What follows belongs to an exercise in optimizing a design on an open flow for small area and a short achievable clock period; a production flow would make more cautious choices. Only simulation tests tie the RTL to the original design; equivalence was not proved. The series may have gaps, and a smaller design here may also do less where the tests do not look.

**flow/standard.sh**
```bash
#!/bin/bash
# synth_recipe.tcl (not shown) runs the flow's synth.tcl, then flattens the netlist and writes it again
# the make line also repeats each setting of config.mk as NAME=value (left out here)
make -C /OpenROAD-flow-scripts/flow DESIGN_CONFIG=/design/flow/config.mk WORK_HOME=/design/flow/orfs CLKGATE_MAP_FILE= SYNTH_SCRIPT=/design/flow/synth_recipe.tcl "${@:-finish}"
```
**flow/constraint.sdc**
```tcl
create_clock -name core_clock -period 2.7 [get_ports {PCLK}]
set_input_delay 0.5400 -clock core_clock [delete_from_list [all_inputs] [get_ports {PCLK}]]
set_output_delay 0.5400 -clock core_clock [all_outputs]
set_load 0.01 [all_outputs]
```
**flow/design.v**
```verilog
module APB_MASTER(
    input            PCLK, PRESETn,
    input            ST, WEN,
    input      [8:0] APB_WADRS, APB_RADRS,
    input      [7:0] APB_WDATA,
    input      [7:0] PRDATA,
    output reg [7:0] RHI, RLO,
    output reg [7:0] WHI, WLO,
    output reg [7:0] PWDATA,
    output reg       PSLVERR,
    output reg [7:0] APB_RDATA_OUT
);
reg setup;    
reg free;     
reg pwrite;   
reg aerr;     
reg rdacc;    
reg erracc;   
wire       take = PRESETn & ST & ~setup;
wire [8:0] adr  = WEN ? APB_WADRS : APB_RADRS;
always @(posedge PCLK)
begin
    setup  <= take;
    free   <= ~take;
end
always @(posedge PCLK)
begin
    pwrite <= WEN;
    aerr   <= |adr[8:6];
    RLO    <= 8'd1 << adr[2:0];
    RHI    <= (adr[7:6] == 2'b00) ? (8'd1 << adr[5:3]) : 8'd0;
    PWDATA <= (PWDATA & {8{setup}}) | (APB_WDATA & {8{free}});
end
wire go = PRESETn & setup;
always @(posedge PCLK)
begin
    rdacc  <= go & ~pwrite;
    erracc <= go & aerr;
    WHI    <= RHI & {8{go & pwrite}};
    WLO    <= RLO;
end
always @(posedge PCLK)
begin
    if (!PRESETn)
        APB_RDATA_OUT <= 8'd0;
    else if (rdacc)
        APB_RDATA_OUT <= PRDATA;
end
always @(posedge PCLK)
    PSLVERR <= PRESETn & ((setup & aerr) | erracc);
endmodule
module APB_SLAVE(
    input            PCLK, PRESETn,
    input      [7:0] RHI, RLO,
    input      [7:0] WHI, WLO,
    input      [7:0] PWDATA,
    output reg [7:0] PRDATA
);
reg [7:0] mem [0:63];
integer g, j;
always @(posedge PCLK)
begin
    for (g = 0; g < 8; g = g + 1)
        for (j = 0; j < 8; j = j + 1)
            if (PRESETn & WHI[g] & WLO[j])
                mem[8*g+j] <= PWDATA;
end
reg [7:0] grp [0:7];
reg [7:0] rd;
always @(*)
begin
    for (g = 0; g < 8; g = g + 1)
    begin
        grp[g] = 8'd0;
        for (j = 0; j < 8; j = j + 1)
            grp[g] = grp[g] | ({8{RLO[j]}} & mem[8*g+j]);
    end
    rd = 8'd0;
    for (g = 0; g < 8; g = g + 1)
        rd = rd | ({8{RHI[g]}} & grp[g]);
end
always @(posedge PCLK)
    PRDATA <= rd;
endmodule
module APB_TOP(
    input PCLK, PRESETn,
    input ST, WEN,
    input [8:0] APB_WADRS, APB_RADRS,
    input [7:0] APB_WDATA,
    output [7:0] APB_RDATA_OUT,
    output PSLVERR
);
    wire [7:0] RHI, RLO;    
    wire [7:0] WHI, WLO;    
    wire [7:0] PWDATA, PRDATA;
    APB_MASTER MASTER_INST (
        .PCLK(PCLK),
        .PRESETn(PRESETn),
        .ST(ST),
        .WEN(WEN),
        .APB_WADRS(APB_WADRS),
        .APB_RADRS(APB_RADRS),
        .APB_WDATA(APB_WDATA),
        .PRDATA(PRDATA),
        .RHI(RHI),
        .RLO(RLO),
        .WHI(WHI),
        .WLO(WLO),
        .PWDATA(PWDATA),
        .PSLVERR(PSLVERR),
        .APB_RDATA_OUT(APB_RDATA_OUT)
    );
    APB_SLAVE SLAVE_INST (
        .PCLK(PCLK),
        .PRESETn(PRESETn),
        .RHI(RHI),
        .RLO(RLO),
        .WHI(WHI),
        .WLO(WLO),
        .PWDATA(PWDATA),
        .PRDATA(PRDATA)
    );
endmodule
```
**flow/flow/run.sh**
```bash
#!/bin/bash
set -euo pipefail
sed "s|CLKGATE_MAP_FILE= |CLKGATE_MAP_FILE= MATCH_CELL_FOOTPRINT=0 'BUFFER_PORTS_ARGS=-buffer_cell sky130_fd_sc_hd__buf_2' |" standard.sh > own_standard.sh
grep -q MATCH_CELL_FOOTPRINT=0 own_standard.sh
bash own_standard.sh > own_flow.log 2>&1
```
**flow/config.mk**
```make
export PLATFORM = sky130hd
export DESIGN_NAME = APB_TOP
export DESIGN_NICKNAME = APB_TOP
export VERILOG_FILES = /design/flow/design.v
export SDC_FILE = /design/flow/constraint.sdc
export NUM_CORES = 4
export LEC_CHECK = 0
export CAP_MARGIN = 20
export CORE_MARGIN = 2
export CORE_UTILIZATION = 40
export CTS_CLUSTER_DIAMETER = 80
export CTS_CLUSTER_SIZE = 25
export SETUP_SLACK_MARGIN = 1.0
export SLEW_MARGIN = 20
```
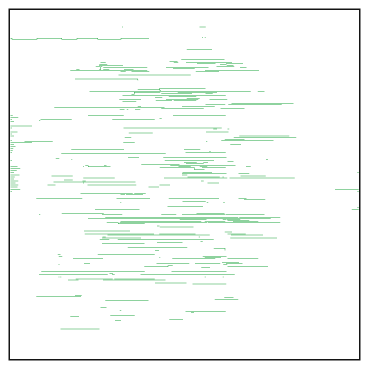
(run_1/layer_met3.png)
(1.5 px per µm)
163 nets have wire on it. The layer holds 8.9% of the routed length. The longest straight run is 121 µm. The wires run mostly horizontal. The layer carries 4,520 µm of wire.
met3 usage: 3.52%
DRT Wirelength: 51,100 µm
Vias: 11,157

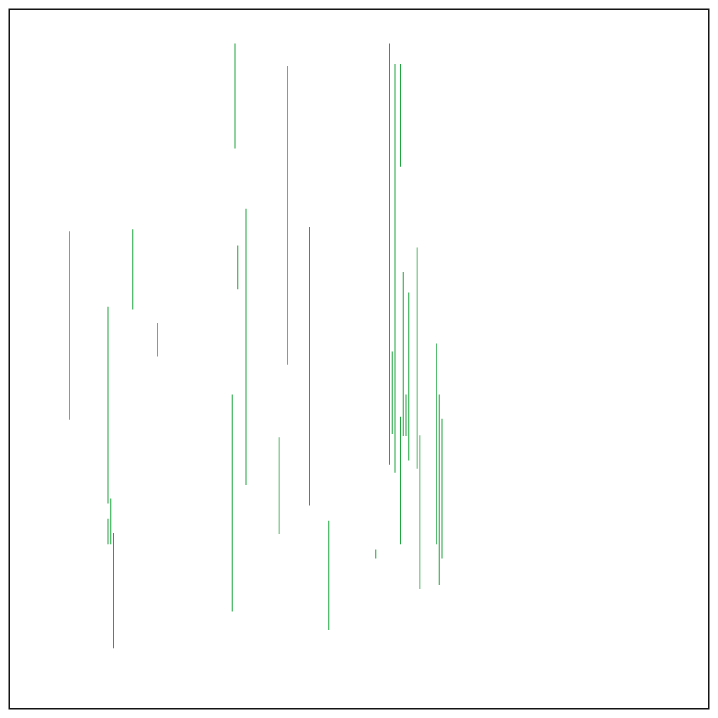
(run_1/layer_met4.png)
(3 px per µm)
21 nets have wire on it. The longest straight run is 140 µm. The wires run mostly vertical.

==> reports/qor.csv, run 1 <==
stage;metric;value;unit
layout;bufAreaShareNonClock;3.29;%
setup_path;path_max_fanout;19;
layout;fillCellCount;4442;
layout;nMultiInputCombCells;508;
route;viasPerCell;5.87;
synth;yosysMostFrequentCell;edfxtp_1;
layout;mostFrequentLayoutCells;edfxtp_1, a22oi_1, a22oi_2, nand4_1, and3_1;
grt;grt_antenna_before_repair;2;
clock_network;htree_num_levels;1;
setup_path;critical_path_class;register to register;
setup_path;cp-startpoint;MASTER_INST.RLO[1];
setup_path;path_buf_inv;1;
floorplan;core_area;0.0515;mm²
setup_path;crit_path_frequent_cell;nand4_1;
clock_network;path_clk_slew;0.09;ns
synth;yosys.area_share.simple;5.30;%
layout;nets;1229;
route;wl_met1;21900;µm
route;drt-wirelength-per-cell;26.9;µm
clock_network;cts_inserted_buffers;28;
layout;instances_no_fill;1901;
setup_path;r2r_slack;1.01;ns
placement;dpl.cell_count;1834;
layout;largest_class;registers;
synth;synth_cell_types;28;
layout;utilization;44.9;%
setup_path;startpoint_type;register;
layout;multi_input_area;0.00392;mm²
synth;yosysTopAreaCell;edfxtp_1;
grt;first_global_vias;10884;
route;drt_iter0_markers;1250;
clock_network;clk_latency;0.60;ns
worst_hold_path;worstHoldStart;APB_WDATA[0];
setup_path;cp.required;3.18;ns
synth;netlist_area;0.0209;mm²
sta;period_minus_slack;1.69;ns
setup_path;ff2ff_path_depth;5;
worst_hold_path;hold_end;MASTER_INST.PWDATA[0];
sta;rsz0062_at_grt;no;
synth;muxShareOfSynthArea;0.586;%
sta;finalHoldViolations;0;
floorplan;start_util;40.6;%
synth;synth_common_cells;edfxtp_1, a22oi_1, nand4_1;
grt;grt_use_total;18.8;%
synth;async_flop_share;0;%
setup_path;cp-endpoint;SLAVE_INST.PRDATA[4];
sta;final_max_slew_viol_count;0;
layout;regArea;0.0167;mm²
synth;yosys_register_bits;575;
run;maxCapViolCount;0;
clock_network;cts_tree;done;
floorplan;nWellTaps;680;
sta;hold_slack;0.155;ns
setup_path;endpoint_kind;register;
synth;ys_top_cells_by_area;edfxtp_1, a22oi_1, dfxtp_1;
layout;seq_cells;575;
setup_path;cp.depth;5;
synth;netlist_instances;1165;
route;route.met2.wl;23100;µm
placement;dpl.hpwl;31300;µm
clock_network;ctsHoldBuffers;0;
floorplan;boundaryPins;39;
route;ant_nets;0;
grt;grt_busiest_layer;met2;
clock_network;clock-sinks;575;
sta;worst_slack;1.01;ns
synth;synth_top_family_by_area;compound AO/OA/AOI/OAI gates;
clock_network;cts_root_buf;clkbuf_16;
synth;yosys.area_share.adder;0;%
layout;n_all_inverters;5;
layout;clkbuf_count;46;
synth;synth_compound_area_share;11.9;%
clock_network;clk_path_buf_depth;3;
grt;grt_pass1_wl;74200;µm
setup_path;cp.arrival;2.16;ns
route;drt_pre_antenna_iters;5;
setup_path;critPathTopFamily;compound AO/OA/AOI/OAI gates;
synth;synth_xor_area_share;0;%
route;route.met3.wl;4520;µm
setup_path;worst_path_largest_cell_delay;0.42;ns
sta;fin_worst_skew;0.0189;ns
synth;yosysTopAreaCellShare;73.5;%
status;status;complete, no violations;
route;top_layer_used;met5;
layout;final_area;0.0231;mm²
setup_path;r2r-end;SLAVE_INST.PRDATA[4];
floorplan;die_h;233;µm
synth;ys.flop_type;edfxtp_1;
placement;gp_congestion;0.796;
floorplan;dieWidth;233;µm
setup_path;crit_chain;buf_4, a22oi_1, nand4_1, a22oi_2, nand4_1;
layout;area_delta_synth_final;10.6;%
grt;grt_use_met1;27.3;%
layout;clk_share;3.88;%
layout;multi_input_area_share;16.9;%
sta;slew_headroom;36.9;%
placement;portBuffers;38;
sta;final.setup.tns;0;ns
sta;worst-slew-pin-transition;0.946;ns
sta;setup_violations;0;
synth;yosys_warnings;4;
layout;final_layout_size_suffix_gt1_share;17.8;%
sta;period_share;62.5;%
setup_path;r2r_start;MASTER_INST.RLO[1];
layout;final_common_cell;edfxtp_1;
synth;syn_avg_cell_area;18.0;µm²
route;drc;0;
placement;dp_slack;0.473;ns
synth;synth_nets;1195;
synth;ys_seq_area_share;79.5;%
layout;seq_share;72.1;%
placement;dpl-instance-area;0.0217;mm²
layout;insertedDiodeCount;0;
grt;grt_max_degree;78;
synth;synth_edf_count;512;
worst_hold_path;hold_path_class;input port to register;
layout;buffers;81;
setup_path;worst_path_max_delay_cell;dfxtp_4;
floorplan;rows;83;
floorplan;fp.dieArea;0.0541;mm²
grt;grt_overflow;0;
worst_hold_path;hold-path-cell-count;2;
sta;fmax;592;MHz
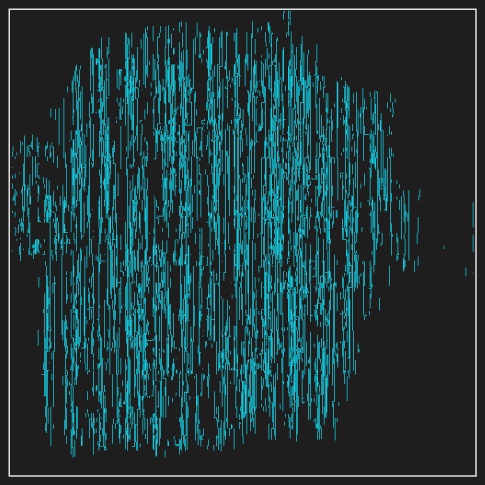
(run_1/layer_met2.png)
(2 px per µm)
1,044 nets have wire on it. The layer carries 23.1 mm of wire. The longest straight run is 83.0 µm. The wires run mostly vertical. The layer holds 45% of the routed length.
M2 GR Usage: 28.8%

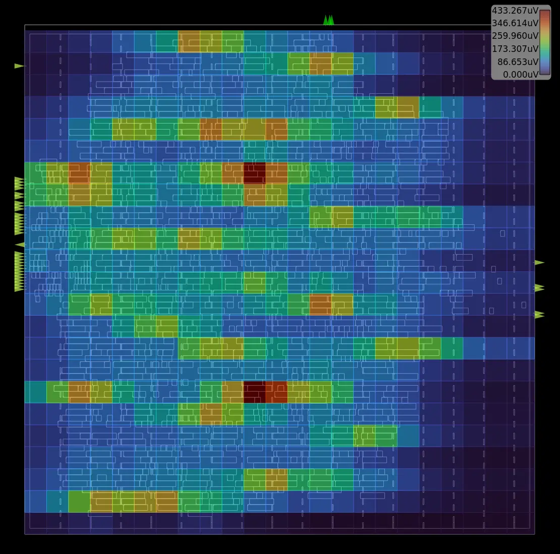
(run_1/ir_drop.png)

[run 1: what timing repair did]
action / CTS / global route
hold endpoints to repair: 0 / 0
endpoints found under the setup margin: 132 / 8
pin swaps: 12 / 14
gates resized for setup: 44 / 19
setup buffers: 7 / 8
[run 1: state kept, by name, indices dropped and copies added, names as in the netlist]
signal / count
MASTER_INST.APB_RDATA_OUT: 8
SLAVE_INST.mem: 512
MASTER_INST.rdacc: 1
MASTER_INST.free: 1
MASTER_INST.WLO: 8
MASTER_INST.pwrite: 1
MASTER_INST.setup: 1
MASTER_INST.erracc: 1
SLAVE_INST.PRDATA: 8
MASTER_INST.PSLVERR: 1
MASTER_INST.RLO: 8
MASTER_INST.aerr: 1
MASTER_INST.PWDATA: 8
MASTER_INST.WHI: 8
MASTER_INST.RHI: 8
==> run 2: changes to the inputs <==
--- a/flow/config.mk
+++ b/flow/config.mk
@@ -8,5 +8,5 @@
 export CAP_MARGIN = 20
 export CORE_MARGIN = 2
-export CORE_UTILIZATION = 40
+export CORE_UTILIZATION = 60
 export CTS_CLUSTER_DIAMETER = 80
 export CTS_CLUSTER_SIZE = 25
==> run 2 against run 1 <==
Compared with the run above: still clean; fmax is 3.1% lower; via count is 1.8% higher; global-route usage is 10 points higher; cell count is 11% lower; synthesized cell count stayed put; sequential cell count stayed put; first-iteration DRC count is 18% higher; area after synthesis stayed put; design area is 0.83% lower; largest cell class unchanged.
==> reports/qor.csv, run 2 <==
stage;metric;value;unit;change
status;status;complete, no violations;;
clock_network;cts_tree;done;;
clock_network;cts_inserted_buffers;27;;-3.6%
setup_path;critical_path_class;register to register;;
sta;period_share;64.5;%;+2.0 points
setup_path;cp.required;3.14;ns;-0.04 ns
synth;yosysMostFrequentCell;edfxtp_1;;
route;drc;0;;unchanged
setup_path;r2r_start;MASTER_INST.RLO[1];;
floorplan;die_h;191;µm;-18%
placement;portBuffers;38;;unchanged
setup_path;endpoint_kind;register;;
setup_path;startpoint_type;register;;
layout;largest_reg_flops;512;;unchanged
layout;final_common_cell;edfxtp_1;;
layout;nMultiInputCombCells;508;;unchanged
grt;grt_antenna_before_repair;2;;unchanged
setup_path;cp.arrival;2.18;ns;+0.02 ns
layout;n_all_inverters;5;;unchanged
synth;ys_top_cells_by_area;edfxtp_1, a22oi_1, dfxtp_1;;
synth;synth_xor_area_share;0;%;unchanged
synth;yosys_warnings;4;;unchanged
synth;synth_cell_types;28;;unchanged
clock_network;post_cts_buffers;18;;+11
route;drt-wirelength-per-cell;30.7;µm;+14%
sta;slew_headroom;44.6;%;+7.7 points
setup_path;ff2ff_path_depth;6;;+1
sta;final_max_slew_viol_count;0;;unchanged
layout;clk_share;3.37;%;-0.52 points
layout;mostFrequentLayoutCells;edfxtp_1, a22oi_1, nand4_1, a22oi_2, and3_1;;
clock_network;cts_root_buf;clkbuf_16;;
setup_path;worst_path_max_delay_cell;dfxtp_4;;
grt;grt_pass1_wl;75100;µm;+1.1%
synth;yosysTopAreaCellShare;73.5;%;unchanged
synth;yosys_register_bits;575;;unchanged
clock_network;path_clk_slew;0.09;ns;about the same
synth;muxShareOfSynthArea;0.586;%;unchanged
setup_path;path_max_fanout;11;;-8
layout;nets;1252;;+1.9%
synth;yosys.area_share.adder;0;%;unchanged
sta;hold_slack;0.172;ns;+0.0173 ns
floorplan;rows;68;;-18%
grt;grt_busiest_layer;met1;;
sta;finalHoldViolations;0;;unchanged
synth;synth_top_family_by_area;compound AO/OA/AOI/OAI gates;;
layout;multi_input_area;0.00390;mm²;-0.61%
worst_hold_path;hold_end;MASTER_INST.PWDATA[3];;
layout;seq_share;72.7;%;+0.59 points
worst_hold_path;hold-path-cell-count;2;;unchanged
floorplan;fp.dieArea;0.0364;mm²;-33%
layout;largest_class;registers;;
sta;fin_worst_skew;0.0202;ns;+0.00130 ns
synth;netlist_instances;1165;;unchanged
sta;setup_violations;0;;unchanged
sta;period_minus_slack;1.74;ns;+0.0535 ns
synth;async_flop_share;0;%;unchanged
layout;bufAreaShareNonClock;4.37;%;+1.1 points
grt;grt_overflow;0;;unchanged
layout;area_delta_synth_final;9.67;%;
worst_hold_path;worstHoldStart;APB_WDATA[3];;
synth;syn_avg_cell_area;18.0;µm²;unchanged
## run 2: how the worst max path moves through the flow
stage                             from                    to  slack [ns]  cells after the start
finish              MASTER_INST.RLO[1]  SLAVE_INST.PRDATA[0]        0.96                      6
global route        MASTER_INST.RLO[4]  SLAVE_INST.PRDATA[2]        0.93                      6
CTS                 MASTER_INST.RLO[5]  SLAVE_INST.PRDATA[4]        0.98                      5
detailed placement  MASTER_INST.RLO[1]  SLAVE_INST.PRDATA[2]        0.50                      6
global placement    MASTER_INST.RLO[5]  SLAVE_INST.PRDATA[6]        0.52                      5
floorplan                      PRESETn  SLAVE_INST.mem[0][0]        1.08                      3
## run 2: per-stage QoR
stage,std cells,util [%],setup slack (ns),area [µm²]
after floorplan,1165,-,1.08,20900
after global placement,1616,62.5,0.521,21500
after detailed placement,1616,62.5,0.504,21500
after CTS,1683,65.9,0.980,22700
after global routing,1697,66.6,0.928,22900
final,1697,66.6,0.958,22900
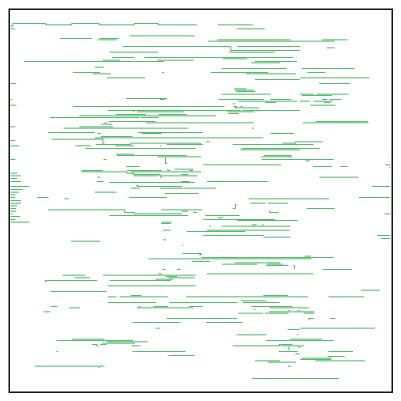
(run_2/layer_met3.png)
(2 px per µm)
Vias: 11,355
DRT Wirelength: 52,200 µm

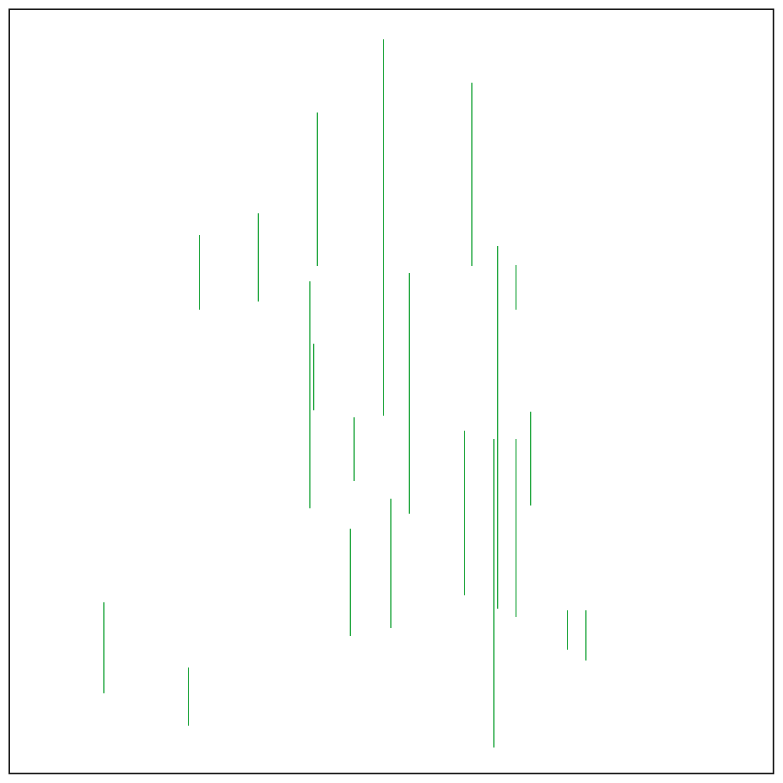
(run_2/layer_met4.png)
(4 px per µm)
The layer holds 1.5% of the routed length. The longest straight run is 93.8 µm. The layer carries 769 µm of wire. 16 nets have wire on it. The wires run mostly vertical.

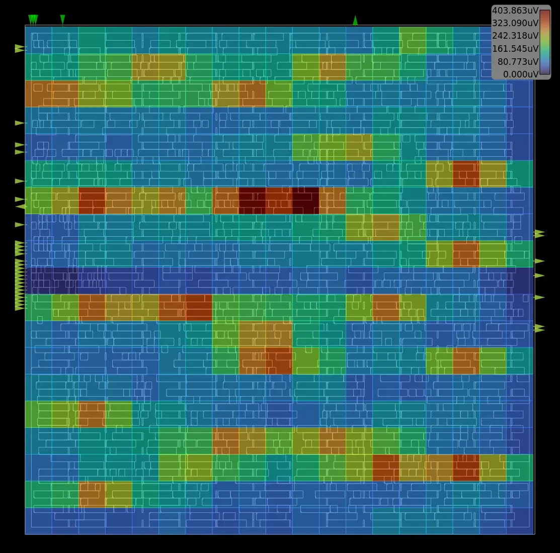
(run_2/ir_drop.png)

==> run 3: changes to the inputs <==
==> flow/flow/run.sh (replaced) <==
#!/bin/bash
set -euo pipefail
sed "s|CLKGATE_MAP_FILE= |CLKGATE_MAP_FILE= MATCH_CELL_FOOTPRINT=0 'BUFFER_PORTS_ARGS=-buffer_cell sky130_fd_sc_hd__buf_2' 'CTS_ARGS=-sink_clustering_enable -repair_clock_nets -sink_clustering_size 25 -sink_clustering_max_diameter 80 -dont_use_dummy_load' |" standard.sh > own_standard.sh
grep -q MATCH_CELL_FOOTPRINT=0 own_standard.sh
bash own_standard.sh > own_flow.log 2>&1
--- a/flow/config.mk
+++ b/flow/config.mk
@@ -8,7 +8,5 @@
 export CAP_MARGIN = 20
 export CORE_MARGIN = 2
-export CORE_UTILIZATION = 60
-export CTS_CLUSTER_DIAMETER = 80
-export CTS_CLUSTER_SIZE = 25
+export CORE_UTILIZATION = 50
 export SETUP_SLACK_MARGIN = 1.0
 export SLEW_MARGIN = 20
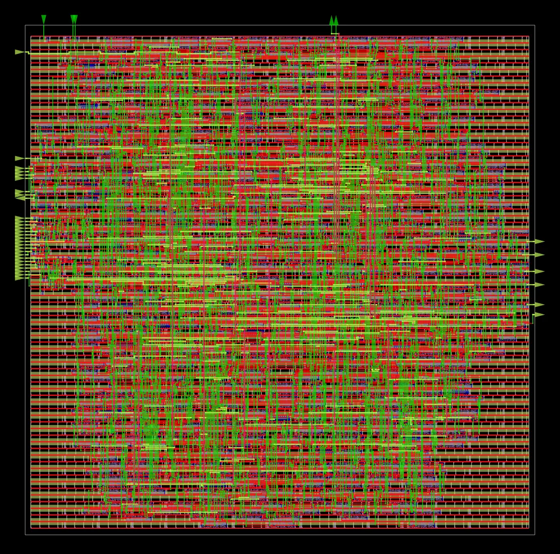
(run_3/routing.png)
Met2 Wirelength: 23,900 µm
Vias: 11,304
DRT Wirelength: 52,100 µm
WL met1: 22,700 µm

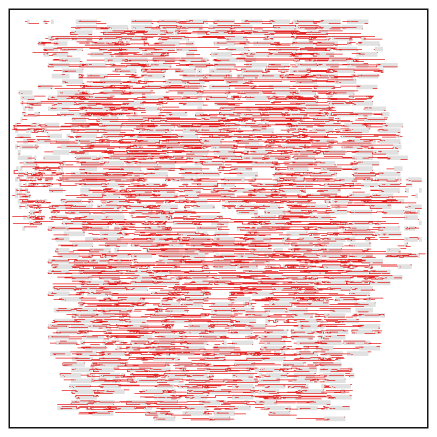
(run_3/layer_met1.png)
(2 px per µm) Cells faint in the background.
The wires run mostly horizontal. The layer holds 44% of the routed length.
GR Util met1: 35.5%

==> run 3 against run 2 <==
Compared with the run above: global-route usage is 5.6 points lower; area after synthesis is the same; sequential share of layout area grew 0.67 points; worst setup slack improved by 0.020 ns; cell count grew 2.1%; hold slack got worse by 0.015 ns; register-to-register slack better by 0.02 ns; via count decreased by 0.45%; count of clock-buffer cells in the layout decreased by 16; design area is 0.92% lower; critical endpoint unchanged; non-clock buffer count fell by 20.
==> reports/qor.csv, run 3 <==
stage;metric;value;unit;change
placement;dpl-instance-area;0.0216;mm²;+0.12%
clock_network;cts_inserted_buffers;27;;unchanged
layout;nets;1232;;-1.6%
sta;setup_violations;0;;unchanged
synth;yosys_register_bits;575;;unchanged
sta;period_share;63.8;%;-0.73 points
setup_path;endpoint_kind;register;;
worst_hold_path;hold-path-cell-count;2;;unchanged
floorplan;fp.dieArea;0.0435;mm²;+20%
synth;yosysMostFrequentCell;edfxtp_1;;
clock_network;cts_tree;done;;
synth;synth_cell_types;28;;unchanged
setup_path;cp.required;3.15;ns;about the same
setup_path;cp.arrival;2.17;ns;about the same
layout;area_delta_synth_final;8.66;%;
grt;grt_use_total;23.5;%;
route;ant_nets;0;;
sta;fin_worst_skew;0.0275;ns;+0.00732 ns
synth;ys.flop_type;edfxtp_1;;
synth;syn_avg_cell_area;18.0;µm²;unchanged
sta;rsz0062_at_grt;yes;;
sta;worst-slew-pin-transition;0.783;ns;
placement;dpl.hpwl;31200;µm;
clock_network;path_clk_slew;0.10;ns;about the same
layout;regArea;0.0167;mm²;
grt;grt_antenna_before_repair;4;;+2
grt;first_global_vias;10757;;
sta;finalHoldViolations;0;;unchanged
route;drt_iter0_markers;1440;;
setup_path;critical_path_class;register to register;;
route;drt-wirelength-per-cell;30.0;µm;-2.3%
sta;hold_slack;0.158;ns;-0.0147 ns
layout;largest_reg_flops;512;;unchanged
grt;grt_overflow;0;;unchanged
synth;netlist_area;0.0209;mm²;
synth;synth_edf_count;512;;
layout;final_area;0.0227;mm²;-0.92%
placement;dpl.cell_count;1682;;+4.1%
floorplan;boundaryPins;39;;
setup_path;r2r_start;MASTER_INST.RLO[5];;
clock_network;htree_num_levels;1;;
clock_network;cts_root_buf;clkbuf_16;;
sta;fmax;581;MHz;
floorplan;rows;74;;+8.8%
setup_path;r2r_slack;0.98;ns;
worst_hold_path;hold_end;MASTER_INST.PWDATA[2];;
placement;gp_congestion;0.822;;
sta;final_max_slew_viol_count;0;;unchanged
floorplan;core_area;0.0410;mm²;
layout;final_common_cell;edfxtp_1;;
worst_hold_path;hold_path_class;input port to register;;
worst_hold_path;worstHoldStart;APB_WDATA[2];;
route;drt_pre_antenna_iters;7;;
placement;dp_slack;0.567;ns;+0.0635 ns
synth;ys_seq_area_share;79.5;%;
synth;synth_nets;1195;;
synth;async_flop_share;0;%;unchanged
synth;netlist_instances;1165;;unchanged
layout;fillCellCount;3131;;
sta;period_minus_slack;1.72;ns;-0.0197 ns
grt;grt_pass1_wl;74300;µm;-0.99%
clock_network;clk_path_buf_depth;3;;
sta;slew_headroom;47.8;%;+3.2 points
setup_path;startpoint_type;register;;
layout;instances_no_fill;1733;;+2.1%
grt;grt_max_degree;78;;
floorplan;start_util;51.0;%;
synth;ys_top_cells_by_area;edfxtp_1, a22oi_1, dfxtp_1;;
synth;yosys_warnings;4;;unchanged
layout;final_layout_size_suffix_gt1_share;16.5;%;
placement;portBuffers;38;;unchanged
floorplan;dieWidth;209;µm;
setup_path;path_max_fanout;32;;+21
setup_path;cp-startpoint;MASTER_INST.RLO[5];;
setup_path;cp-endpoint;SLAVE_INST.PRDATA[0];;
layout;top_register;SLAVE_INST.mem;;
sta;worst_slack;0.978;ns;+0.0197 ns
synth;yosysTopAreaCellShare;73.5;%;unchanged
setup_path;ff2ff_path_depth;5;;-1
run;maxCapViolCount;0;;
layout;utilization;55.4;%;-11 points
status;status;complete, no violations;;
route;drc;0;;unchanged
layout;multi_input_area;0.00386;mm²;-0.80%
clock_network;clock-sinks;575;;
floorplan;die_h;209;µm;+9.3%
layout;mostFrequentLayoutCells;edfxtp_1, a22oi_1, nand4_1, and3_1, a22oi_2;;
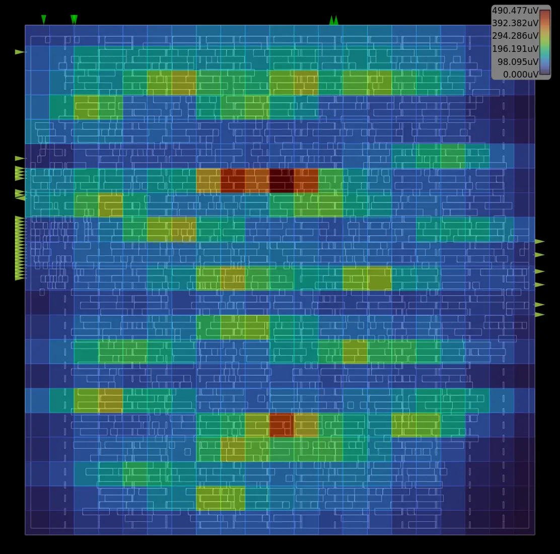
(run_3/ir_drop.png)

[run 3: what timing repair did]
item	4_1_cts	5_1_grt
endpoints found under the setup margin	8	48
gates cloned	0	2
gates resized for setup	23	22
hold endpoints to repair	0	0
setup buffers	10	11
pin swaps	4	15
[run 3: cell families after synthesis]
family / share of synthesized area (%)
AO/OA/AOI/OAI: 11.9
buffers and inverters: 2.72
flip-flops: 79.5
multiplexers: 0.586
AND/OR/NAND/NOR: 5.30
[run 3: cell type report]
type                            count  area share, %
Tap cell                          532           2.93
Inverter                            5         0.0826
Timing Repair Buffer               85           3.62
Multi-Input combinational cell    508           17.0
Antenna cell                        1         0.0110
Sequential cell                   575           73.4
Clock buffer                       27           2.97
[run 3: layer usage]
metal / vias up / wire, µm / global-route usage [%]
met5: - / 0 / 0
li1: 4863 / - / -
met3: 57 / 4250 / 3.68
met2: 471 / 23900 / 35.8
met1: 5913 / 22700 / 35.5
met4: 0 / 1280 / 6.50
[run 3: worst max-delay path, stage by stage, from the launching register on]
cell and delay [ns]:
dfxtp_4 0.41, clkbuf_16 0.24, a22oi_1 0.22, nand4_1 0.23
a22oi_2 0.34, nand4_1 0.13
==> run 4: changes to the inputs <==
--- a/flow/config.mk
+++ b/flow/config.mk
@@ -8,5 +8,5 @@
 export CAP_MARGIN = 20
 export CORE_MARGIN = 2
-export CORE_UTILIZATION = 50
+export CORE_UTILIZATION = 40
 export SETUP_SLACK_MARGIN = 1.0
 export SLEW_MARGIN = 20
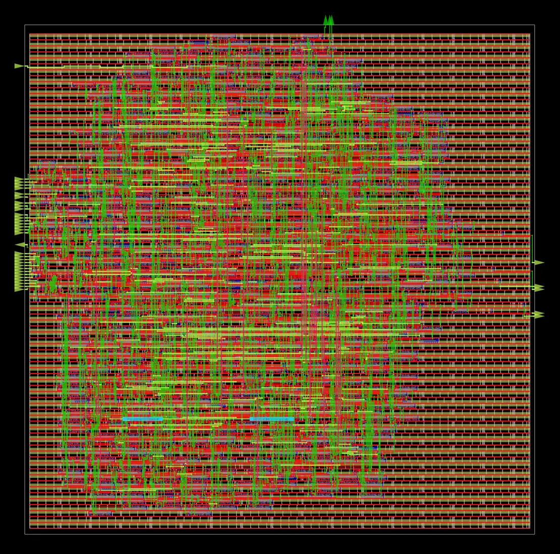
(run_4/routing.png)
Top Layer Used: met5
Overall Global Routing Usage: 18.8%
Met2 Wirelength: 23,100 µm
DR WL/cell: 27.1 µm

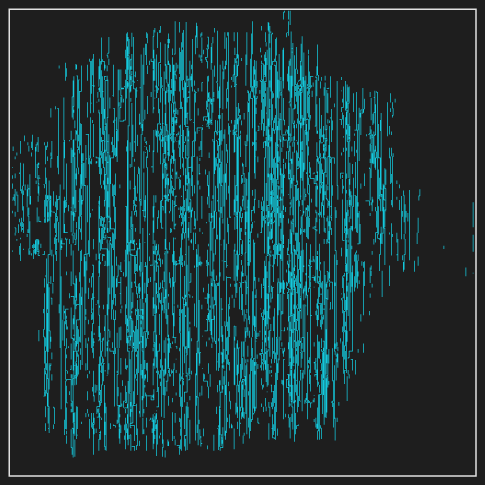
(run_4/layer_met2.png)
(2 px per µm)
1,033 nets have wire on it. The layer holds 45% of the routed length. The layer carries 23.1 mm of wire. The longest straight run is 103 µm. The wires run mostly vertical.
DRT Wirelength: 50,800 µm
Vias: 11,087
M2 GR Usage: 28.8%

==> run 4 against run 3 <==
Compared with the run above: cell count grew 8.2%; sequential share of layout area shrank 0.46 points; utilization shrank 11 points; clock skew grew 0.0077 ns; global-route usage shrank 4.7 points; worst setup slack gained 0.035 ns; synthesized cell count is the same; hold slack gained 0.0087 ns; non-clock buffer count shrank 6; count of clock-buffer cells in the layout grew 1.
==> reports/qor.csv, run 4 <==
stage;metric;value;unit;change
synth;yosysTopAreaCellShare;73.5;%;unchanged
status;status;complete, no violations;;
layout;largest_reg_flops;512;;unchanged
synth;synth_edf_count;512;;unchanged
synth;ys_seq_area_share;79.5;%;unchanged
setup_path;worst_path_largest_cell_delay;0.42;ns;about the same
grt;grt_max_degree;78;;unchanged
clock_network;ctsHoldBuffers;0;;
layout;instances_no_fill;1875;;+8.2%
synth;netlist_instances;1165;;unchanged
placement;dp_slack;0.473;ns;-0.0939 ns
layout;seq_cells;575;;unchanged
setup_path;path_buf_inv;2;;+1
sta;worst-slew-pin-transition;0.947;ns;+0.164 ns
setup_path;crit_chain;buf_4, buf_6, a22oi_1, nand4_1, a22oi_1, nand4_1;;
layout;n_all_inverters;5;;unchanged
sta;fin_worst_skew;0.0353;ns;+0.00774 ns
synth;syn_avg_cell_area;18.0;µm²;unchanged
clock_network;clk_path_buf_depth;3;;unchanged
sta;period_minus_slack;1.69;ns;-0.0348 ns
sta;hold_slack;0.166;ns;+0.00871 ns
synth;ys_top_cells_by_area;edfxtp_1, a22oi_1, dfxtp_1;;
sta;worst_slack;1.01;ns;+0.0348 ns
placement;gp_congestion;0.796;;-3.1%
grt;first_global_vias;10857;;+0.93%
route;drt_iter0_markers;1454;;+0.97%
placement;dpl.hpwl;31300;µm;+0.42%
setup_path;path_max_fanout;10;;-69%
setup_path;critical_path_class;register to register;;
worst_hold_path;hold_path_class;input port to register;;
clock_network;cts_root_buf;clkbuf_16;;
sta;final.setup.tns;0;ns;
layout;multi_input_area_share;17.1;%;+0.063 points
sta;finalHoldViolations;0;;unchanged
floorplan;boundaryPins;39;;unchanged
sta;fmax;593;MHz;+2.1%
sta;rsz0062_at_grt;yes;;
placement;dpl.cell_count;1834;;+9.0%
setup_path;worst_path_max_delay_cell;dfxtp_4;;
synth;synth_cell_types;28;;unchanged
sta;period_share;62.5;%;-1.3 points
synth;yosys_register_bits;575;;unchanged
floorplan;dieWidth;233;µm;+12%
layout;final_common_cell;edfxtp_1;;
synth;async_flop_share;0;%;unchanged
clock_network;path_clk_slew;0.10;ns;about the same
layout;largest_class;registers;;
layout;clkbuf_count;28;;+3.7%
grt;grt_pass1_wl;73900;µm;-0.49%
layout;fillCellCount;4457;;+42%
route;drc;0;;unchanged
synth;yosysMostFrequentCell;edfxtp_1;;
setup_path;cp.required;3.17;ns;+0.02 ns
clock_network;htree_num_levels;1;;unchanged
clock_network;clock-sinks;575;;unchanged
layout;final_layout_size_suffix_gt1_share;17.0;%;+0.49 points
synth;synth_nets;1195;;unchanged
clock_network;cts_inserted_buffers;28;;+3.7%
floorplan;die_h;233;µm;+12%
layout;top_register;SLAVE_INST.mem;;
route;viasPerCell;5.91;;
synth;yosys_warnings;4;;unchanged
synth;synth_common_cells;edfxtp_1, a22oi_1, nand4_1;;
layout;bufAreaShareNonClock;3.14;%;-0.47 points
layout;mostFrequentLayoutCells;edfxtp_1, a22oi_1, a22oi_2, nand4_1, and3_1;;
layout;nMultiInputCombCells;508;;unchanged
sta;final_max_slew_viol_count;0;;unchanged
layout;utilization;44.4;%;-11 points
setup_path;cp.arrival;2.16;ns;about the same
layout;final_area;0.0229;mm²;+0.66%
layout;multi_input_area;0.00391;mm²;+1.0%
placement;portBuffers;38;;unchanged
grt;grt_overflow;0;;unchanged
route;ant_nets;0;;unchanged
floorplan;rows;83;;+12%
route;drt_pre_antenna_iters;5;;-2
synth;ys.flop_type;edfxtp_1;;
floorplan;fp.dieArea;0.0541;mm²;+24%
layout;buffers;79;;-7.1%
layout;area_delta_synth_final;9.38;%;
layout;nets;1227;;-0.41%
floorplan;start_util;40.6;%;-10 points
grt;grt_antenna_before_repair;2;;-2
layout;regArea;0.0167;mm²;about the same
layout;clk_share;3.06;%;+0.090 points
setup_path;endpoint_kind;register;;
synth;netlist_area;0.0209;mm²;unchanged
sta;slew_headroom;36.8;%;-11 points
sta;setup_violations;0;;unchanged
layout;seq_share;72.9;%;-0.46 points
setup_path;critPathTopFamily;compound AO/OA/AOI/OAI gates;;
run;maxCapViolCount;0;;unchanged
synth;yosysTopAreaCell;edfxtp_1;;
floorplan;core_area;0.0515;mm²;+26%
clock_network;clk_latency;0.60;ns;
clock_network;cts_tree;done;;
layout;insertedDiodeCount;0;;-1
placement;dpl-instance-area;0.0217;mm²;+0.65%
setup_path;startpoint_type;register;;
floorplan;nWellTaps;680;;+28%
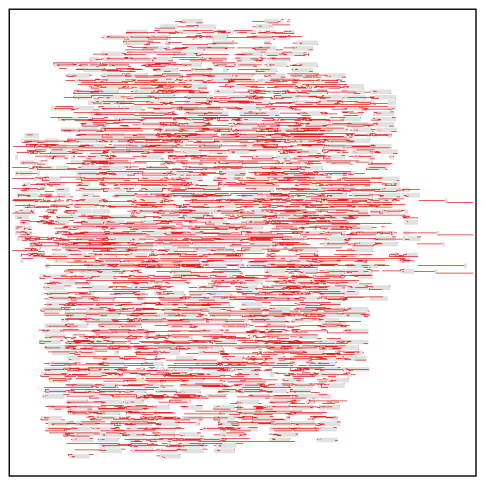
(run_4/layer_met1.png)
(2 px per µm) Cells faint in the background.
GR Util met1: 27.3%

run 4: cell counts after synthesis:
No cell type changed its count.
run 4: logic make-up (layout without fill, tap and decap cells):
logic type             count (synthesis)  count (layout)  share of synthesized area (%)
flip-flops                           575             575                           79.5
AO/OA/AOI/OAI                        306             306                           11.9
AND/OR/NAND/NOR                      190             190                           5.30
buffers and inverters                 82             112                           2.72
multiplexers                          12              12                          0.586
run 4: worst paths after layout:
check / startpoint / endpoint / slack (ns) / cells after the start
worst max-delay path: MASTER_INST.RLO[4] / SLAVE_INST.PRDATA[1] / 1.01 / 6
worst min-delay path: APB_WDATA[0] / MASTER_INST.PWDATA[0] / 0.17 / 2
worst max register to register: MASTER_INST.RLO[4] / SLAVE_INST.PRDATA[1] / 1.01 / 6
worst min register to register: MASTER_INST.RLO[6] / MASTER_INST.WLO[6] / 0.41 / 0
run 4: what timing repair did:
action / 4_1_cts / 5_1_grt
buffers inserted: 8 / 5
pin swaps: 14 / 13
setup endpoints to repair: 132 / 8
gates resized for setup: 48 / 12
run 4: metal layers:
metal	GRT usage, %	part of all wire, %	vias up
li1	-	-	4854
met1	27.3	43	5693
met2	28.8	45	464
met3	3.39	8.4	72
met4	5.99	3.1	4
met5	0	0.067	-
==> run 5: changes to the inputs <==
--- a/flow/config.mk
+++ b/flow/config.mk
@@ -6,4 +6,5 @@
 export NUM_CORES = 4
 export LEC_CHECK = 0
+export ABC_AREA = 1
 export CAP_MARGIN = 20
 export CORE_MARGIN = 2
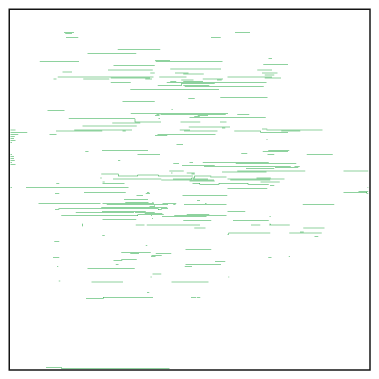
(run_5/layer_met3.png)
(1.5 px per µm)
The layer holds 6.8% of the routed length. The longest straight run is 71.8 µm.
DRT Wirelength: 52,800 µm
Vias: 13,175
met3 usage: 2.73%

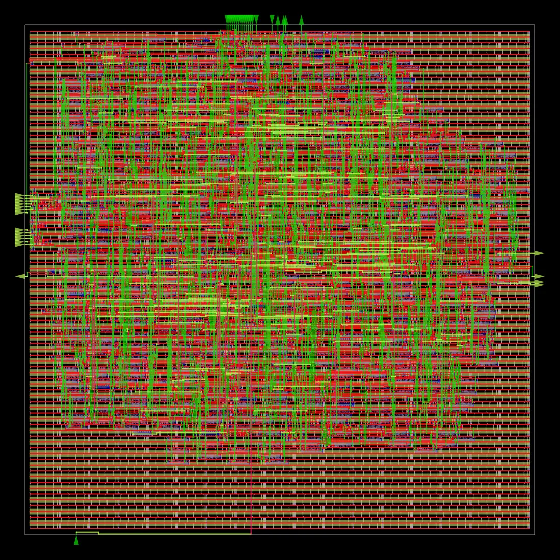
(run_5/routing.png)
met3 WL: 3570 µm
Met2 Wirelength: 24,800 µm

==> run 5 against run 4 <==
Compared with the run above: via count up 19%; first-iteration DRC count shrank 10%; utilization down 0.70 points; die area increased by 6.0%; non-clock buffer count rose by 15; sequential share of layout area down 3.5 points; synthesized cell count rose by 65%; critical path type unchanged; critical endpoint is now SLAVE_INST.mem[57][7].
==> reports/qor.csv, run 5 <==
stage;metric;value;unit;change
worst_hold_path;hold_path_class;input port to register;;
sta;rsz0062_at_grt;yes;;
sta;final.setup.tns;0;ns;unchanged
layout;seq_cells;575;;unchanged
route;top_layer_used;met4;;
setup_path;startpoint_type;register;;
placement;gp_congestion;0.898;;+13%
clock_network;htree_num_levels;1;;unchanged
layout;top_register;SLAVE_INST.mem;;
setup_path;r2r-end;SLAVE_INST.mem[57][7];;
grt;grt_overflow;0;;unchanged
sta;period_minus_slack;1.68;ns;-0.00802 ns
synth;netlist_instances;1919;;+65%
grt;grt_pass1_wl;77800;µm;+5.2%
floorplan;dieWidth;240;µm;+2.9%
synth;netlist_area;0.0222;mm²;+6.1%
synth;ys.flop_type;edfxtp_1;;
synth;yosys_register_bits;575;;unchanged
sta;fmax;596;MHz;+0.48%
synth;syn_avg_cell_area;11.6;µm²;-36%
layout;multi_input_area_share;20.0;%;+2.9 points
clock_network;cts_tree;done;;
grt;grt_antenna_before_repair;0;;-2
layout;largest_class;registers;;
clock_network;ctsHoldBuffers;0;;unchanged
route;drt_pre_antenna_iters;6;;+1
synth;async_flop_share;0;%;unchanged
clock_network;cts_inserted_buffers;28;;unchanged
setup_path;cp-startpoint;MASTER_INST.WLO[1];;
route;ant_nets;0;;unchanged
layout;bufAreaShareNonClock;3.28;%;+0.13 points
run;maxCapViolCount;0;;unchanged
floorplan;die_h;240;µm;+2.9%
sta;fin_worst_skew;0.0729;ns;+0.0377 ns
setup_path;cp.arrival;1.90;ns;-0.26 ns
clock_network;post_cts_buffers;0;;-8
grt;grt_use_met1;25.7;%;-1.6 points
clock_network;clk_latency;0.62;ns;+0.02 ns
placement;portBuffers;38;;unchanged
layout;clk_share;2.92;%;-0.15 points
floorplan;fp.dieArea;0.0574;mm²;+6.0%
floorplan;core_area;0.0550;mm²;+6.7%
synth;synth_cell_types;19;;-32%
synth;synth_edf_count;512;;unchanged
layout;seq_share;69.4;%;-3.5 points
sta;worst-slew-pin-transition;0.767;ns;-0.181 ns
layout;clkbuf_count;28;;unchanged
clock_network;path_clk_slew;0.09;ns;about the same
clock_network;clock-sinks;575;;unchanged
status;status;complete, no violations;;
floorplan;start_util;40.4;%;-0.25 points
floorplan;nWellTaps;748;;+10%
sta;final_max_slew_viol_count;0;;unchanged
worst_hold_path;hold-path-cell-count;2;;unchanged
setup_path;cp-endpoint;SLAVE_INST.mem[57][7];;
grt;grt_use_total;18.3;%;-0.53 points
setup_path;ff2ff_path_depth;2;;-4
route;drc;0;;unchanged
clock_network;cts_resized;17;;-65%
layout;area_delta_synth_final;8.33;%;
setup_path;r2r_start;MASTER_INST.WLO[1];;
synth;ys_top_cells_by_area;edfxtp_1, nand2_1, dfxtp_1;;
route;drt-wirelength-per-cell;19.4;µm;-28%
grt;grt_busiest_layer;met2;;
synth;yosysTopAreaCell;edfxtp_1;;
synth;yosysMostFrequentCell;nand2_1;;
synth;yosysTopAreaCellShare;69.3;%;-4.2 points
route;wl_met1;23400;µm;+7.0%
layout;nets;2004;;+63%
route;viasPerCell;4.84;;-18%
layout;insertedDiodeCount;0;;unchanged
grt;grt.met2_usage;30.0;%;+1.2 points
synth;synth_nets;1949;;+63%
layout;final_common_cell;nand2_1;;
layout;final_layout_size_suffix_gt1_share;8.57;%;-8.4 points
sta;setup_violations;0;;unchanged
setup_path;cp.required;2.92;ns;-0.25 ns
setup_path;endpoint_kind;register;;
setup_path;path_max_fanout;8;;-2
sta;finalHoldViolations;0;;unchanged
clock_network;clk_path_buf_depth;3;;unchanged
layout;largest_reg_flops;512;;unchanged
grt;grt_max_degree;66;;-15%
layout;nMultiInputCombCells;1241;;+140%
layout;mostFrequentLayoutCells;nand2_1, edfxtp_1, nor2_1, dfxtp_1;;
placement;dpl.hpwl;32900;µm;+5.2%
synth;yosys_warnings;4;;unchanged
grt;first_global_vias;12976;;+20%
layout;n_all_inverters;34;;+29
layout;instances_no_fill;2720;;+45%
sta;period_share;62.2;%;-0.30 points
worst_hold_path;worstHoldStart;APB_WDATA[6];;
floorplan;rows;86;;+3.6%
setup_path;critical_path_class;register to register;;
sta;slew_headroom;48.8;%;+12 points
layout;multi_input_area;0.00480;mm²;+23%
worst_hold_path;hold_end;MASTER_INST.PWDATA[6];;
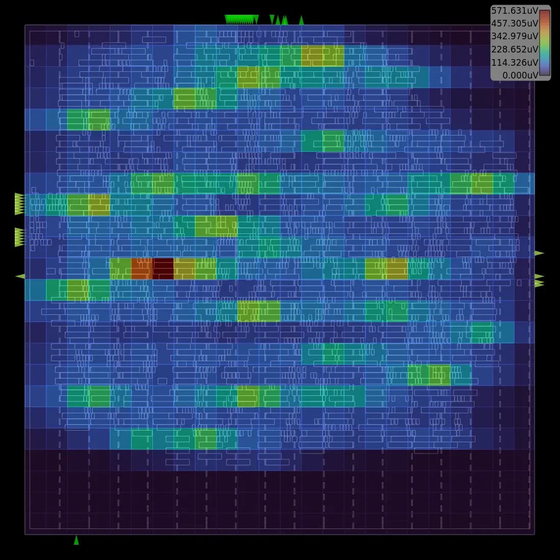
(run_5/ir_drop.png)

==> run 5: cells by family after synthesis <==
| group | after synthesis | synth area share, % |
|---|---|---|
| and+or+nand+nor | 1216 | 20.7 |
| DFF | 575 | 75.0 |
| buffers and inverters | 103 | 3.55 |
| AOI/OAI and AO/OA | 25 | 0.744 |
==> run 5: through the flow <==
| step | utilization, % | hold WS [ns] | setup slack (ns) | area, µm² |
|---|---|---|---|---|
| 6_report | 43.7 | 0.131 | 1.02 | 24000 |
| 5_1_grt | 43.7 | 0.124 | 0.977 | 24000 |
| 4_1_cts | 43.5 | 0.109 | 1.00 | 23900 |
| 3_5_place_dp | 42.2 | 0.404 | 0.530 | 23200 |
| 3_3_place_gp | 42.2 | 0.407 | 0.595 | 23200 |
| 2_1_floorplan | - | 0.351 | 1.08 | 22200 |
==> run 5: worst max-delay path, cell delays in order, from the launching register on <==
cell	delay [ns]
dfxtp_1	0.32
inv_1	0.33
nor2_1	0.63
==> run 6: changes to the inputs <==
--- a/flow/config.mk
+++ b/flow/config.mk
@@ -6,8 +6,8 @@
 export NUM_CORES = 4
 export LEC_CHECK = 0
-export ABC_AREA = 1
 export CAP_MARGIN = 20
 export CORE_MARGIN = 2
 export CORE_UTILIZATION = 40
+export GPL_TIMING_DRIVEN = 0
 export SETUP_SLACK_MARGIN = 1.0
 export SLEW_MARGIN = 20
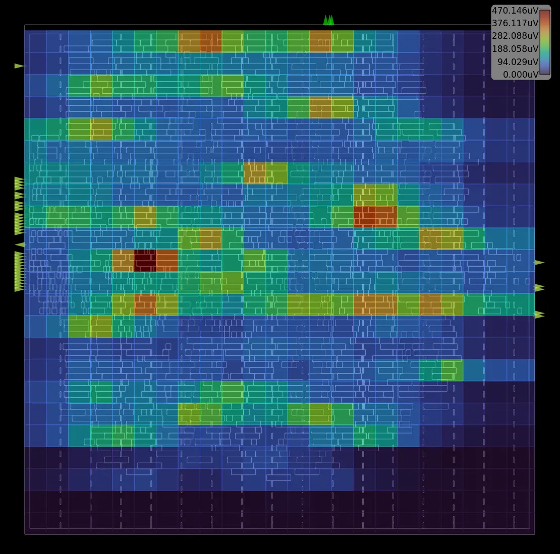
(run_6/ir_drop.png)

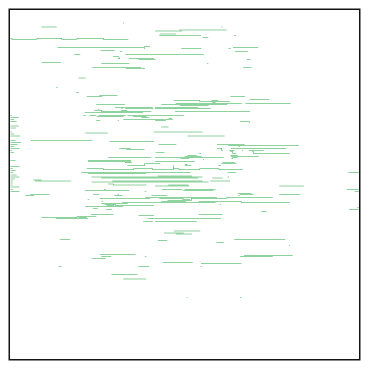
(run_6/layer_met3.png)
(1.5 px per µm)
met3 usage: 3.08%
Vias: 11,302
DRT Wirelength: 51,000 µm

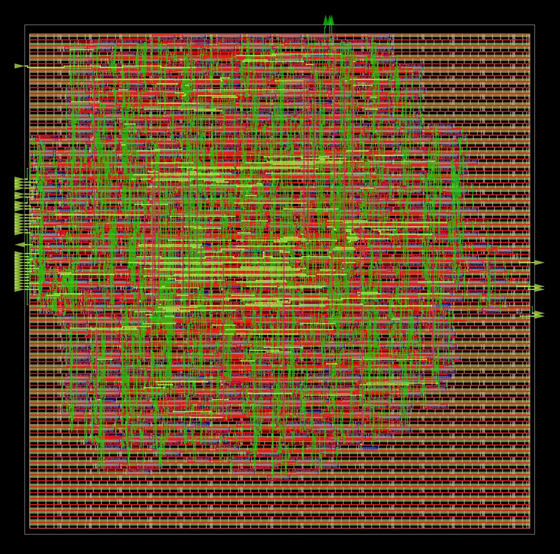
(run_6/routing.png)
DR WL/cell: 26.6 µm
Overall Global Routing Usage: 18.7%
Top Layer Used: met4
WL met1: 22,400 µm
Met2 Wirelength: 23,800 µm

==> run 6 against run 5 <==
Compared with the run above: still clean on timing, DRC and antenna; routed wire length fell by 3.4%; count of clock-buffer cells in the layout rose by 1; die area fell by 5.6%; synthesized cell count fell by 39%; largest cell class unchanged; highest routed layer unchanged.
==> reports/qor.csv, run 6 <==
stage;metric;value;unit;change
placement;gp_congestion;0.888;;-1.1%
layout;fillCellCount;4428;;
layout;final_layout_size_suffix_gt1_share;18.6;%;+10 points
synth;yosysTopAreaCellShare;73.5;%;+4.2 points
setup_path;crit_chain;buf_12, clkbuf_16, a22oi_2, nand4_1, a22oi_2, nand4_1;;
floorplan;die_h;233;µm;-2.9%
setup_path;worst_path_largest_cell_delay;0.37;ns;-0.26 ns
layout;final_area;0.0231;mm²;-3.9%
worst_hold_path;hold_path_class;input port to register;;
setup_path;worst_path_max_delay_cell;a22oi_2;;
sta;fmax;513;MHz;-14%
setup_path;critical_path_class;register to register;;
grt;first_global_vias;10903;;-16%
floorplan;dieWidth;233;µm;-2.9%
synth;ys_top_cells_by_area;edfxtp_1, a22oi_1, dfxtp_1;;
floorplan;start_util;40.6;%;+0.25 points
layout;top_register;SLAVE_INST.mem;;
route;drc;0;;unchanged
floorplan;core_area;0.0515;mm²;-6.3%
grt;grt_max_degree;66;;unchanged
setup_path;path_max_fanout;8;;unchanged
synth;yosys_warnings;4;;unchanged
sta;worst_slack;0.752;ns;-0.269 ns
synth;async_flop_share;0;%;unchanged
setup_path;cp.arrival;2.35;ns;+0.45 ns
synth;netlist_area;0.0209;mm²;-5.7%
synth;yosysMostFrequentCell;edfxtp_1;;
layout;multi_input_area;0.00394;mm²;-18%
synth;synth_cell_types;28;;+9
layout;largest_reg_flops;512;;unchanged
clock_network;clock-sinks;575;;unchanged
placement;dp_slack;0.378;ns;-0.152 ns
layout;regArea;0.0167;mm²;
route;drt_iter0_markers;1247;;
clock_network;clk_path_buf_depth;3;;unchanged
grt;grt_pass1_wl;73500;µm;-5.6%
sta;slew_headroom;48.6;%;-0.28 points
synth;ys_seq_area_share;79.5;%;
sta;final.setup.tns;0;ns;unchanged
synth;ys.flop_type;edfxtp_1;;
synth;syn_avg_cell_area;18.0;µm²;+55%
route;ant_nets;0;;unchanged
synth;yosys_register_bits;575;;unchanged
sta;rsz0062_at_grt;yes;;
route;drt_pre_antenna_iters;5;;-1
layout;instances_no_fill;1915;;-30%
layout;nets;1267;;-37%
clock_network;cts_tree;done;;
floorplan;fp.dieArea;0.0541;mm²;-5.6%
route;viasPerCell;5.90;;+22%
grt;grt_use_met1;27.2;%;+1.5 points
setup_path;startpoint_type;register;;
grt;grt_overflow;0;;unchanged
synth;yosysTopAreaCell;edfxtp_1;;
floorplan;boundaryPins;39;;
synth;synth_edf_count;512;;unchanged
layout;final_common_cell;edfxtp_1;;
floorplan;rows;83;;-3.5%
sta;hold_slack;0.0966;ns;-0.0342 ns
layout;mostFrequentLayoutCells;edfxtp_1, a22oi_1, a22oi_2, nand4_1, and3_1;;
sta;worst-slew-pin-transition;0.772;ns;+0.00497 ns
setup_path;path_buf_inv;2;;+1
clock_network;cts_root_buf;clkbuf_16;;
grt;grt_antenna_before_repair;3;;+3
grt;grt_busiest_layer;met2;;
grt;grt.met2_usage;29.3;%;-0.71 points
sta;setup_violations;0;;unchanged
layout;insertedDiodeCount;0;;unchanged
route;route.met3.wl;3490;µm;-2.4%
setup_path;cp.required;3.10;ns;+0.18 ns
synth;synth_common_cells;edfxtp_1, a22oi_1, nand4_1;;
run;maxCapViolCount;0;;unchanged
sta;fin_worst_skew;0.0620;ns;-0.0109 ns
synth;netlist_instances;1165;;-39%
setup_path;critPathTopFamily;compound AO/OA/AOI/OAI gates;;
placement;dpl-instance-area;0.0220;mm²;-5.1%
layout;utilization;44.8;%;+1.1 points
sta;period_share;72.1;%;+9.9 points
sta;finalHoldViolations;0;;unchanged
clock_network;clk_latency;0.61;ns;about the same
status;status;complete, no violations;;
placement;dpl.hpwl;33600;µm;+2.1%
sta;period_minus_slack;1.95;ns;+0.269 ns
synth;synth_nets;1195;;-39%
clock_network;cts_inserted_buffers;29;;+3.6%
placement;dpl.cell_count;1883;;
setup_path;endpoint_kind;register;;
clock_network;htree_num_levels;1;;unchanged
sta;final_max_slew_viol_count;0;;unchanged
clock_network;path_clk_slew;0.10;ns;about the same
placement;portBuffers;37;;-2.6%
layout;area_delta_synth_final;10.4;%;
-- run 6: cell families (layout without fill, tap and decap cells) --
logic type             after synthesis  count (layout)  synth area share (%)
buffers and inverters               82             152                  2.72
and+or+nand+nor                    190             190                  5.30
muxes                               12              12                 0.586
AOI/OAI and AO/OA                  306             306                  11.9
DFF                                575             575                  79.5
-- run 6: timing repair --
action                                  in CTS  in global routing
gates resized for setup                     83                 11
endpoints found under the setup margin      38                 18
cloned                                       1                  0
buffers inserted                             2                  0
pin swaps                                   31                 17
hold buffers                                 0                  0
endpoints found under the hold margin        0                  0
-- run 6: cell type report --
type | instances | area share [%]
tap | 680 | 3.68
inverter | 5 | 0.0813
timing repair buffer | 41 | 1.09
clock buffer | 29 | 3.14
multi-input combinational | 508 | 17.1
sequential | 575 | 72.2
buffer | 77 | 2.75
-- run 6: worst paths after layout --
path                 startpoint                    to  slack (ns)  cells past startpoint
min reg2reg  MASTER_INST.RLO[2]    MASTER_INST.WLO[2]        0.35                      0
max reg2reg  MASTER_INST.RLO[1]  SLAVE_INST.PRDATA[2]        0.75                      6
min                         WEN    MASTER_INST.pwrite         0.1                      1
max          MASTER_INST.RLO[1]  SLAVE_INST.PRDATA[2]        0.75                      6
==> run 7: changes to the inputs <==
--- a/flow/config.mk
+++ b/flow/config.mk
@@ -6,8 +6,8 @@
 export NUM_CORES = 4
 export LEC_CHECK = 0
+export ABC_CLOCK_PERIOD_IN_PS = 1500
 export CAP_MARGIN = 20
 export CORE_MARGIN = 2
 export CORE_UTILIZATION = 40
-export GPL_TIMING_DRIVEN = 0
 export SETUP_SLACK_MARGIN = 1.0
 export SLEW_MARGIN = 20
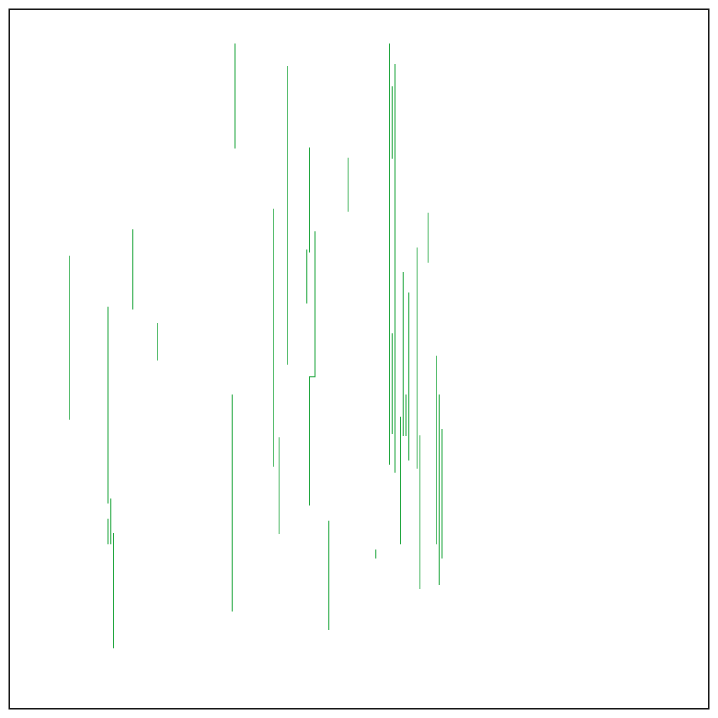
(run_7/layer_met4.png)
(3 px per µm)
DRT Wirelength: 50,800 µm
Vias: 11,087

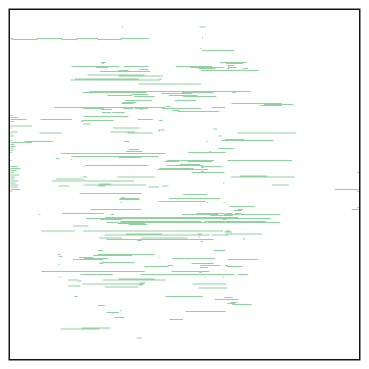
(run_7/layer_met3.png)
(1.5 px per µm)
The longest straight run is 123 µm. The layer carries 4,270 µm of wire.
met3 usage: 3.39%

==> run 7 against run 6 <==
Compared with the run above: synthesized cell count is the same; die area unchanged; utilization decreased by 0.43 points; count of clock-buffer cells in the layout down 1; hold slack improved by 0.070 ns; non-clock buffer count down 39; clock skew down 0.027 ns; highest routed layer is now met5.
==> reports/qor.csv, run 7 <==
stage;metric;value;unit;change
status;status;complete, no violations;;
clock_network;cts_tree;done;;
layout;final_area;0.0229;mm²;-0.95%
layout;clk_share;3.06;%;-0.079 points
sta;setup_violations;0;;unchanged
sta;slew_headroom;36.8;%;-12 points
setup_path;cp.required;3.17;ns;+0.07 ns
synth;ys_top_cells_by_area;edfxtp_1, a22oi_1, dfxtp_1;;
layout;largest_class;registers;;
clock_network;htree_num_levels;1;;unchanged
grt;grt_use_met1;27.3;%;+0.12 points
layout;nets;1227;;-3.2%
synth;synth_compound_area_share;11.9;%;unchanged
grt;grt_use_total;18.8;%;+0.097 points
synth;yosysTopAreaCellShare;73.5;%;unchanged
synth;netlist_area;0.0209;mm²;unchanged
placement;gp_congestion;0.796;;-10%
grt;grt_pass1_wl;73900;µm;+0.63%
floorplan;core_area;0.0515;mm²;unchanged
route;drt-wirelength-per-cell;27.1;µm;+1.8%
synth;muxShareOfSynthArea;0.586;%;unchanged
placement;dpl.cell_count;1834;;-2.6%
clock_network;path_clk_slew;0.10;ns;about the same
setup_path;cp-startpoint;MASTER_INST.RLO[4];;
layout;seq_share;72.9;%;+0.72 points
setup_path;critPathTopFamily;compound AO/OA/AOI/OAI gates;;
synth;ys_seq_area_share;79.5;%;unchanged
setup_path;crit_chain;buf_4, buf_6, a22oi_1, nand4_1, a22oi_1, nand4_1;;
placement;dp_slack;0.473;ns;+0.0952 ns
layout;clkbuf_count;28;;-3.4%
setup_path;cp.depth;6;;unchanged
synth;yosys.area_share.simple;5.30;%;unchanged
layout;insertedDiodeCount;0;;unchanged
sta;rsz0062_at_grt;yes;;
floorplan;die_h;233;µm;unchanged
synth;ys.flop_type;edfxtp_1;;
synth;synth_xor_area_share;0;%;unchanged
grt;grt_max_degree;78;;+18%
floorplan;start_util;40.6;%;unchanged
sta;finalHoldViolations;0;;unchanged
placement;dpl-instance-area;0.0217;mm²;-1.3%
placement;portBuffers;38;;+2.7%
layout;n_all_inverters;5;;unchanged
layout;fillCellCount;4457;;+0.65%
sta;fmax;593;MHz;+15%
layout;final_common_cell;edfxtp_1;;
synth;yosys.area_share.adder;0;%;unchanged
setup_path;path_max_fanout;10;;+2
clock_network;clock-sinks;575;;unchanged
synth;yosys_warnings;4;;unchanged
setup_path;r2r_slack;1.01;ns;+0.26 ns
grt;grt.met2_usage;28.8;%;-0.51 points
floorplan;fp.dieArea;0.0541;mm²;unchanged
setup_path;endpoint_kind;register;;
layout;utilization;44.4;%;-0.43 points
synth;synth_edf_count;512;;unchanged
sta;period_minus_slack;1.69;ns;-0.261 ns
layout;final_layout_size_suffix_gt1_share;17.0;%;-1.6 points
setup_path;startpoint_type;register;;
setup_path;r2r_start;MASTER_INST.RLO[4];;
setup_path;worst_path_largest_cell_delay;0.42;ns;+0.05 ns
layout;largest_reg_flops;512;;unchanged
setup_path;cp.arrival;2.16;ns;-0.19 ns
synth;netlist_instances;1165;;unchanged
layout;area_delta_synth_final;9.38;%;
synth;synth_top_family_by_area;compound AO/OA/AOI/OAI gates;;
clock_network;cts_root_buf;clkbuf_16;;
layout;instances_no_fill;1875;;-2.1%
layout;bufAreaShareNonClock;3.14;%;-0.70 points
synth;synth_nets;1195;;unchanged
setup_path;critical_path_class;register to register;;
synth;syn_avg_cell_area;18.0;µm²;unchanged
sta;final_max_slew_viol_count;0;;unchanged
synth;synth_cell_types;28;;unchanged
clock_network;clk_latency;0.60;ns;about the same
route;top_layer_used;met5;;
grt;grt_antenna_before_repair;2;;-1
layout;nMultiInputCombCells;508;;unchanged
layout;multi_input_area_share;17.1;%;about the same
route;route.met2.wl;23100;µm;-2.9%
grt;grt_overflow;0;;unchanged
synth;yosys_register_bits;575;;unchanged
clock_network;clk_path_buf_depth;3;;unchanged
synth;yosysMostFrequentCell;edfxtp_1;;
clock_network;cts_inserted_buffers;28;;-3.4%
layout;buffers;79;;-33%
setup_path;r2r-end;SLAVE_INST.PRDATA[1];;
route;viasPerCell;5.91;;+0.19%
grt;grt_busiest_layer;met2;;
placement;dpl.hpwl;31300;µm;-6.9%
layout;seq_cells;575;;unchanged
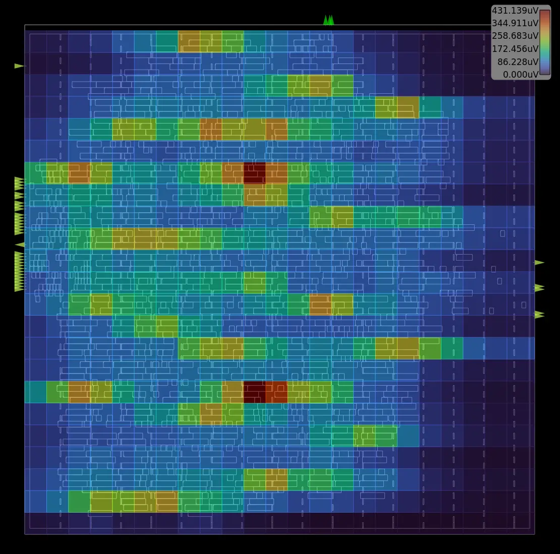
(run_7/ir_drop.png)

run 7: cell counts after synthesis:
Identical to the previous run, type by type.
run 7: cell families after synthesis:
logic type	count (synthesis)
flip-flops	575
AO/OA/AOI/OAI	306
multiplexers	12
AND/OR/NAND/NOR	190
buffers and inverters	82
run 7: worst min-delay path by stage:
stage | end | slack (ns) | from | depth (start not counted)
2_1_floorplan | MASTER_INST.WLO[0] | 0.35 | MASTER_INST.RLO[0] | 0
3_3_place_gp | MASTER_INST.PSLVERR | 0.42 | MASTER_INST.erracc | 1
3_5_place_dp | MASTER_INST.PSLVERR | 0.44 | MASTER_INST.erracc | 1
4_1_cts | MASTER_INST.PWDATA[0] | 0.15 | APB_WDATA[0] | 2
5_1_grt | MASTER_INST.PWDATA[3] | 0.15 | APB_WDATA[3] | 2
6_report | MASTER_INST.PWDATA[0] | 0.17 | APB_WDATA[0] | 2
run 7: what timing repair did:
action                     4_1_cts  5_1_grt
pin swaps                       14       13
setup endpoints to repair      132        8
gates resized for setup         48       12
hold buffers                     0        0
setup buffers                    8        5
==> run 8: changes to the inputs <==
--- a/flow/config.mk
+++ b/flow/config.mk
@@ -6,8 +6,7 @@
 export NUM_CORES = 4
 export LEC_CHECK = 0
-export ABC_CLOCK_PERIOD_IN_PS = 1500
 export CAP_MARGIN = 20
 export CORE_MARGIN = 2
 export CORE_UTILIZATION = 40
-export SETUP_SLACK_MARGIN = 1.0
+export SETUP_SLACK_MARGIN = 0.5
 export SLEW_MARGIN = 20
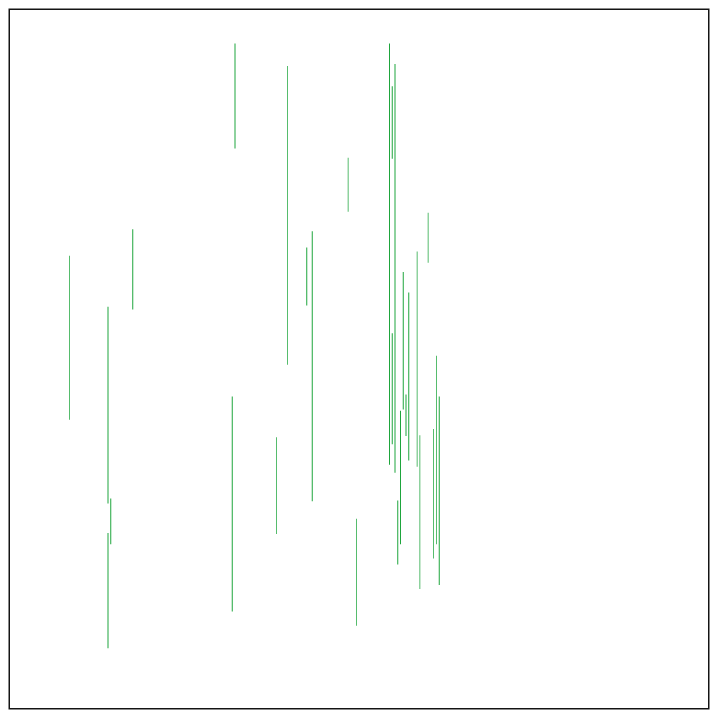
(run_8/layer_met4.png)
(3 px per µm)
The layer carries 1,420 µm of wire. 19 nets have wire on it. The wires run mostly vertical. The longest straight run is 140 µm. The layer holds 2.9% of the routed length.
DRT Wirelength: 49,500 µm
Vias: 10,986

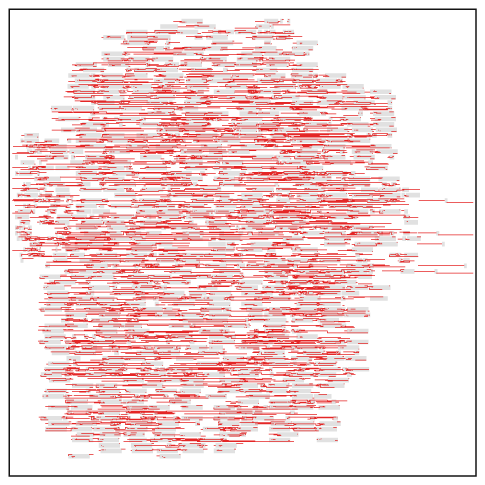
(run_8/layer_met1.png)
(2 px per µm) Cells faint in the background.
1,159 nets have wire on it. The layer holds 44% of the routed length. The wires run mostly horizontal.
GR Util met1: 26.6%

==> run 8 against run 7 <==
Compared with the run above: still clean on timing, DRC and antenna; die area is the same; area after synthesis unchanged; cell count decreased by 0.64%; sequential cell count did not move; design area is 2.0% lower; utilization fell by 0.89 points; critical path type unchanged; critical endpoint is now SLAVE_INST.PRDATA[4]; largest cell class unchanged.
==> reports/qor.csv, run 8 <==
stage;metric;value;unit;change
status;status;complete, no violations;;
synth;synth_cell_types;28;;unchanged
sta;period_minus_slack;2.13;ns;+0.439 ns
setup_path;worst_path_max_delay_cell;dfxtp_2;;
route;route.met2.wl;22300;µm;-3.6%
sta;setup_violations;0;;unchanged
setup_path;endpoint_kind;register;;
layout;nMultiInputCombCells;508;;unchanged
placement;dpl.cell_count;1834;;unchanged
route;wl_met1;21900;µm;
layout;instances_no_fill;1863;;-0.64%
setup_path;crit_path_frequent_cell;nand4_1;;
layout;buffers;66;;-16%
floorplan;die_h;233;µm;unchanged
synth;yosysTopAreaCellShare;73.5;%;unchanged
synth;netlist_instances;1165;;unchanged
synth;ys_top_cells_by_area;edfxtp_1, a22oi_1, dfxtp_1;;
placement;dpl.hpwl;31300;µm;unchanged
clock_network;cts_root_buf;clkbuf_16;;
clock_network;post_cts_buffers;0;;-8
route;drt_iter0_markers;1280;;
setup_path;startpoint_type;register;;
route;top_layer_used;met4;;
setup_path;cp.required;3.16;ns;about the same
grt;grt_antenna_before_repair;0;;-2
layout;regArea;0.0167;mm²;
sta;finalHoldViolations;0;;unchanged
grt;grt_max_degree;78;;unchanged
synth;yosys_register_bits;575;;unchanged
route;drt-wirelength-per-cell;26.6;µm;-1.9%
route;ant_nets;0;;
layout;largest_reg_flops;512;;unchanged
clock_network;clk_latency;0.59;ns;about the same
grt;grt.met2_usage;27.9;%;-0.96 points
clock_network;path_clk_slew;0.08;ns;-0.02 ns
synth;synth_edf_count;512;;unchanged
setup_path;path_max_fanout;34;;+24
layout;final_common_cell;edfxtp_1;;
layout;bufAreaShareNonClock;2.12;%;-1.0 points
layout;final_area;0.0224;mm²;-2.0%
layout;n_all_inverters;5;;unchanged
grt;grt_busiest_layer;met2;;
synth;yosysMostFrequentCell;edfxtp_1;;
layout;utilization;43.5;%;-0.89 points
synth;yosysTopAreaCell;edfxtp_1;;
layout;nets;1214;;-1.1%
sta;final.setup.tns;0;ns;
setup_path;crit_chain;buf_4, a22oi_2, nand4_1, a22oi_1, nand4_1;;
route;viasPerCell;5.90;;-0.27%
layout;largest_class;registers;;
clock_network;cts_tree;done;;
floorplan;start_util;40.6;%;unchanged
layout;multi_input_area;0.00371;mm²;
sta;worst-slew-pin-transition;0.973;ns;
worst_hold_path;hold_path_class;input port to register;;
synth;netlist_area;0.0209;mm²;unchanged
layout;clk_share;3.13;%;+0.062 points
layout;area_delta_synth_final;7.20;%;
synth;synth_common_cells;edfxtp_1, a22oi_1, nand4_1;;
layout;insertedDiodeCount;1;;+1
layout;seq_share;74.3;%;+1.4 points
clock_network;cts_inserted_buffers;28;;unchanged
synth;async_flop_share;0;%;
route;drt_pre_antenna_iters;5;;
synth;syn_avg_cell_area;18.0;µm²;unchanged
layout;mostFrequentLayoutCells;edfxtp_1, a22oi_1, nand4_1, and3_1, dfxtp_1;;
floorplan;core_area;0.0515;mm²;unchanged
placement;gp_congestion;0.796;;unchanged
floorplan;nWellTaps;680;;
setup_path;worst_path_largest_cell_delay;0.55;ns;+0.13 ns
setup_path;r2r_slack;0.57;ns;-0.44 ns
grt;grt_overflow;0;;unchanged
floorplan;boundaryPins;39;;
layout;multi_input_area_share;16.6;%;-0.50 points
sta;fin_worst_skew;0.0325;ns;
layout;fillCellCount;4506;;+1.1%
synth;ys.flop_type;edfxtp_1;;
layout;final_layout_size_suffix_gt1_share;12.5;%;-4.5 points
setup_path;path_buf_inv;1;;
grt;first_global_vias;10728;;
placement;portBuffers;38;;unchanged
grt;use_met3;3.38;%;-0.012 points
layout;seq_cells;575;;unchanged
floorplan;rows;83;;
sta;period_share;78.7;%;
route;route.met3.wl;3940;µm;
layout;top_register;SLAVE_INST.mem;;
setup_path;critical_path_class;register to register;;
synth;yosys_warnings;4;;unchanged
clock_network;clk_path_buf_depth;3;;unchanged
setup_path;cp.arrival;2.58;ns;+0.42 ns
sta;rsz0062_at_grt;no;;
placement;dpl-instance-area;0.0217;mm²;unchanged
synth;ys_seq_area_share;79.5;%;unchanged
sta;fmax;470;MHz;-21%
floorplan;fp.dieArea;0.0541;mm²;unchanged
sta;slew_headroom;35.1;%;-1.7 points
layout;clkbuf_count;28;;unchanged
clock_network;clock-sinks;575;;unchanged
grt;grt_pass1_wl;72300;µm;-2.2%
clock_network;htree_num_levels;1;;unchanged
setup_path;critPathTopFamily;compound AO/OA/AOI/OAI gates;;
route;drc;0;;
floorplan;dieWidth;233;µm;
run;maxCapViolCount;0;;
synth;synth_nets;1195;;unchanged
grt;grt_use_total;18.3;%;-0.53 points
sta;final_max_slew_viol_count;0;;unchanged
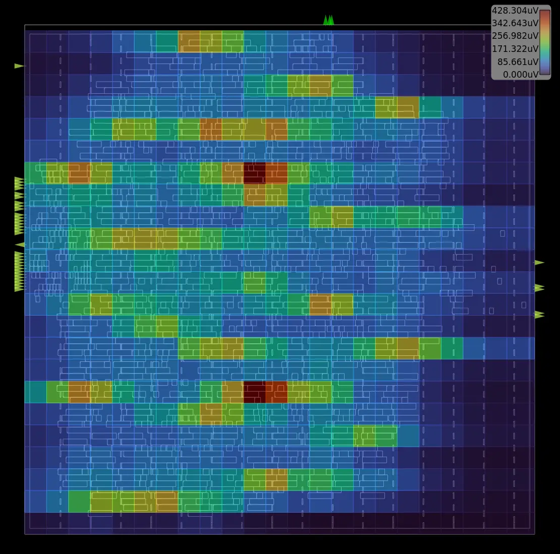
(run_8/ir_drop.png)

## run 8: cells by family after synthesis
kind of cell / share of synthesized area, %
simple gates: 5.30
flops: 79.5
mux: 0.586
compound gates: 11.9
buf+inv: 2.72
## run 8: repair_timing
action / 4_1_cts / 5_1_grt
resized for setup: 1 / 0
setup endpoints to repair: 1 / 0
hold buffers: 0 / 0
hold endpoints to repair: 0 / 0
## run 8: metrics by stage
stage	hold slack (ns)	setup WS (ns)
after floorplan	0.351	1.08
after global placement	0.417	0.510
after detailed placement	0.445	0.473
after CTS	0.145	0.551
after global routing	0.148	0.513
final	0.171	0.574
## run 8: final timing paths
check	from	to	cells after the start
setup reg to reg	MASTER_INST.RLO[3]	SLAVE_INST.PRDATA[4]	5
hold reg to reg	MASTER_INST.erracc	MASTER_INST.PSLVERR	1
hold / removal	APB_WDATA[5]	MASTER_INST.PWDATA[5]	2
setup / recovery	MASTER_INST.RLO[3]	SLAVE_INST.PRDATA[4]	5
## run 8: worst reg2reg max path: stages (launching register included)
cell     delay (ns)
dfxtp_2        0.55
buf_4          0.40
a22oi_2        0.27
nand4_1        0.16
a22oi_1        0.49
nand4_1        0.14
==> run 9: changes to the inputs <==
--- a/flow/config.mk
+++ b/flow/config.mk
@@ -9,4 +9,4 @@
 export CORE_MARGIN = 2
 export CORE_UTILIZATION = 40
-export SETUP_SLACK_MARGIN = 0.5
+export SETUP_SLACK_MARGIN = 1.15
 export SLEW_MARGIN = 20
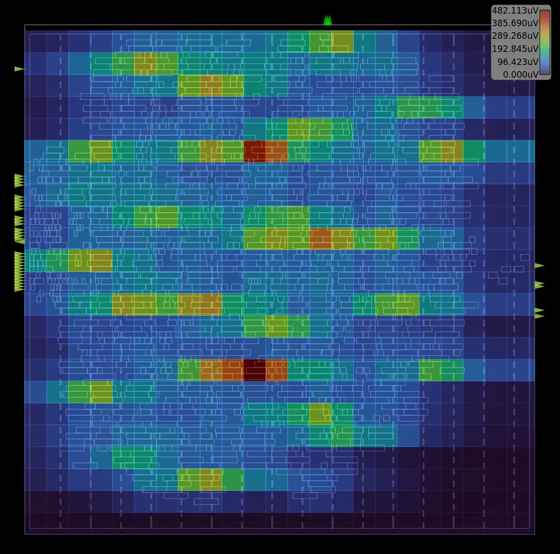
(run_9/ir_drop.png)

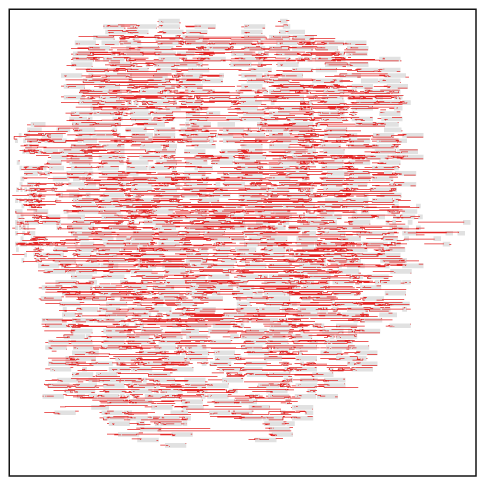
(run_9/layer_met1.png)
(2 px per µm) Cells faint in the background.
The layer carries 23.0 mm of wire. The wires run mostly horizontal. 1,200 nets have wire on it.
Vias: 11,344
GR Util met1: 29.0%

==> run 9 against run 8 <==
Compared with the run above: sequential cell count stayed put; critical path depth stayed put; hold slack worse by 0.015 ns; worst setup slack better by 0.45 ns; die area stayed put; register-to-register slack better by 0.45 ns; utilization is 2.2 points higher; clock skew is 0.0051 ns lower; area after synthesis stayed put; largest cell class unchanged.
==> reports/qor.csv, run 9 <==
stage;metric;value;unit;change
route;drt_iter0_markers;1221;;-4.6%
clock_network;clk_path_buf_depth;3;;unchanged
synth;yosysMostFrequentCell;edfxtp_1;;
sta;period_share;62.1;%;-17 points
route;drc;0;;unchanged
grt;grt.met2_usage;31.5;%;+3.7 points
setup_path;cp-startpoint;MASTER_INST.RLO[1];;
clock_network;cts_root_buf;clkbuf_16;;
route;drt_pre_antenna_iters;5;;unchanged
layout;bufAreaShareNonClock;4.74;%;+2.6 points
setup_path;r2r-end;SLAVE_INST.PRDATA[1];;
placement;dpl.cell_count;1831;;-0.16%
layout;n_all_inverters;5;;unchanged
synth;yosys.area_share.adder;0;%;unchanged
synth;synth_compound_area_share;11.9;%;unchanged
setup_path;r2r_start;MASTER_INST.RLO[1];;
clock_network;clock-sinks;575;;unchanged
grt;grt_use_total;20.2;%;+1.9 points
clock_network;cts_tree;done;;
grt;grt_pass1_wl;78700;µm;+8.8%
layout;nets;1252;;+3.1%
synth;ys_seq_area_share;79.5;%;unchanged
layout;largest_class;registers;;
synth;syn_avg_cell_area;18.0;µm²;unchanged
sta;slew_headroom;50.0;%;+15 points
floorplan;fp.dieArea;0.0541;mm²;unchanged
setup_path;cp.required;3.16;ns;about the same
sta;worst_slack;1.02;ns;+0.448 ns
setup_path;cp.arrival;2.13;ns;-0.45 ns
sta;setup_violations;0;;unchanged
clock_network;clk_latency;0.59;ns;about the same
run;maxCapViolCount;0;;unchanged
sta;fmax;596;MHz;+27%
grt;grt_busiest_layer;met2;;
floorplan;core_area;0.0515;mm²;unchanged
synth;synth_nets;1195;;unchanged
sta;hold_slack;0.156;ns;-0.0146 ns
layout;final_common_cell;edfxtp_1;;
sta;worst-slew-pin-transition;0.750;ns;-0.223 ns
layout;clkbuf_count;27;;-3.6%
grt;grt_antenna_before_repair;4;;+4
floorplan;rows;83;;unchanged
sta;final_max_slew_viol_count;0;;unchanged
setup_path;path_max_fanout;13;;-62%
clock_network;ctsHoldBuffers;0;;unchanged
floorplan;boundaryPins;39;;unchanged
setup_path;worst_path_max_delay_cell;dfxtp_4;;
synth;async_flop_share;0;%;unchanged
route;viasPerCell;5.97;;+1.2%
layout;multi_input_area;0.00418;mm²;+12%
setup_path;critPathTopFamily;compound AO/OA/AOI/OAI gates;;
synth;synth_top_family_by_area;compound AO/OA/AOI/OAI gates;;
layout;top_register;SLAVE_INST.mem;;
route;ant_nets;0;;unchanged
synth;netlist_area;0.0209;mm²;unchanged
setup_path;startpoint_type;register;;
layout;instances_no_fill;1901;;+2.0%
layout;mostFrequentLayoutCells;edfxtp_1, a22oi_1, a22oi_2, nand4_1, buf_4;;
grt;use_met3;3.85;%;+0.47 points
synth;yosys_register_bits;575;;unchanged
setup_path;crit_chain;clkbuf_16, a22oi_1, nand4_1, a22oi_2, nand4_1;;
floorplan;dieWidth;233;µm;unchanged
layout;multi_input_area_share;17.7;%;+1.2 points
sta;rsz0062_at_grt;yes;;
setup_path;r2r_slack;1.02;ns;+0.45 ns
synth;ys_top_cells_by_area;edfxtp_1, a22oi_1, dfxtp_1;;
synth;synth_edf_count;512;;unchanged
layout;fillCellCount;4456;;-1.1%
setup_path;crit_path_frequent_cell;nand4_1;;
synth;muxShareOfSynthArea;0.586;%;unchanged
route;route.met2.wl;25000;µm;+12%
synth;ys.flop_type;edfxtp_1;;
layout;nMultiInputCombCells;508;;unchanged
floorplan;start_util;40.6;%;unchanged
status;status;complete, no violations;;
sta;finalHoldViolations;0;;unchanged
sta;fin_worst_skew;0.0275;ns;-0.00506 ns
clock_network;cts_resized;106;;+105
worst_hold_path;hold_path_class;input port to register;;
setup_path;cp-endpoint;SLAVE_INST.PRDATA[1];;
floorplan;die_h;233;µm;unchanged
layout;buffers;105;;+59%
placement;dp_slack;0.570;ns;+0.0968 ns
placement;portBuffers;38;;unchanged
layout;insertedDiodeCount;1;;unchanged
clock_network;path_clk_slew;0.10;ns;+0.02 ns
layout;final_layout_size_suffix_gt1_share;26.0;%;+13 points
synth;yosysTopAreaCellShare;73.5;%;unchanged
synth;yosys.area_share.simple;5.30;%;unchanged
synth;yosysTopAreaCell;edfxtp_1;;
layout;seq_cells;575;;unchanged
synth;synth_xor_area_share;0;%;unchanged
clock_network;cts_inserted_buffers;27;;-3.6%
grt;first_global_vias;11198;;+4.4%
synth;synth_common_cells;edfxtp_1, a22oi_1, nand4_1;;
setup_path;ff2ff_path_depth;5;;unchanged
setup_path;worst_path_largest_cell_delay;0.44;ns;-0.11 ns
synth;synth_cell_types;28;;unchanged
grt;grt_overflow;0;;unchanged
layout;seq_share;71.0;%;-3.3 points
placement;dpl.hpwl;31100;µm;-0.47%
grt;grt_max_degree;59;;-24%
setup_path;path_buf_inv;1;;unchanged
layout;area_delta_synth_final;12.6;%;
setup_path;cp.depth;5;;unchanged
placement;gp_congestion;0.814;;+2.2%
layout;largest_reg_flops;512;;unchanged
sta;period_minus_slack;1.68;ns;-0.448 ns
clock_network;post_cts_buffers;29;;+29
layout;regArea;0.0167;mm²;+0.28%
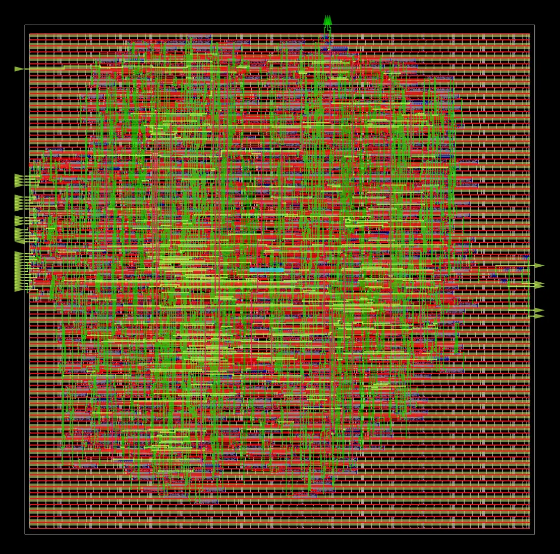
(run_9/routing.png)
met3 WL: 4690 µm
Top Layer Used: met5
WL met1: 23,000 µm
DRT Wirelength: 54,200 µm
DR WL/cell: 28.5 µm

## run 9: worst min path at each step
stage                            start               endpoint  slack (ns)  cells past startpoint
floorplan           MASTER_INST.RLO[0]     MASTER_INST.WLO[0]        0.35                      0
global placement    MASTER_INST.erracc    MASTER_INST.PSLVERR        0.43                      1
detailed placement  MASTER_INST.erracc    MASTER_INST.PSLVERR        0.42                      1
CTS                       APB_WDATA[1]  MASTER_INST.PWDATA[1]        0.13                      2
global route              APB_WDATA[1]  MASTER_INST.PWDATA[1]        0.14                      2
finish                    APB_WDATA[3]  MASTER_INST.PWDATA[3]        0.16                      2
## run 9: through the flow
| step | area (µm²) | util [%] |
|---|---|---|
| 5_1_grt | 23500 | 45.7 |
| 6_report | 23500 | 45.7 |
| 3_5_place_dp | 21800 | 42.3 |
| 2_1_floorplan | 21000 | - |
| 3_3_place_gp | 21800 | 42.3 |
| 4_1_cts | 23400 | 45.3 |
==> run 10: changes to the inputs <==
--- a/flow/design.v
+++ b/flow/design.v
@@ -5,5 +5,6 @@
     input      [7:0] APB_WDATA,
     input      [7:0] PRDATA,
-    output reg [7:0] RHI, RLO,
+    output reg [7:0] RHI,
+    output reg [31:0] RLO,
     output reg [7:0] WHI, WLO,
     output reg [7:0] PWDATA,
@@ -28,5 +29,6 @@
     pwrite <= WEN;
     aerr   <= |adr[8:6];
-    RLO    <= 8'd1 << adr[2:0];
+    RLO    <= {{8{adr[5:4] == 2'd3}}, {8{adr[5:4] == 2'd2}},
+               {8{adr[5:4] == 2'd1}}, {8{adr[5:4] == 2'd0}}} & {4{8'd1 << adr[2:0]}};
     RHI    <= (adr[7:6] == 2'b00) ? (8'd1 << adr[5:3]) : 8'd0;
     PWDATA <= (PWDATA & {8{setup}}) | (APB_WDATA & {8{free}});
@@ -38,5 +40,5 @@
     erracc <= go & aerr;
     WHI    <= RHI & {8{go & pwrite}};
-    WLO    <= RLO;
+    WLO    <= RLO[31:24] | RLO[23:16] | RLO[15:8] | RLO[7:0];
 end
 always @(posedge PCLK)
@@ -52,5 +54,6 @@
 module APB_SLAVE(
     input            PCLK, PRESETn,
-    input      [7:0] RHI, RLO,
+    input      [7:0] RHI,
+    input      [31:0] RLO,
     input      [7:0] WHI, WLO,
     input      [7:0] PWDATA,
@@ -74,5 +77,5 @@
         grp[g] = 8'd0;
         for (j = 0; j < 8; j = j + 1)
-            grp[g] = grp[g] | ({8{RLO[j]}} & mem[8*g+j]);
+            grp[g] = grp[g] | ({8{RLO[8*(g/2)+j]}} & mem[8*g+j]);
     end
     rd = 8'd0;
@@ -91,5 +94,6 @@
     output PSLVERR
 );
-    wire [7:0] RHI, RLO;    
+    wire [7:0] RHI;         
+    wire [31:0] RLO;        
     wire [7:0] WHI, WLO;    
     wire [7:0] PWDATA, PRDATA;
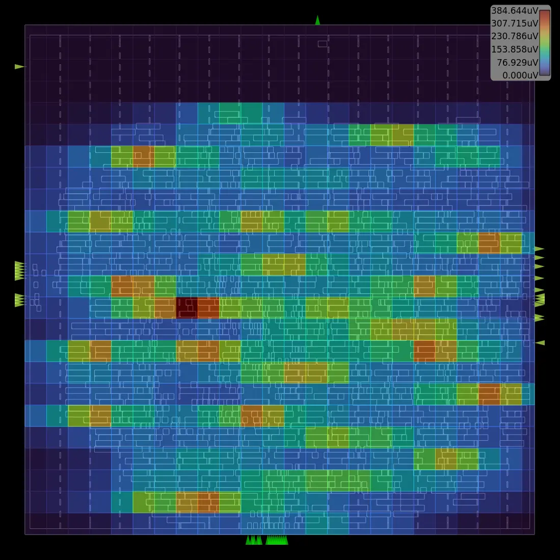
(run_10/ir_drop.png)

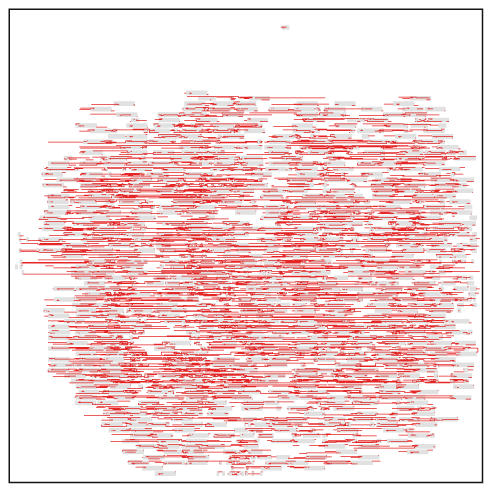
(run_10/layer_met1.png)
(2 px per µm) Cells faint in the background.
The layer holds 43% of the routed length. The wires run mostly horizontal. 1,218 nets have wire on it. The layer carries 23.9 mm of wire.
Vias: 11,745
DRT Wirelength: 55,500 µm
GR Util met1: 28.0%

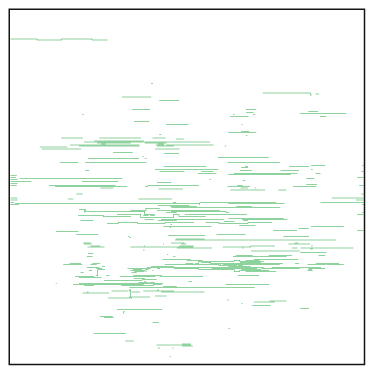
(run_10/layer_met3.png)
(1.5 px per µm)
met3 usage: 4.35%

==> run 10 against run 9 <==
Compared with the run above: clock skew is 0.028 ns higher; worst setup slack better by 0.059 ns; fmax is 3.6% higher; sequential share of layout area is 2.6 points higher; critical path type unchanged; largest cell class unchanged.
==> reports/qor.csv, run 10 <==
stage;metric;value;unit;change
synth;synth_xor_area_share;0;%;unchanged
layout;nMultiInputCombCells;547;;+7.7%
layout;regArea;0.0172;mm²;+3.2%
floorplan;fp.dieArea;0.0556;mm²;+2.8%
synth;ys_top_cells_by_area;edfxtp_1, a22oi_1, dfxtp_1;;
clock_network;clk_path_buf_depth;3;;unchanged
setup_path;cp.required;3.15;ns;about the same
sta;slew_headroom;46.2;%;-3.8 points
synth;synth_common_cells;edfxtp_1, a22oi_1, dfxtp_1;;
layout;mostFrequentLayoutCells;edfxtp_1, a22oi_1, nand4_1, a22oi_2, nor2_1;;
clock_network;cts_inserted_buffers;28;;+3.7%
synth;syn_avg_cell_area;17.4;µm²;-3.0%
route;drt_pre_antenna_iters;5;;unchanged
layout;instances_no_fill;1931;;+1.6%
placement;dp_slack;0.671;ns;+0.101 ns
setup_path;startpoint_type;register;;
layout;seq_cells;599;;+4.2%
worst_hold_path;hold-path-cell-count;2;;unchanged
placement;dpl.hpwl;36300;µm;+16%
route;drc;0;;unchanged
layout;largest_reg_flops;512;;unchanged
placement;dpl.cell_count;1889;;+3.2%
grt;grt_max_degree;54;;-8.5%
layout;final_common_cell;edfxtp_1;;
sta;final_max_slew_viol_count;0;;unchanged
sta;rsz0062_at_grt;yes;;
placement;portBuffers;38;;unchanged
sta;setup_violations;0;;unchanged
sta;hold_slack;0.127;ns;-0.0297 ns
layout;multi_input_area_share;17.4;%;-0.37 points
clock_network;cts_tree;done;;
synth;ys_seq_area_share;79.6;%;about the same
floorplan;dieWidth;236;µm;+1.4%
route;ant_nets;0;;unchanged
layout;top_register;SLAVE_INST.mem;;
synth;synth_edf_count;512;;unchanged
setup_path;critPathTopFamily;compound AO/OA/AOI/OAI gates;;
synth;yosys.area_share.adder;0;%;unchanged
setup_path;cp.arrival;2.07;ns;-0.06 ns
synth;yosysMostFrequentCell;edfxtp_1;;
clock_network;cts_resized;80;;-25%
sta;finalHoldViolations;0;;unchanged
setup_path;worst_path_largest_cell_delay;0.41;ns;-0.03 ns
floorplan;boundaryPins;39;;unchanged
worst_hold_path;hold_end;MASTER_INST.PWDATA[0];;
setup_path;crit_path_frequent_cell;nand4_1;;
sta;period_minus_slack;1.62;ns;-0.0590 ns
layout;seq_share;73.5;%;+2.6 points
grt;grt_pass1_wl;79200;µm;+0.62%
clock_network;post_cts_buffers;6;;-79%
layout;buffers;61;;-42%
layout;clkbuf_count;28;;+3.7%
setup_path;r2r_slack;1.08;ns;+0.06 ns
synth;synth_top_family_by_area;compound AO/OA/AOI/OAI gates;;
clock_network;clock-sinks;599;;+4.2%
layout;insertedDiodeCount;4;;+3
sta;fin_worst_skew;0.0558;ns;+0.0283 ns
clock_network;path_clk_slew;0.10;ns;about the same
layout;largest_class;registers;;
setup_path;worst_path_max_delay_cell;dfxtp_4;;
sta;worst-slew-pin-transition;0.806;ns;+0.0563 ns
route;drt_iter0_markers;1603;;+31%
floorplan;nWellTaps;688;;
layout;n_all_inverters;4;;-1
synth;yosysTopAreaCell;edfxtp_1;;
sta;worst_slack;1.08;ns;+0.0590 ns
synth;ys.flop_type;edfxtp_1;;
floorplan;core_area;0.0529;mm²;+2.6%
layout;reg_top3;SLAVE_INST.mem x512, MASTER_INST.RLO x32;;
sta;fmax;618;MHz;+3.6%
sta;period_share;59.9;%;-2.2 points
synth;synth_compound_area_share;10.8;%;-1.0 points
synth;muxShareOfSynthArea;0.844;%;+0.26 points
worst_hold_path;hold_path_class;input port to register;;
layout;nets;1271;;+1.5%
grt;first_global_vias;11369;;+1.5%
setup_path;path_buf_inv;1;;unchanged
setup_path;crit_chain;buf_4, a22oi_1, nand4_1, a22oi_2, nand4_1;;
placement;gp_congestion;0.908;;+12%
clock_network;clk_latency;0.62;ns;+0.03 ns
grt;grt_antenna_before_repair;4;;unchanged
setup_path;ff2ff_path_depth;5;;unchanged
synth;yosys.area_share.simple;6.07;%;+0.77 points
synth;netlist_area;0.0215;mm²;+2.8%
layout;bufAreaShareNonClock;2.35;%;-2.4 points
setup_path;r2r-end;SLAVE_INST.PRDATA[0];;
synth;yosysTopAreaCellShare;71.5;%;-2.0 points
synth;synth_cell_types;29;;+3.6%
route;viasPerCell;6.08;;+1.9%
grt;grt_use_total;19.5;%;-0.71 points
status;status;complete, no violations;;
layout;fillCellCount;4563;;+2.4%
layout;multi_input_area;0.00407;mm²;-2.4%
floorplan;start_util;40.7;%;+0.083 points
-- run 10: per-layer routing --
layer / GRT usage [%] / vias to the layer above / wire length [µm]
li1: - / 5041 / -
met1: 28.0 / 6105 / 23900
met5: 0 / - / 70
met2: 29.8 / 521 / 25300
met3: 4.35 / 76 / 4550
met4: 5.39 / 2 / 1640
-- run 10: how the worst max path moves through the flow --
| stage | start | endpoint | slack, ns | cells after the start |
|---|---|---|---|---|
| 2_1_floorplan | PRESETn | SLAVE_INST.mem[0][0] | 1.16 | 3 |
| 3_3_place_gp | MASTER_INST.RLO[1] | SLAVE_INST.PRDATA[4] | 0.67 | 4 |
| 3_5_place_dp | MASTER_INST.RLO[1] | SLAVE_INST.PRDATA[4] | 0.67 | 4 |
| 4_1_cts | MASTER_INST.RLO[25] | SLAVE_INST.PRDATA[4] | 1.03 | 4 |
| 5_1_grt | MASTER_INST.APB_RDATA_OUT[0] | APB_RDATA_OUT[0] | 1.06 | 1 |
| 6_report | MASTER_INST.RLO[4] | SLAVE_INST.PRDATA[0] | 1.08 | 5 |
-- run 10: cells by family after synthesis --
group,after synthesis
buf+inv,89
compound gates,303
flops,599
mux,16
simple gates,228
==> run 11: changes to the inputs <==
--- a/flow/config.mk
+++ b/flow/config.mk
@@ -9,4 +9,4 @@
 export CORE_MARGIN = 2
 export CORE_UTILIZATION = 40
-export SETUP_SLACK_MARGIN = 1.15
+export SETUP_SLACK_MARGIN = 1.0
 export SLEW_MARGIN = 20
==> run 11 against run 10 <==
Compared with the run above: via count is 0.54% lower; die area stayed put; synthesized cell count stayed put; utilization is 0.75 points lower; design area is 1.7% lower; register-to-register slack worse by 0.08 ns; routed wire length is 1.1% lower; worst setup slack worse by 0.080 ns; area after synthesis stayed put; global-route usage is 0.12 points lower; critical path type unchanged; highest routed layer is now met4.
==> reports/qor.csv, run 11 <==
stage;metric;value;unit;change
setup_path;critPathTopFamily;compound AO/OA/AOI/OAI gates;;
route;drt_pre_antenna_iters;5;;unchanged
route;drt_iter0_markers;1516;;-5.4%
synth;synth_edf_count;512;;unchanged
route;drc;0;;unchanged
placement;dpl.hpwl;35200;µm;-3.0%
sta;period_share;62.9;%;+3.0 points
worst_hold_path;hold_path_class;input port to register;;
synth;synth_nets;1265;;
synth;ys_top_cells_by_area;edfxtp_1, a22oi_1, dfxtp_1;;
floorplan;nWellTaps;688;;unchanged
layout;buffers;47;;-23%
setup_path;cp.required;3.17;ns;+0.02 ns
sta;rsz0062_at_grt;no;;
floorplan;fp.dieArea;0.0556;mm²;unchanged
layout;multi_input_area;0.00389;mm²;-4.5%
clock_network;cts_inserted_buffers;30;;+7.1%
sta;slew_headroom;41.9;%;-4.3 points
setup_path;crit_path_frequent_cell;nand4_1;;
setup_path;crit_chain;a22oi_1, nand4_1, a22oi_2, nand4_1;;
setup_path;worst_path_max_delay_cell;dfxtp_2;;
layout;nets;1259;;-0.94%
synth;syn_avg_cell_area;17.4;µm²;unchanged
synth;yosysTopAreaCellShare;71.5;%;unchanged
floorplan;rows;84;;
layout;clk_share;3.26;%;
synth;ys_seq_area_share;79.6;%;unchanged
layout;clkbuf_count;30;;+7.1%
grt;grt.met2_usage;30.2;%;+0.35 points
layout;fillCellCount;4571;;+0.18%
synth;yosys_warnings;4;;
grt;grt_busiest_layer;met2;;
setup_path;cp.arrival;2.16;ns;+0.09 ns
layout;top_register;SLAVE_INST.mem;;
synth;netlist_area;0.0215;mm²;unchanged
sta;setup_violations;0;;unchanged
floorplan;core_area;0.0529;mm²;unchanged
floorplan;start_util;40.7;%;unchanged
synth;yosysMostFrequentCell;edfxtp_1;;
synth;yosys_register_bits;599;;
synth;synth_common_cells;edfxtp_1, a22oi_1, dfxtp_1;;
layout;mostFrequentLayoutCells;edfxtp_1, a22oi_1, nand4_1, and3_1, dfxtp_1;;
placement;gp_congestion;0.906;;-0.31%
sta;final.setup.tns;0;ns;
floorplan;dieWidth;236;µm;unchanged
setup_path;worst_path_largest_cell_delay;0.46;ns;+0.05 ns
clock_network;clock-sinks;599;;unchanged
layout;area_delta_synth_final;7.21;%;
floorplan;boundaryPins;39;;unchanged
setup_path;path_max_fanout;17;;
sta;final_max_slew_viol_count;0;;unchanged
sta;fin_worst_skew;0.0534;ns;-0.00232 ns
sta;finalHoldViolations;0;;unchanged
layout;reg_top3;SLAVE_INST.mem x512, MASTER_INST.RLO x32;;
route;drt-wirelength-per-cell;28.6;µm;
layout;utilization;43.6;%;
clock_network;cts_tree;done;;
grt;grt_use_total;19.3;%;-0.12 points
route;ant_nets;0;;unchanged
synth;synth_cell_types;29;;unchanged
sta;hold_slack;0.139;ns;+0.0125 ns
clock_network;cts_resized;40;;-50%
grt;first_global_vias;11431;;+0.55%
layout;largest_class;registers;;
placement;portBuffers;38;;unchanged
clock_network;ctsHoldBuffers;0;;
layout;final_common_cell;edfxtp_1;;
layout;bufAreaShareNonClock;1.55;%;-0.80 points
layout;seq_cells;599;;unchanged
setup_path;critical_path_class;register to register;;
clock_network;clk_path_buf_depth;3;;unchanged
layout;insertedDiodeCount;2;;-2
grt;grt_use_met1;27.1;%;-0.89 points
clock_network;cts_root_buf;clkbuf_16;;
synth;ys.flop_type;edfxtp_1;;
grt;grt_max_degree;78;;+44%
setup_path;path_buf_inv;0;;-1
grt;grt_antenna_before_repair;3;;-1
run;maxCapViolCount;0;;
clock_network;htree_num_levels;1;;
route;viasPerCell;6.09;;+0.18%
clock_network;post_cts_buffers;0;;-6
layout;nMultiInputCombCells;547;;unchanged
route;top_layer_used;met4;;
grt;grt_pass1_wl;79100;µm;-0.15%
synth;yosysTopAreaCell;edfxtp_1;;
layout;seq_share;74.5;%;+0.99 points
layout;multi_input_area_share;16.9;%;-0.50 points
layout;regArea;0.0172;mm²;-0.36%
synth;async_flop_share;0;%;
status;status;complete, no violations;;
grt;grt_overflow;0;;
layout;n_all_inverters;4;;unchanged
synth;netlist_instances;1235;;
clock_network;clk_latency;0.61;ns;about the same
sta;worst-slew-pin-transition;0.871;ns;+0.0650 ns
clock_network;path_clk_slew;0.10;ns;about the same
layout;largest_reg_flops;512;;unchanged
layout;final_layout_size_suffix_gt1_share;12.1;%;
sta;period_minus_slack;1.70;ns;+0.0798 ns
floorplan;die_h;236;µm;
setup_path;startpoint_type;register;;
sta;fmax;589;MHz;-4.7%
setup_path;endpoint_kind;register;;
## run 11: metrics by stage
| step | cells | setup slack, ns | instance area [µm²] |
|---|---|---|---|
| after global routing | 1917 | 1.00 | 23100 |
| after floorplan | 1235 | 1.08 | 21500 |
| after detailed placement | 1885 | 0.611 | 22200 |
| final | 1917 | 1.00 | 23100 |
| after global placement | 1885 | 0.629 | 22200 |
| after CTS | 1915 | 0.976 | 23000 |
## run 11: kinds of logic after synthesis
kind of cell | share of synthesized area, %
buffers and inverters | 2.66
and+or+nand+nor | 6.07
muxes | 0.843
AOI/OAI and AO/OA | 10.8
DFF | 79.6
## run 11: path summary, 6_finish.rpt
check | cells past startpoint | start | slack [ns] | to
worst min-delay path | 2 | APB_WDATA[2] | 0.14 | MASTER_INST.PWDATA[2]
worst min register to register | 1 | MASTER_INST.pwrite | 0.41 | MASTER_INST.rdacc
worst max register to register | 4 | MASTER_INST.RLO[21] | 1.00 | SLAVE_INST.PRDATA[2]
worst max-delay path | 4 | MASTER_INST.RLO[21] | 1.00 | SLAVE_INST.PRDATA[2]
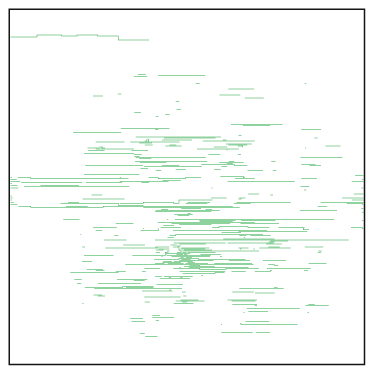
(run_11/layer_met3.png)
(1.5 px per µm)
195 nets have wire on it. The layer carries 4,970 µm of wire. The layer holds 9.1% of the routed length. The wires run mostly horizontal. The longest straight run is 129 µm.
Vias: 11,681
met3 usage: 4.44%
DRT Wirelength: 54,900 µm

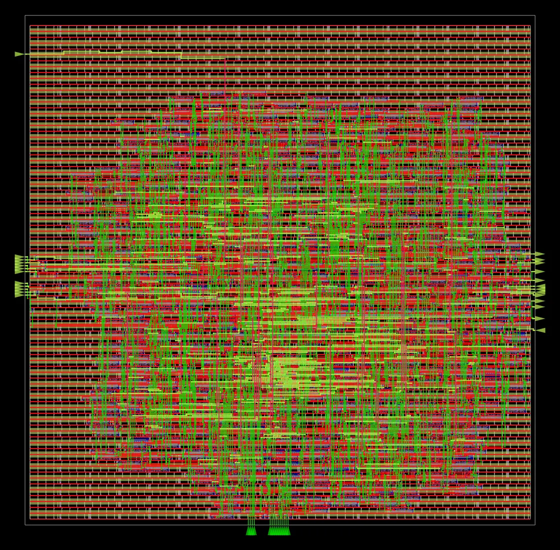
(run_11/routing.png)
met3 WL: 4970 µm
Met2 Wirelength: 25,300 µm
WL met1: 22,900 µm

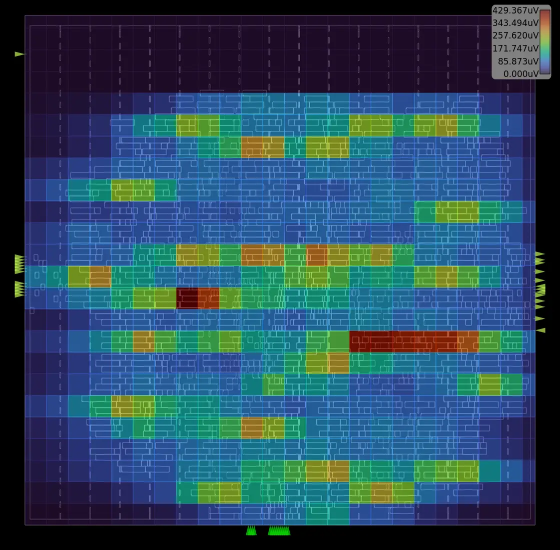
(run_11/ir_drop.png)

==> run_11/layer_met1.png <==
(2 px per µm) Cells faint in the background.
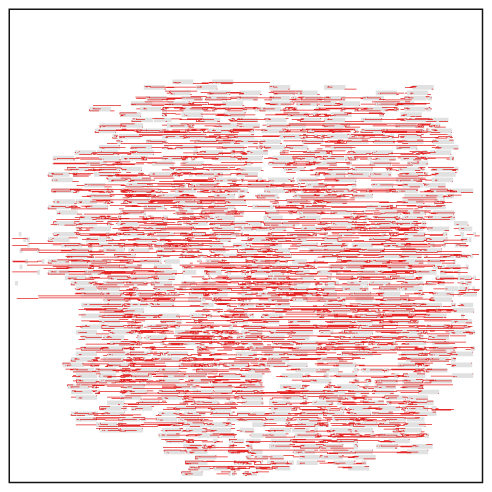

==> run 12: changes to the inputs <==
--- a/flow/config.mk
+++ b/flow/config.mk
@@ -9,4 +9,4 @@
 export CORE_MARGIN = 2
 export CORE_UTILIZATION = 40
-export SETUP_SLACK_MARGIN = 1.0
+export SETUP_SLACK_MARGIN = 1.1
 export SLEW_MARGIN = 20
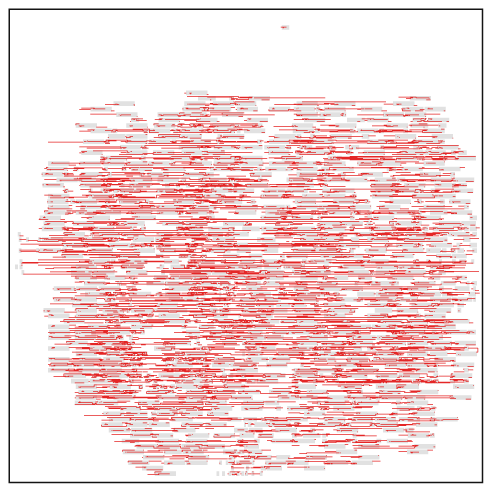
(run_12/layer_met1.png)
(2 px per µm) Cells faint in the background.
The longest straight run is 130 µm. 1,219 nets have wire on it. The wires run mostly horizontal.
Vias: 11,686
GR Util met1: 28.2%
DRT Wirelength: 55,400 µm

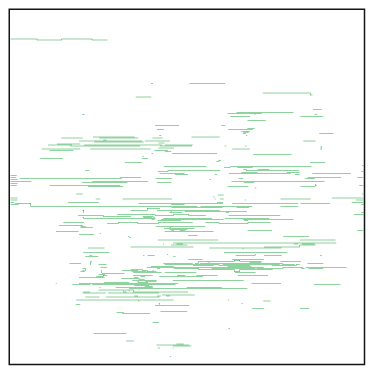
(run_12/layer_met3.png)
(1.5 px per µm)
The wires run mostly horizontal. The layer holds 9.0% of the routed length. 183 nets have wire on it. The longest straight run is 111 µm. The layer carries 4,970 µm of wire.
met3 usage: 4.27%

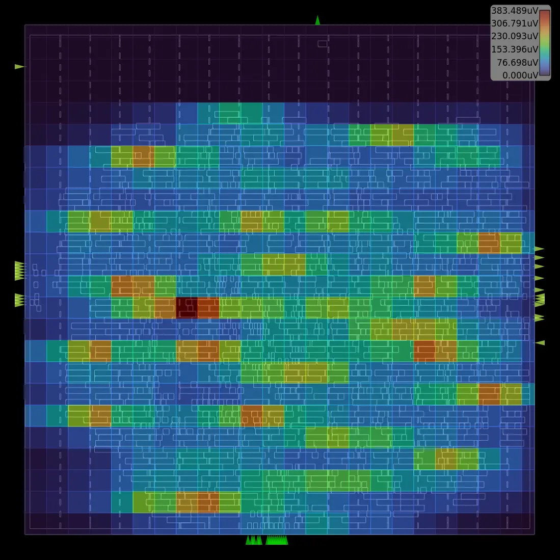
(run_12/ir_drop.png)

==> run 12 against run 11 <==
Compared with the run above: die area stayed put; highest routed layer is now met5; critical path type unchanged; still clean on timing, DRC and antenna; critical endpoint is now SLAVE_INST.PRDATA[3]; worst setup slack improved by 0.092 ns; clock skew rose by 0.0073 ns.
==> reports/qor.csv, run 12 <==
stage;metric;value;unit;change
status;status;complete, no violations;;
setup_path;endpoint_kind;register;;
layout;multi_input_area;0.00399;mm²;+2.6%
layout;multi_input_area_share;17.1;%;+0.28 points
setup_path;crit_chain;a22oi_1, nand4_1, a22oi_2, nand4_1;;
setup_path;ff2ff_path_depth;4;;unchanged
synth;synth_nets;1265;;unchanged
clock_network;cts_tree;done;;
synth;yosys_register_bits;599;;unchanged
placement;dpl-instance-area;0.0222;mm²;+0.30%
synth;netlist_area;0.0215;mm²;unchanged
synth;netlist_instances;1235;;unchanged
layout;largest_reg_flops;512;;unchanged
setup_path;worst_path_max_delay_cell;dfxtp_2;;
floorplan;die_h;236;µm;unchanged
layout;clkbuf_count;28;;-6.7%
synth;ys_top_cells_by_area;edfxtp_1, a22oi_1, dfxtp_1;;
synth;ys_seq_area_share;79.6;%;unchanged
synth;yosysMostFrequentCell;edfxtp_1;;
floorplan;nWellTaps;688;;unchanged
floorplan;core_area;0.0529;mm²;unchanged
clock_network;clk_latency;0.62;ns;about the same
route;drt_pre_antenna_iters;5;;unchanged
clock_network;cts_root_buf;clkbuf_16;;
synth;synth_edf_count;512;;unchanged
clock_network;cts_inserted_buffers;28;;-6.7%
route;drt_iter0_markers;1601;;+5.6%
synth;yosys_warnings;4;;unchanged
setup_path;cp.required;3.16;ns;about the same
floorplan;dieWidth;236;µm;unchanged
run;maxCapViolCount;0;;unchanged
layout;fillCellCount;4592;;+0.46%
sta;setup_violations;0;;unchanged
worst_hold_path;hold_path_class;input port to register;;
grt;first_global_vias;11321;;-0.96%
layout;mostFrequentLayoutCells;edfxtp_1, a22oi_1, nand4_1, dfxtp_2, nor2_1;;
route;drt-wirelength-per-cell;28.7;µm;+0.35%
sta;slew_headroom;45.1;%;+3.2 points
layout;top_register;SLAVE_INST.mem;;
layout;n_all_inverters;4;;unchanged
grt;grt_max_degree;54;;-31%
synth;synth_cell_types;29;;unchanged
route;viasPerCell;6.06;;-0.53%
setup_path;worst_path_largest_cell_delay;0.45;ns;about the same
grt;grt_pass1_wl;79200;µm;+0.11%
placement;portBuffers;38;;unchanged
layout;insertedDiodeCount;3;;+1
clock_network;htree_num_levels;1;;unchanged
setup_path;r2r_slack;1.09;ns;+0.09 ns
layout;instances_no_fill;1928;;+0.57%
floorplan;start_util;40.7;%;unchanged
layout;seq_share;73.9;%;-0.57 points
worst_hold_path;hold_end;MASTER_INST.PWDATA[3];;
layout;final_area;0.0233;mm²;+0.99%
synth;yosysTopAreaCellShare;71.5;%;unchanged
layout;nMultiInputCombCells;547;;unchanged
[run 12: cell types whose count changed in the layout (fill, tap and decap cells not counted), moves of 10 or more]
cell / before / now
a22oi_1: 275 / 262
a22oi_2: 14 / 27
and3_1: 66 / 36
and3_2: 0 / 30
buf_4: 1 / 11
dfxtp_1: 46 / 30
[run 12: per-layer routing]
metal	track usage [%]	up-vias	part of all wire (%)
met5	0	-	0.023
met3	4.27	85	9.0
met1	28.2	6011	43
met2	29.8	560	45
li1	-	5028	-
met4	5.10	2	2.9
[run 12: logic make-up (layout without fill, tap and decap cells)]
| logic type | Yosys count | in the layout | share of synthesized area [%] |
|---|---|---|---|
| other cells | 0 | 3 | 0 |
| flops | 599 | 599 | 79.6 |
| buf+inv | 89 | 91 | 2.66 |
| mux | 16 | 16 | 0.843 |
| compound gates | 303 | 303 | 10.8 |
| simple gates | 228 | 228 | 6.07 |
[run 12: stage by stage]
step,util (%),hold slack [ns]
after CTS,43.7,0.110
after detailed placement,42.1,0.408
after floorplan,-,0.383
final,44.1,0.118
after global placement,42.1,0.394
after global routing,44.0,0.122
[run 12: what timing repair did]
item	in CTS	in global routing
setup endpoints to repair	319	56
gates resized for setup	63	33
setup buffers	3	5
pin swaps	5	9
==> run 13: changes to the inputs <==
--- a/flow/config.mk
+++ b/flow/config.mk
@@ -8,5 +8,5 @@
 export CAP_MARGIN = 20
 export CORE_MARGIN = 2
-export CORE_UTILIZATION = 40
+export CORE_UTILIZATION = 45
 export SETUP_SLACK_MARGIN = 1.1
 export SLEW_MARGIN = 20
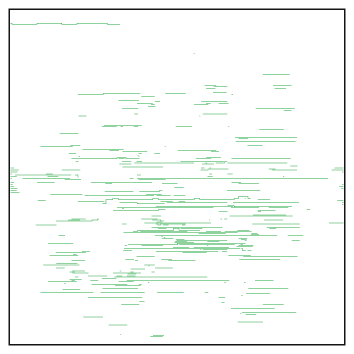
(run_13/layer_met3.png)
(1.5 px per µm)
The longest straight run is 127 µm. The layer carries 4,100 µm of wire. The wires run mostly horizontal. 180 nets have wire on it.
Vias: 11,713
DRT Wirelength: 53,900 µm
met3 usage: 3.76%

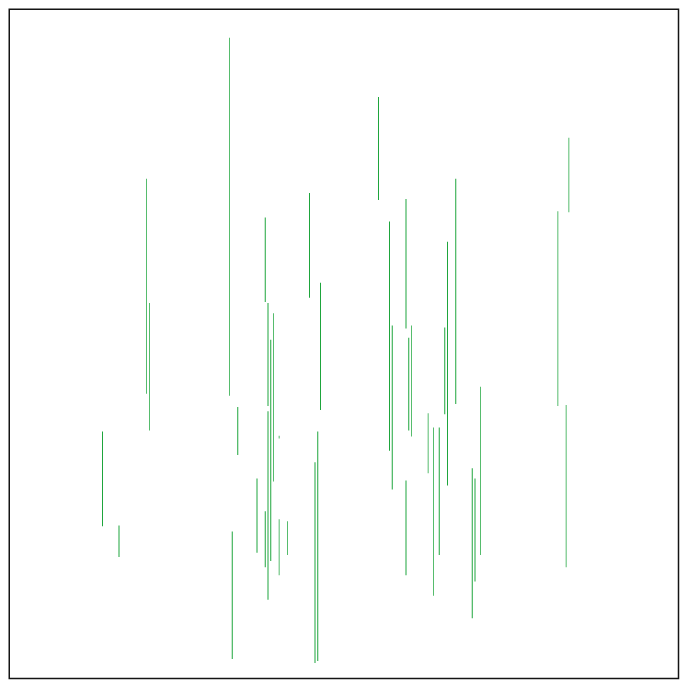
(run_13/layer_met4.png)
(3 px per µm)
The wires run mostly vertical. 26 nets have wire on it. The layer holds 3.3% of the routed length. The longest straight run is 119 µm.

==> run 13 against run 12 <==
Compared with the run above: count of clock-buffer cells in the layout grew 1; clock skew down 0.034 ns; non-clock buffer count down 7; critical path depth did not move; critical path type unchanged.
==> reports/qor.csv, run 13 <==
stage;metric;value;unit;change
floorplan;fp.dieArea;0.0496;mm²;
layout;area_delta_synth_final;7.83;%;
floorplan;start_util;45.3;%;+4.6 points
route;drc;0;;
setup_path;r2r_start;MASTER_INST.RLO[24];;
floorplan;dieWidth;223;µm;-5.6%
clock_network;cts_inserted_buffers;29;;+3.6%
setup_path;path_max_fanout;17;;
synth;ys_top_cells_by_area;edfxtp_1, a22oi_1, dfxtp_1;;
floorplan;core_area;0.0474;mm²;-10%
grt;grt_antenna_before_repair;1;;
sta;finalHoldViolations;0;;
sta;final.setup.tns;0;ns;
setup_path;endpoint_kind;register;;
layout;nets;1263;;
route;drt-wirelength-per-cell;29.2;µm;+1.7%
grt;first_global_vias;11342;;+0.19%
clock_network;cts_tree;done;;
sta;worst-slew-pin-transition;0.752;ns;
sta;period_minus_slack;1.59;ns;
layout;insertedDiodeCount;0;;-3
synth;synth_compound_area_share;10.8;%;unchanged
worst_hold_path;hold_path_class;input port to register;;
grt;grt_busiest_layer;met2;;
status;status;complete, no violations;;
grt;grt_overflow;0;;
clock_network;path_clk_slew;0.09;ns;
route;wl_met1;23200;µm;-1.6%
worst_hold_path;hold-path-cell-count;2;;
synth;netlist_area;0.0215;mm²;unchanged
synth;yosys.area_share.adder;0;%;unchanged
floorplan;rows;80;;
route;top_layer_used;met5;;
synth;synth_common_cells;edfxtp_1, a22oi_1, dfxtp_1;;
setup_path;cp.required;3.16;ns;about the same
placement;portBuffers;38;;unchanged
worst_hold_path;worstHoldStart;APB_WDATA[0];;
setup_path;cp-startpoint;MASTER_INST.RLO[24];;
clock_network;cts_root_buf;clkbuf_16;;
layout;mostFrequentLayoutCells;edfxtp_1, a22oi_1, nand4_1, dfxtp_2, nor2_1;;
clock_network;clock-sinks;599;;
route;drt_pre_antenna_iters;5;;unchanged
clock_network;htree_num_levels;1;;unchanged
setup_path;cp.arrival;2.05;ns;
route;viasPerCell;6.35;;+4.7%
synth;muxShareOfSynthArea;0.844;%;unchanged
setup_path;worst_path_largest_cell_delay;0.46;ns;about the same
synth;synth_xor_area_share;0;%;unchanged
clock_network;cts_resized;63;;unchanged
synth;netlist_instances;1235;;unchanged
setup_path;ff2ff_path_depth;4;;unchanged
run;maxCapViolCount;0;;unchanged
route;ant_nets;0;;
synth;yosys_register_bits;599;;unchanged
synth;yosys_warnings;4;;unchanged
clock_network;clk_latency;0.60;ns;-0.02 ns
sta;fmax;630;MHz;
route;route.met3.wl;4100;µm;-18%
synth;synth_nets;1265;;unchanged
sta;hold_slack;0.148;ns;+0.0302 ns
floorplan;die_h;223;µm;-5.6%
synth;synth_top_family_by_area;compound AO/OA/AOI/OAI gates;;
grt;grt_use_total;21.6;%;
placement;gp_congestion;0.910;;
clock_network;ctsHoldBuffers;0;;
synth;yosysTopAreaCellShare;71.5;%;unchanged
setup_path;worst_path_max_delay_cell;dfxtp_2;;
layout;top_register;SLAVE_INST.mem;;
sta;setup_violations;0;;unchanged
route;drt_iter0_markers;1590;;-0.69%
synth;yosys.area_share.simple;6.07;%;unchanged
setup_path;r2r-end;SLAVE_INST.PRDATA[4];;
sta;final_max_slew_viol_count;0;;
sta;slew_headroom;49.9;%;+4.8 points
placement;dpl.hpwl;34700;µm;
setup_path;crit_path_frequent_cell;nand4_1;;
floorplan;boundaryPins;39;;
layout;reg_top3;SLAVE_INST.mem x512, MASTER_INST.RLO x32;;
clock_network;clk_path_buf_depth;3;;
synth;synth_cell_types;29;;unchanged
synth;ys.flop_type;edfxtp_1;;
layout;largest_reg_flops;512;;unchanged
synth;syn_avg_cell_area;17.4;µm²;
sta;rsz0062_at_grt;yes;;
synth;yosysMostFrequentCell;edfxtp_1;;
synth;ys_seq_area_share;79.6;%;unchanged
grt;grt_max_degree;78;;+44%
route;route.met2.wl;24800;µm;-1.3%
synth;synth_edf_count;512;;unchanged
grt;grt.met2_usage;33.2;%;+3.4 points
layout;final_layout_size_suffix_gt1_share;17.8;%;
setup_path;crit_chain;a22oi_1, nand4_1, a22oi_2, nand4_1;;
worst_hold_path;hold_end;MASTER_INST.PWDATA[0];;
clock_network;post_cts_buffers;3;;unchanged
sta;fin_worst_skew;0.0269;ns;
synth;async_flop_share;0;%;
setup_path;r2r_slack;1.11;ns;+0.02 ns
setup_path;cp-endpoint;SLAVE_INST.PRDATA[4];;
grt;grt_pass1_wl;78200;µm;-1.2%
setup_path;critical_path_class;register to register;;
sta;period_share;58.8;%;
synth;yosysTopAreaCell;edfxtp_1;;
setup_path;startpoint_type;register;;
layout;final_common_cell;edfxtp_1;;
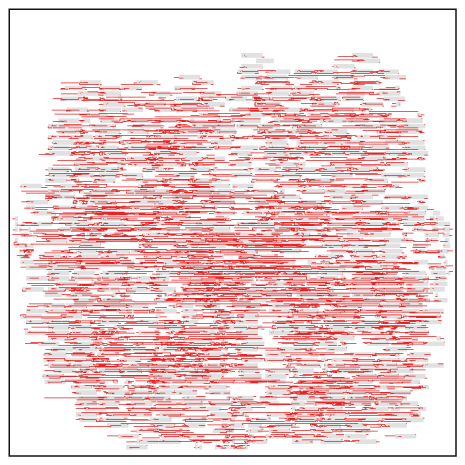
(run_13/layer_met1.png)
(2 px per µm) Cells faint in the background.
The longest straight run is 110 µm. The wires run mostly horizontal. The layer holds 43% of the routed length. 1,225 nets have wire on it. The layer carries 23.2 mm of wire.
GR Util met1: 31.7%

## run 13: cell count changes in the layout (fill, tap and decap cells not counted), sizes merged
cell,change
buf,-6
diode,-3
## run 13: worst max-delay path: cells and delay by family, from the launching register on
| kind | cells | cell delay, ns |
|---|---|---|
| AOI/OAI and AO/OA | 2 | 0.64 |
| DFF | 1 | 0.46 |
| and+or+nand+nor | 2 | 0.35 |
## run 13: layout make-up
class	count	area, µm²
Sequential cell	599	17200
Inverter	4	15.0
Timing Repair Buffer	52	445
Multi-Input combinational cell	547	4020
Tap cell	615	769
Fill cell	3955	24300
Clock buffer	29	726
## run 13: metrics by stage
| step | std cells | setup WS (ns) | util, % | cell area [µm²] |
|---|---|---|---|---|
| 4_1_cts | 1844 | 1.00 | 48.6 | 23100 |
| 3_5_place_dp | 1812 | 0.467 | 46.7 | 22100 |
| 3_3_place_gp | 1812 | 0.563 | 46.7 | 22100 |
| 5_1_grt | 1846 | 1.06 | 48.9 | 23200 |
| 6_report | 1846 | 1.11 | 48.9 | 23200 |
| 2_1_floorplan | 1235 | 1.16 | - | 21500 |

[afterwards: timing with drivers on the ports]
In the flow no input, the clock included, has a driving cell. The finished layouts below were timed again as built, in two steps.
Step 1 (the two cells are an assumption about what drives the block):
set clk [get_ports {PCLK}]
set_driving_cell -lib_cell sky130_fd_sc_hd__clkbuf_16 $clk
set_driving_cell -lib_cell sky130_fd_sc_hd__buf_2 [delete_from_list [all_inputs] $clk]
Step 2 moves the port delays by t, midway between the first and last clock arrival at a register: inputs arrive t later, outputs are due t later. That takes back most of the time a late clock gives input paths.
Three values: no drivers, after step 1, after step 2; two values: the first two.
run	t, ns	setup WS [ns]	worst setup path after step 2	pins driven straight from the clock port
run 1	0.643	1.012 / 1.012 / 0.829	input to register	1
run 2	0.628	0.958 / 0.958 / 0.601	input to register	1
run 3	0.629	0.978 / 0.978 / 0.825	input to register	1
run 4	0.633	1.013 / 1.013 / 0.827	input to register	1
run 5	0.637	1.021 / 0.995 / 0.522	input to register	1
run 6	0.638	0.752 / 0.752 / 0.442	input to register	1
run 7	0.633	1.013 / 1.013 / 0.827	input to register	1
run 8	0.631	0.574 / 0.574 / 0.574	register to register	1
run 9	0.628	1.023 / 1.020 / 0.705	input to register	1
run 10	0.655	1.082 / 1.026 / 0.677	input to register	1
run 11	0.642	1.002 / 0.993 / 0.516	input to register	1
run 12	0.653	1.094 / 1.033 / 0.659	input to register	1
run 13	0.647	1.113 / 1.054 / 0.568	input to register	1
After both steps every run listed still meets setup and hold. For run 13, which loses most, drivers alone change the setup slack by -0.059 ns; drivers and shift together by -0.545 ns.
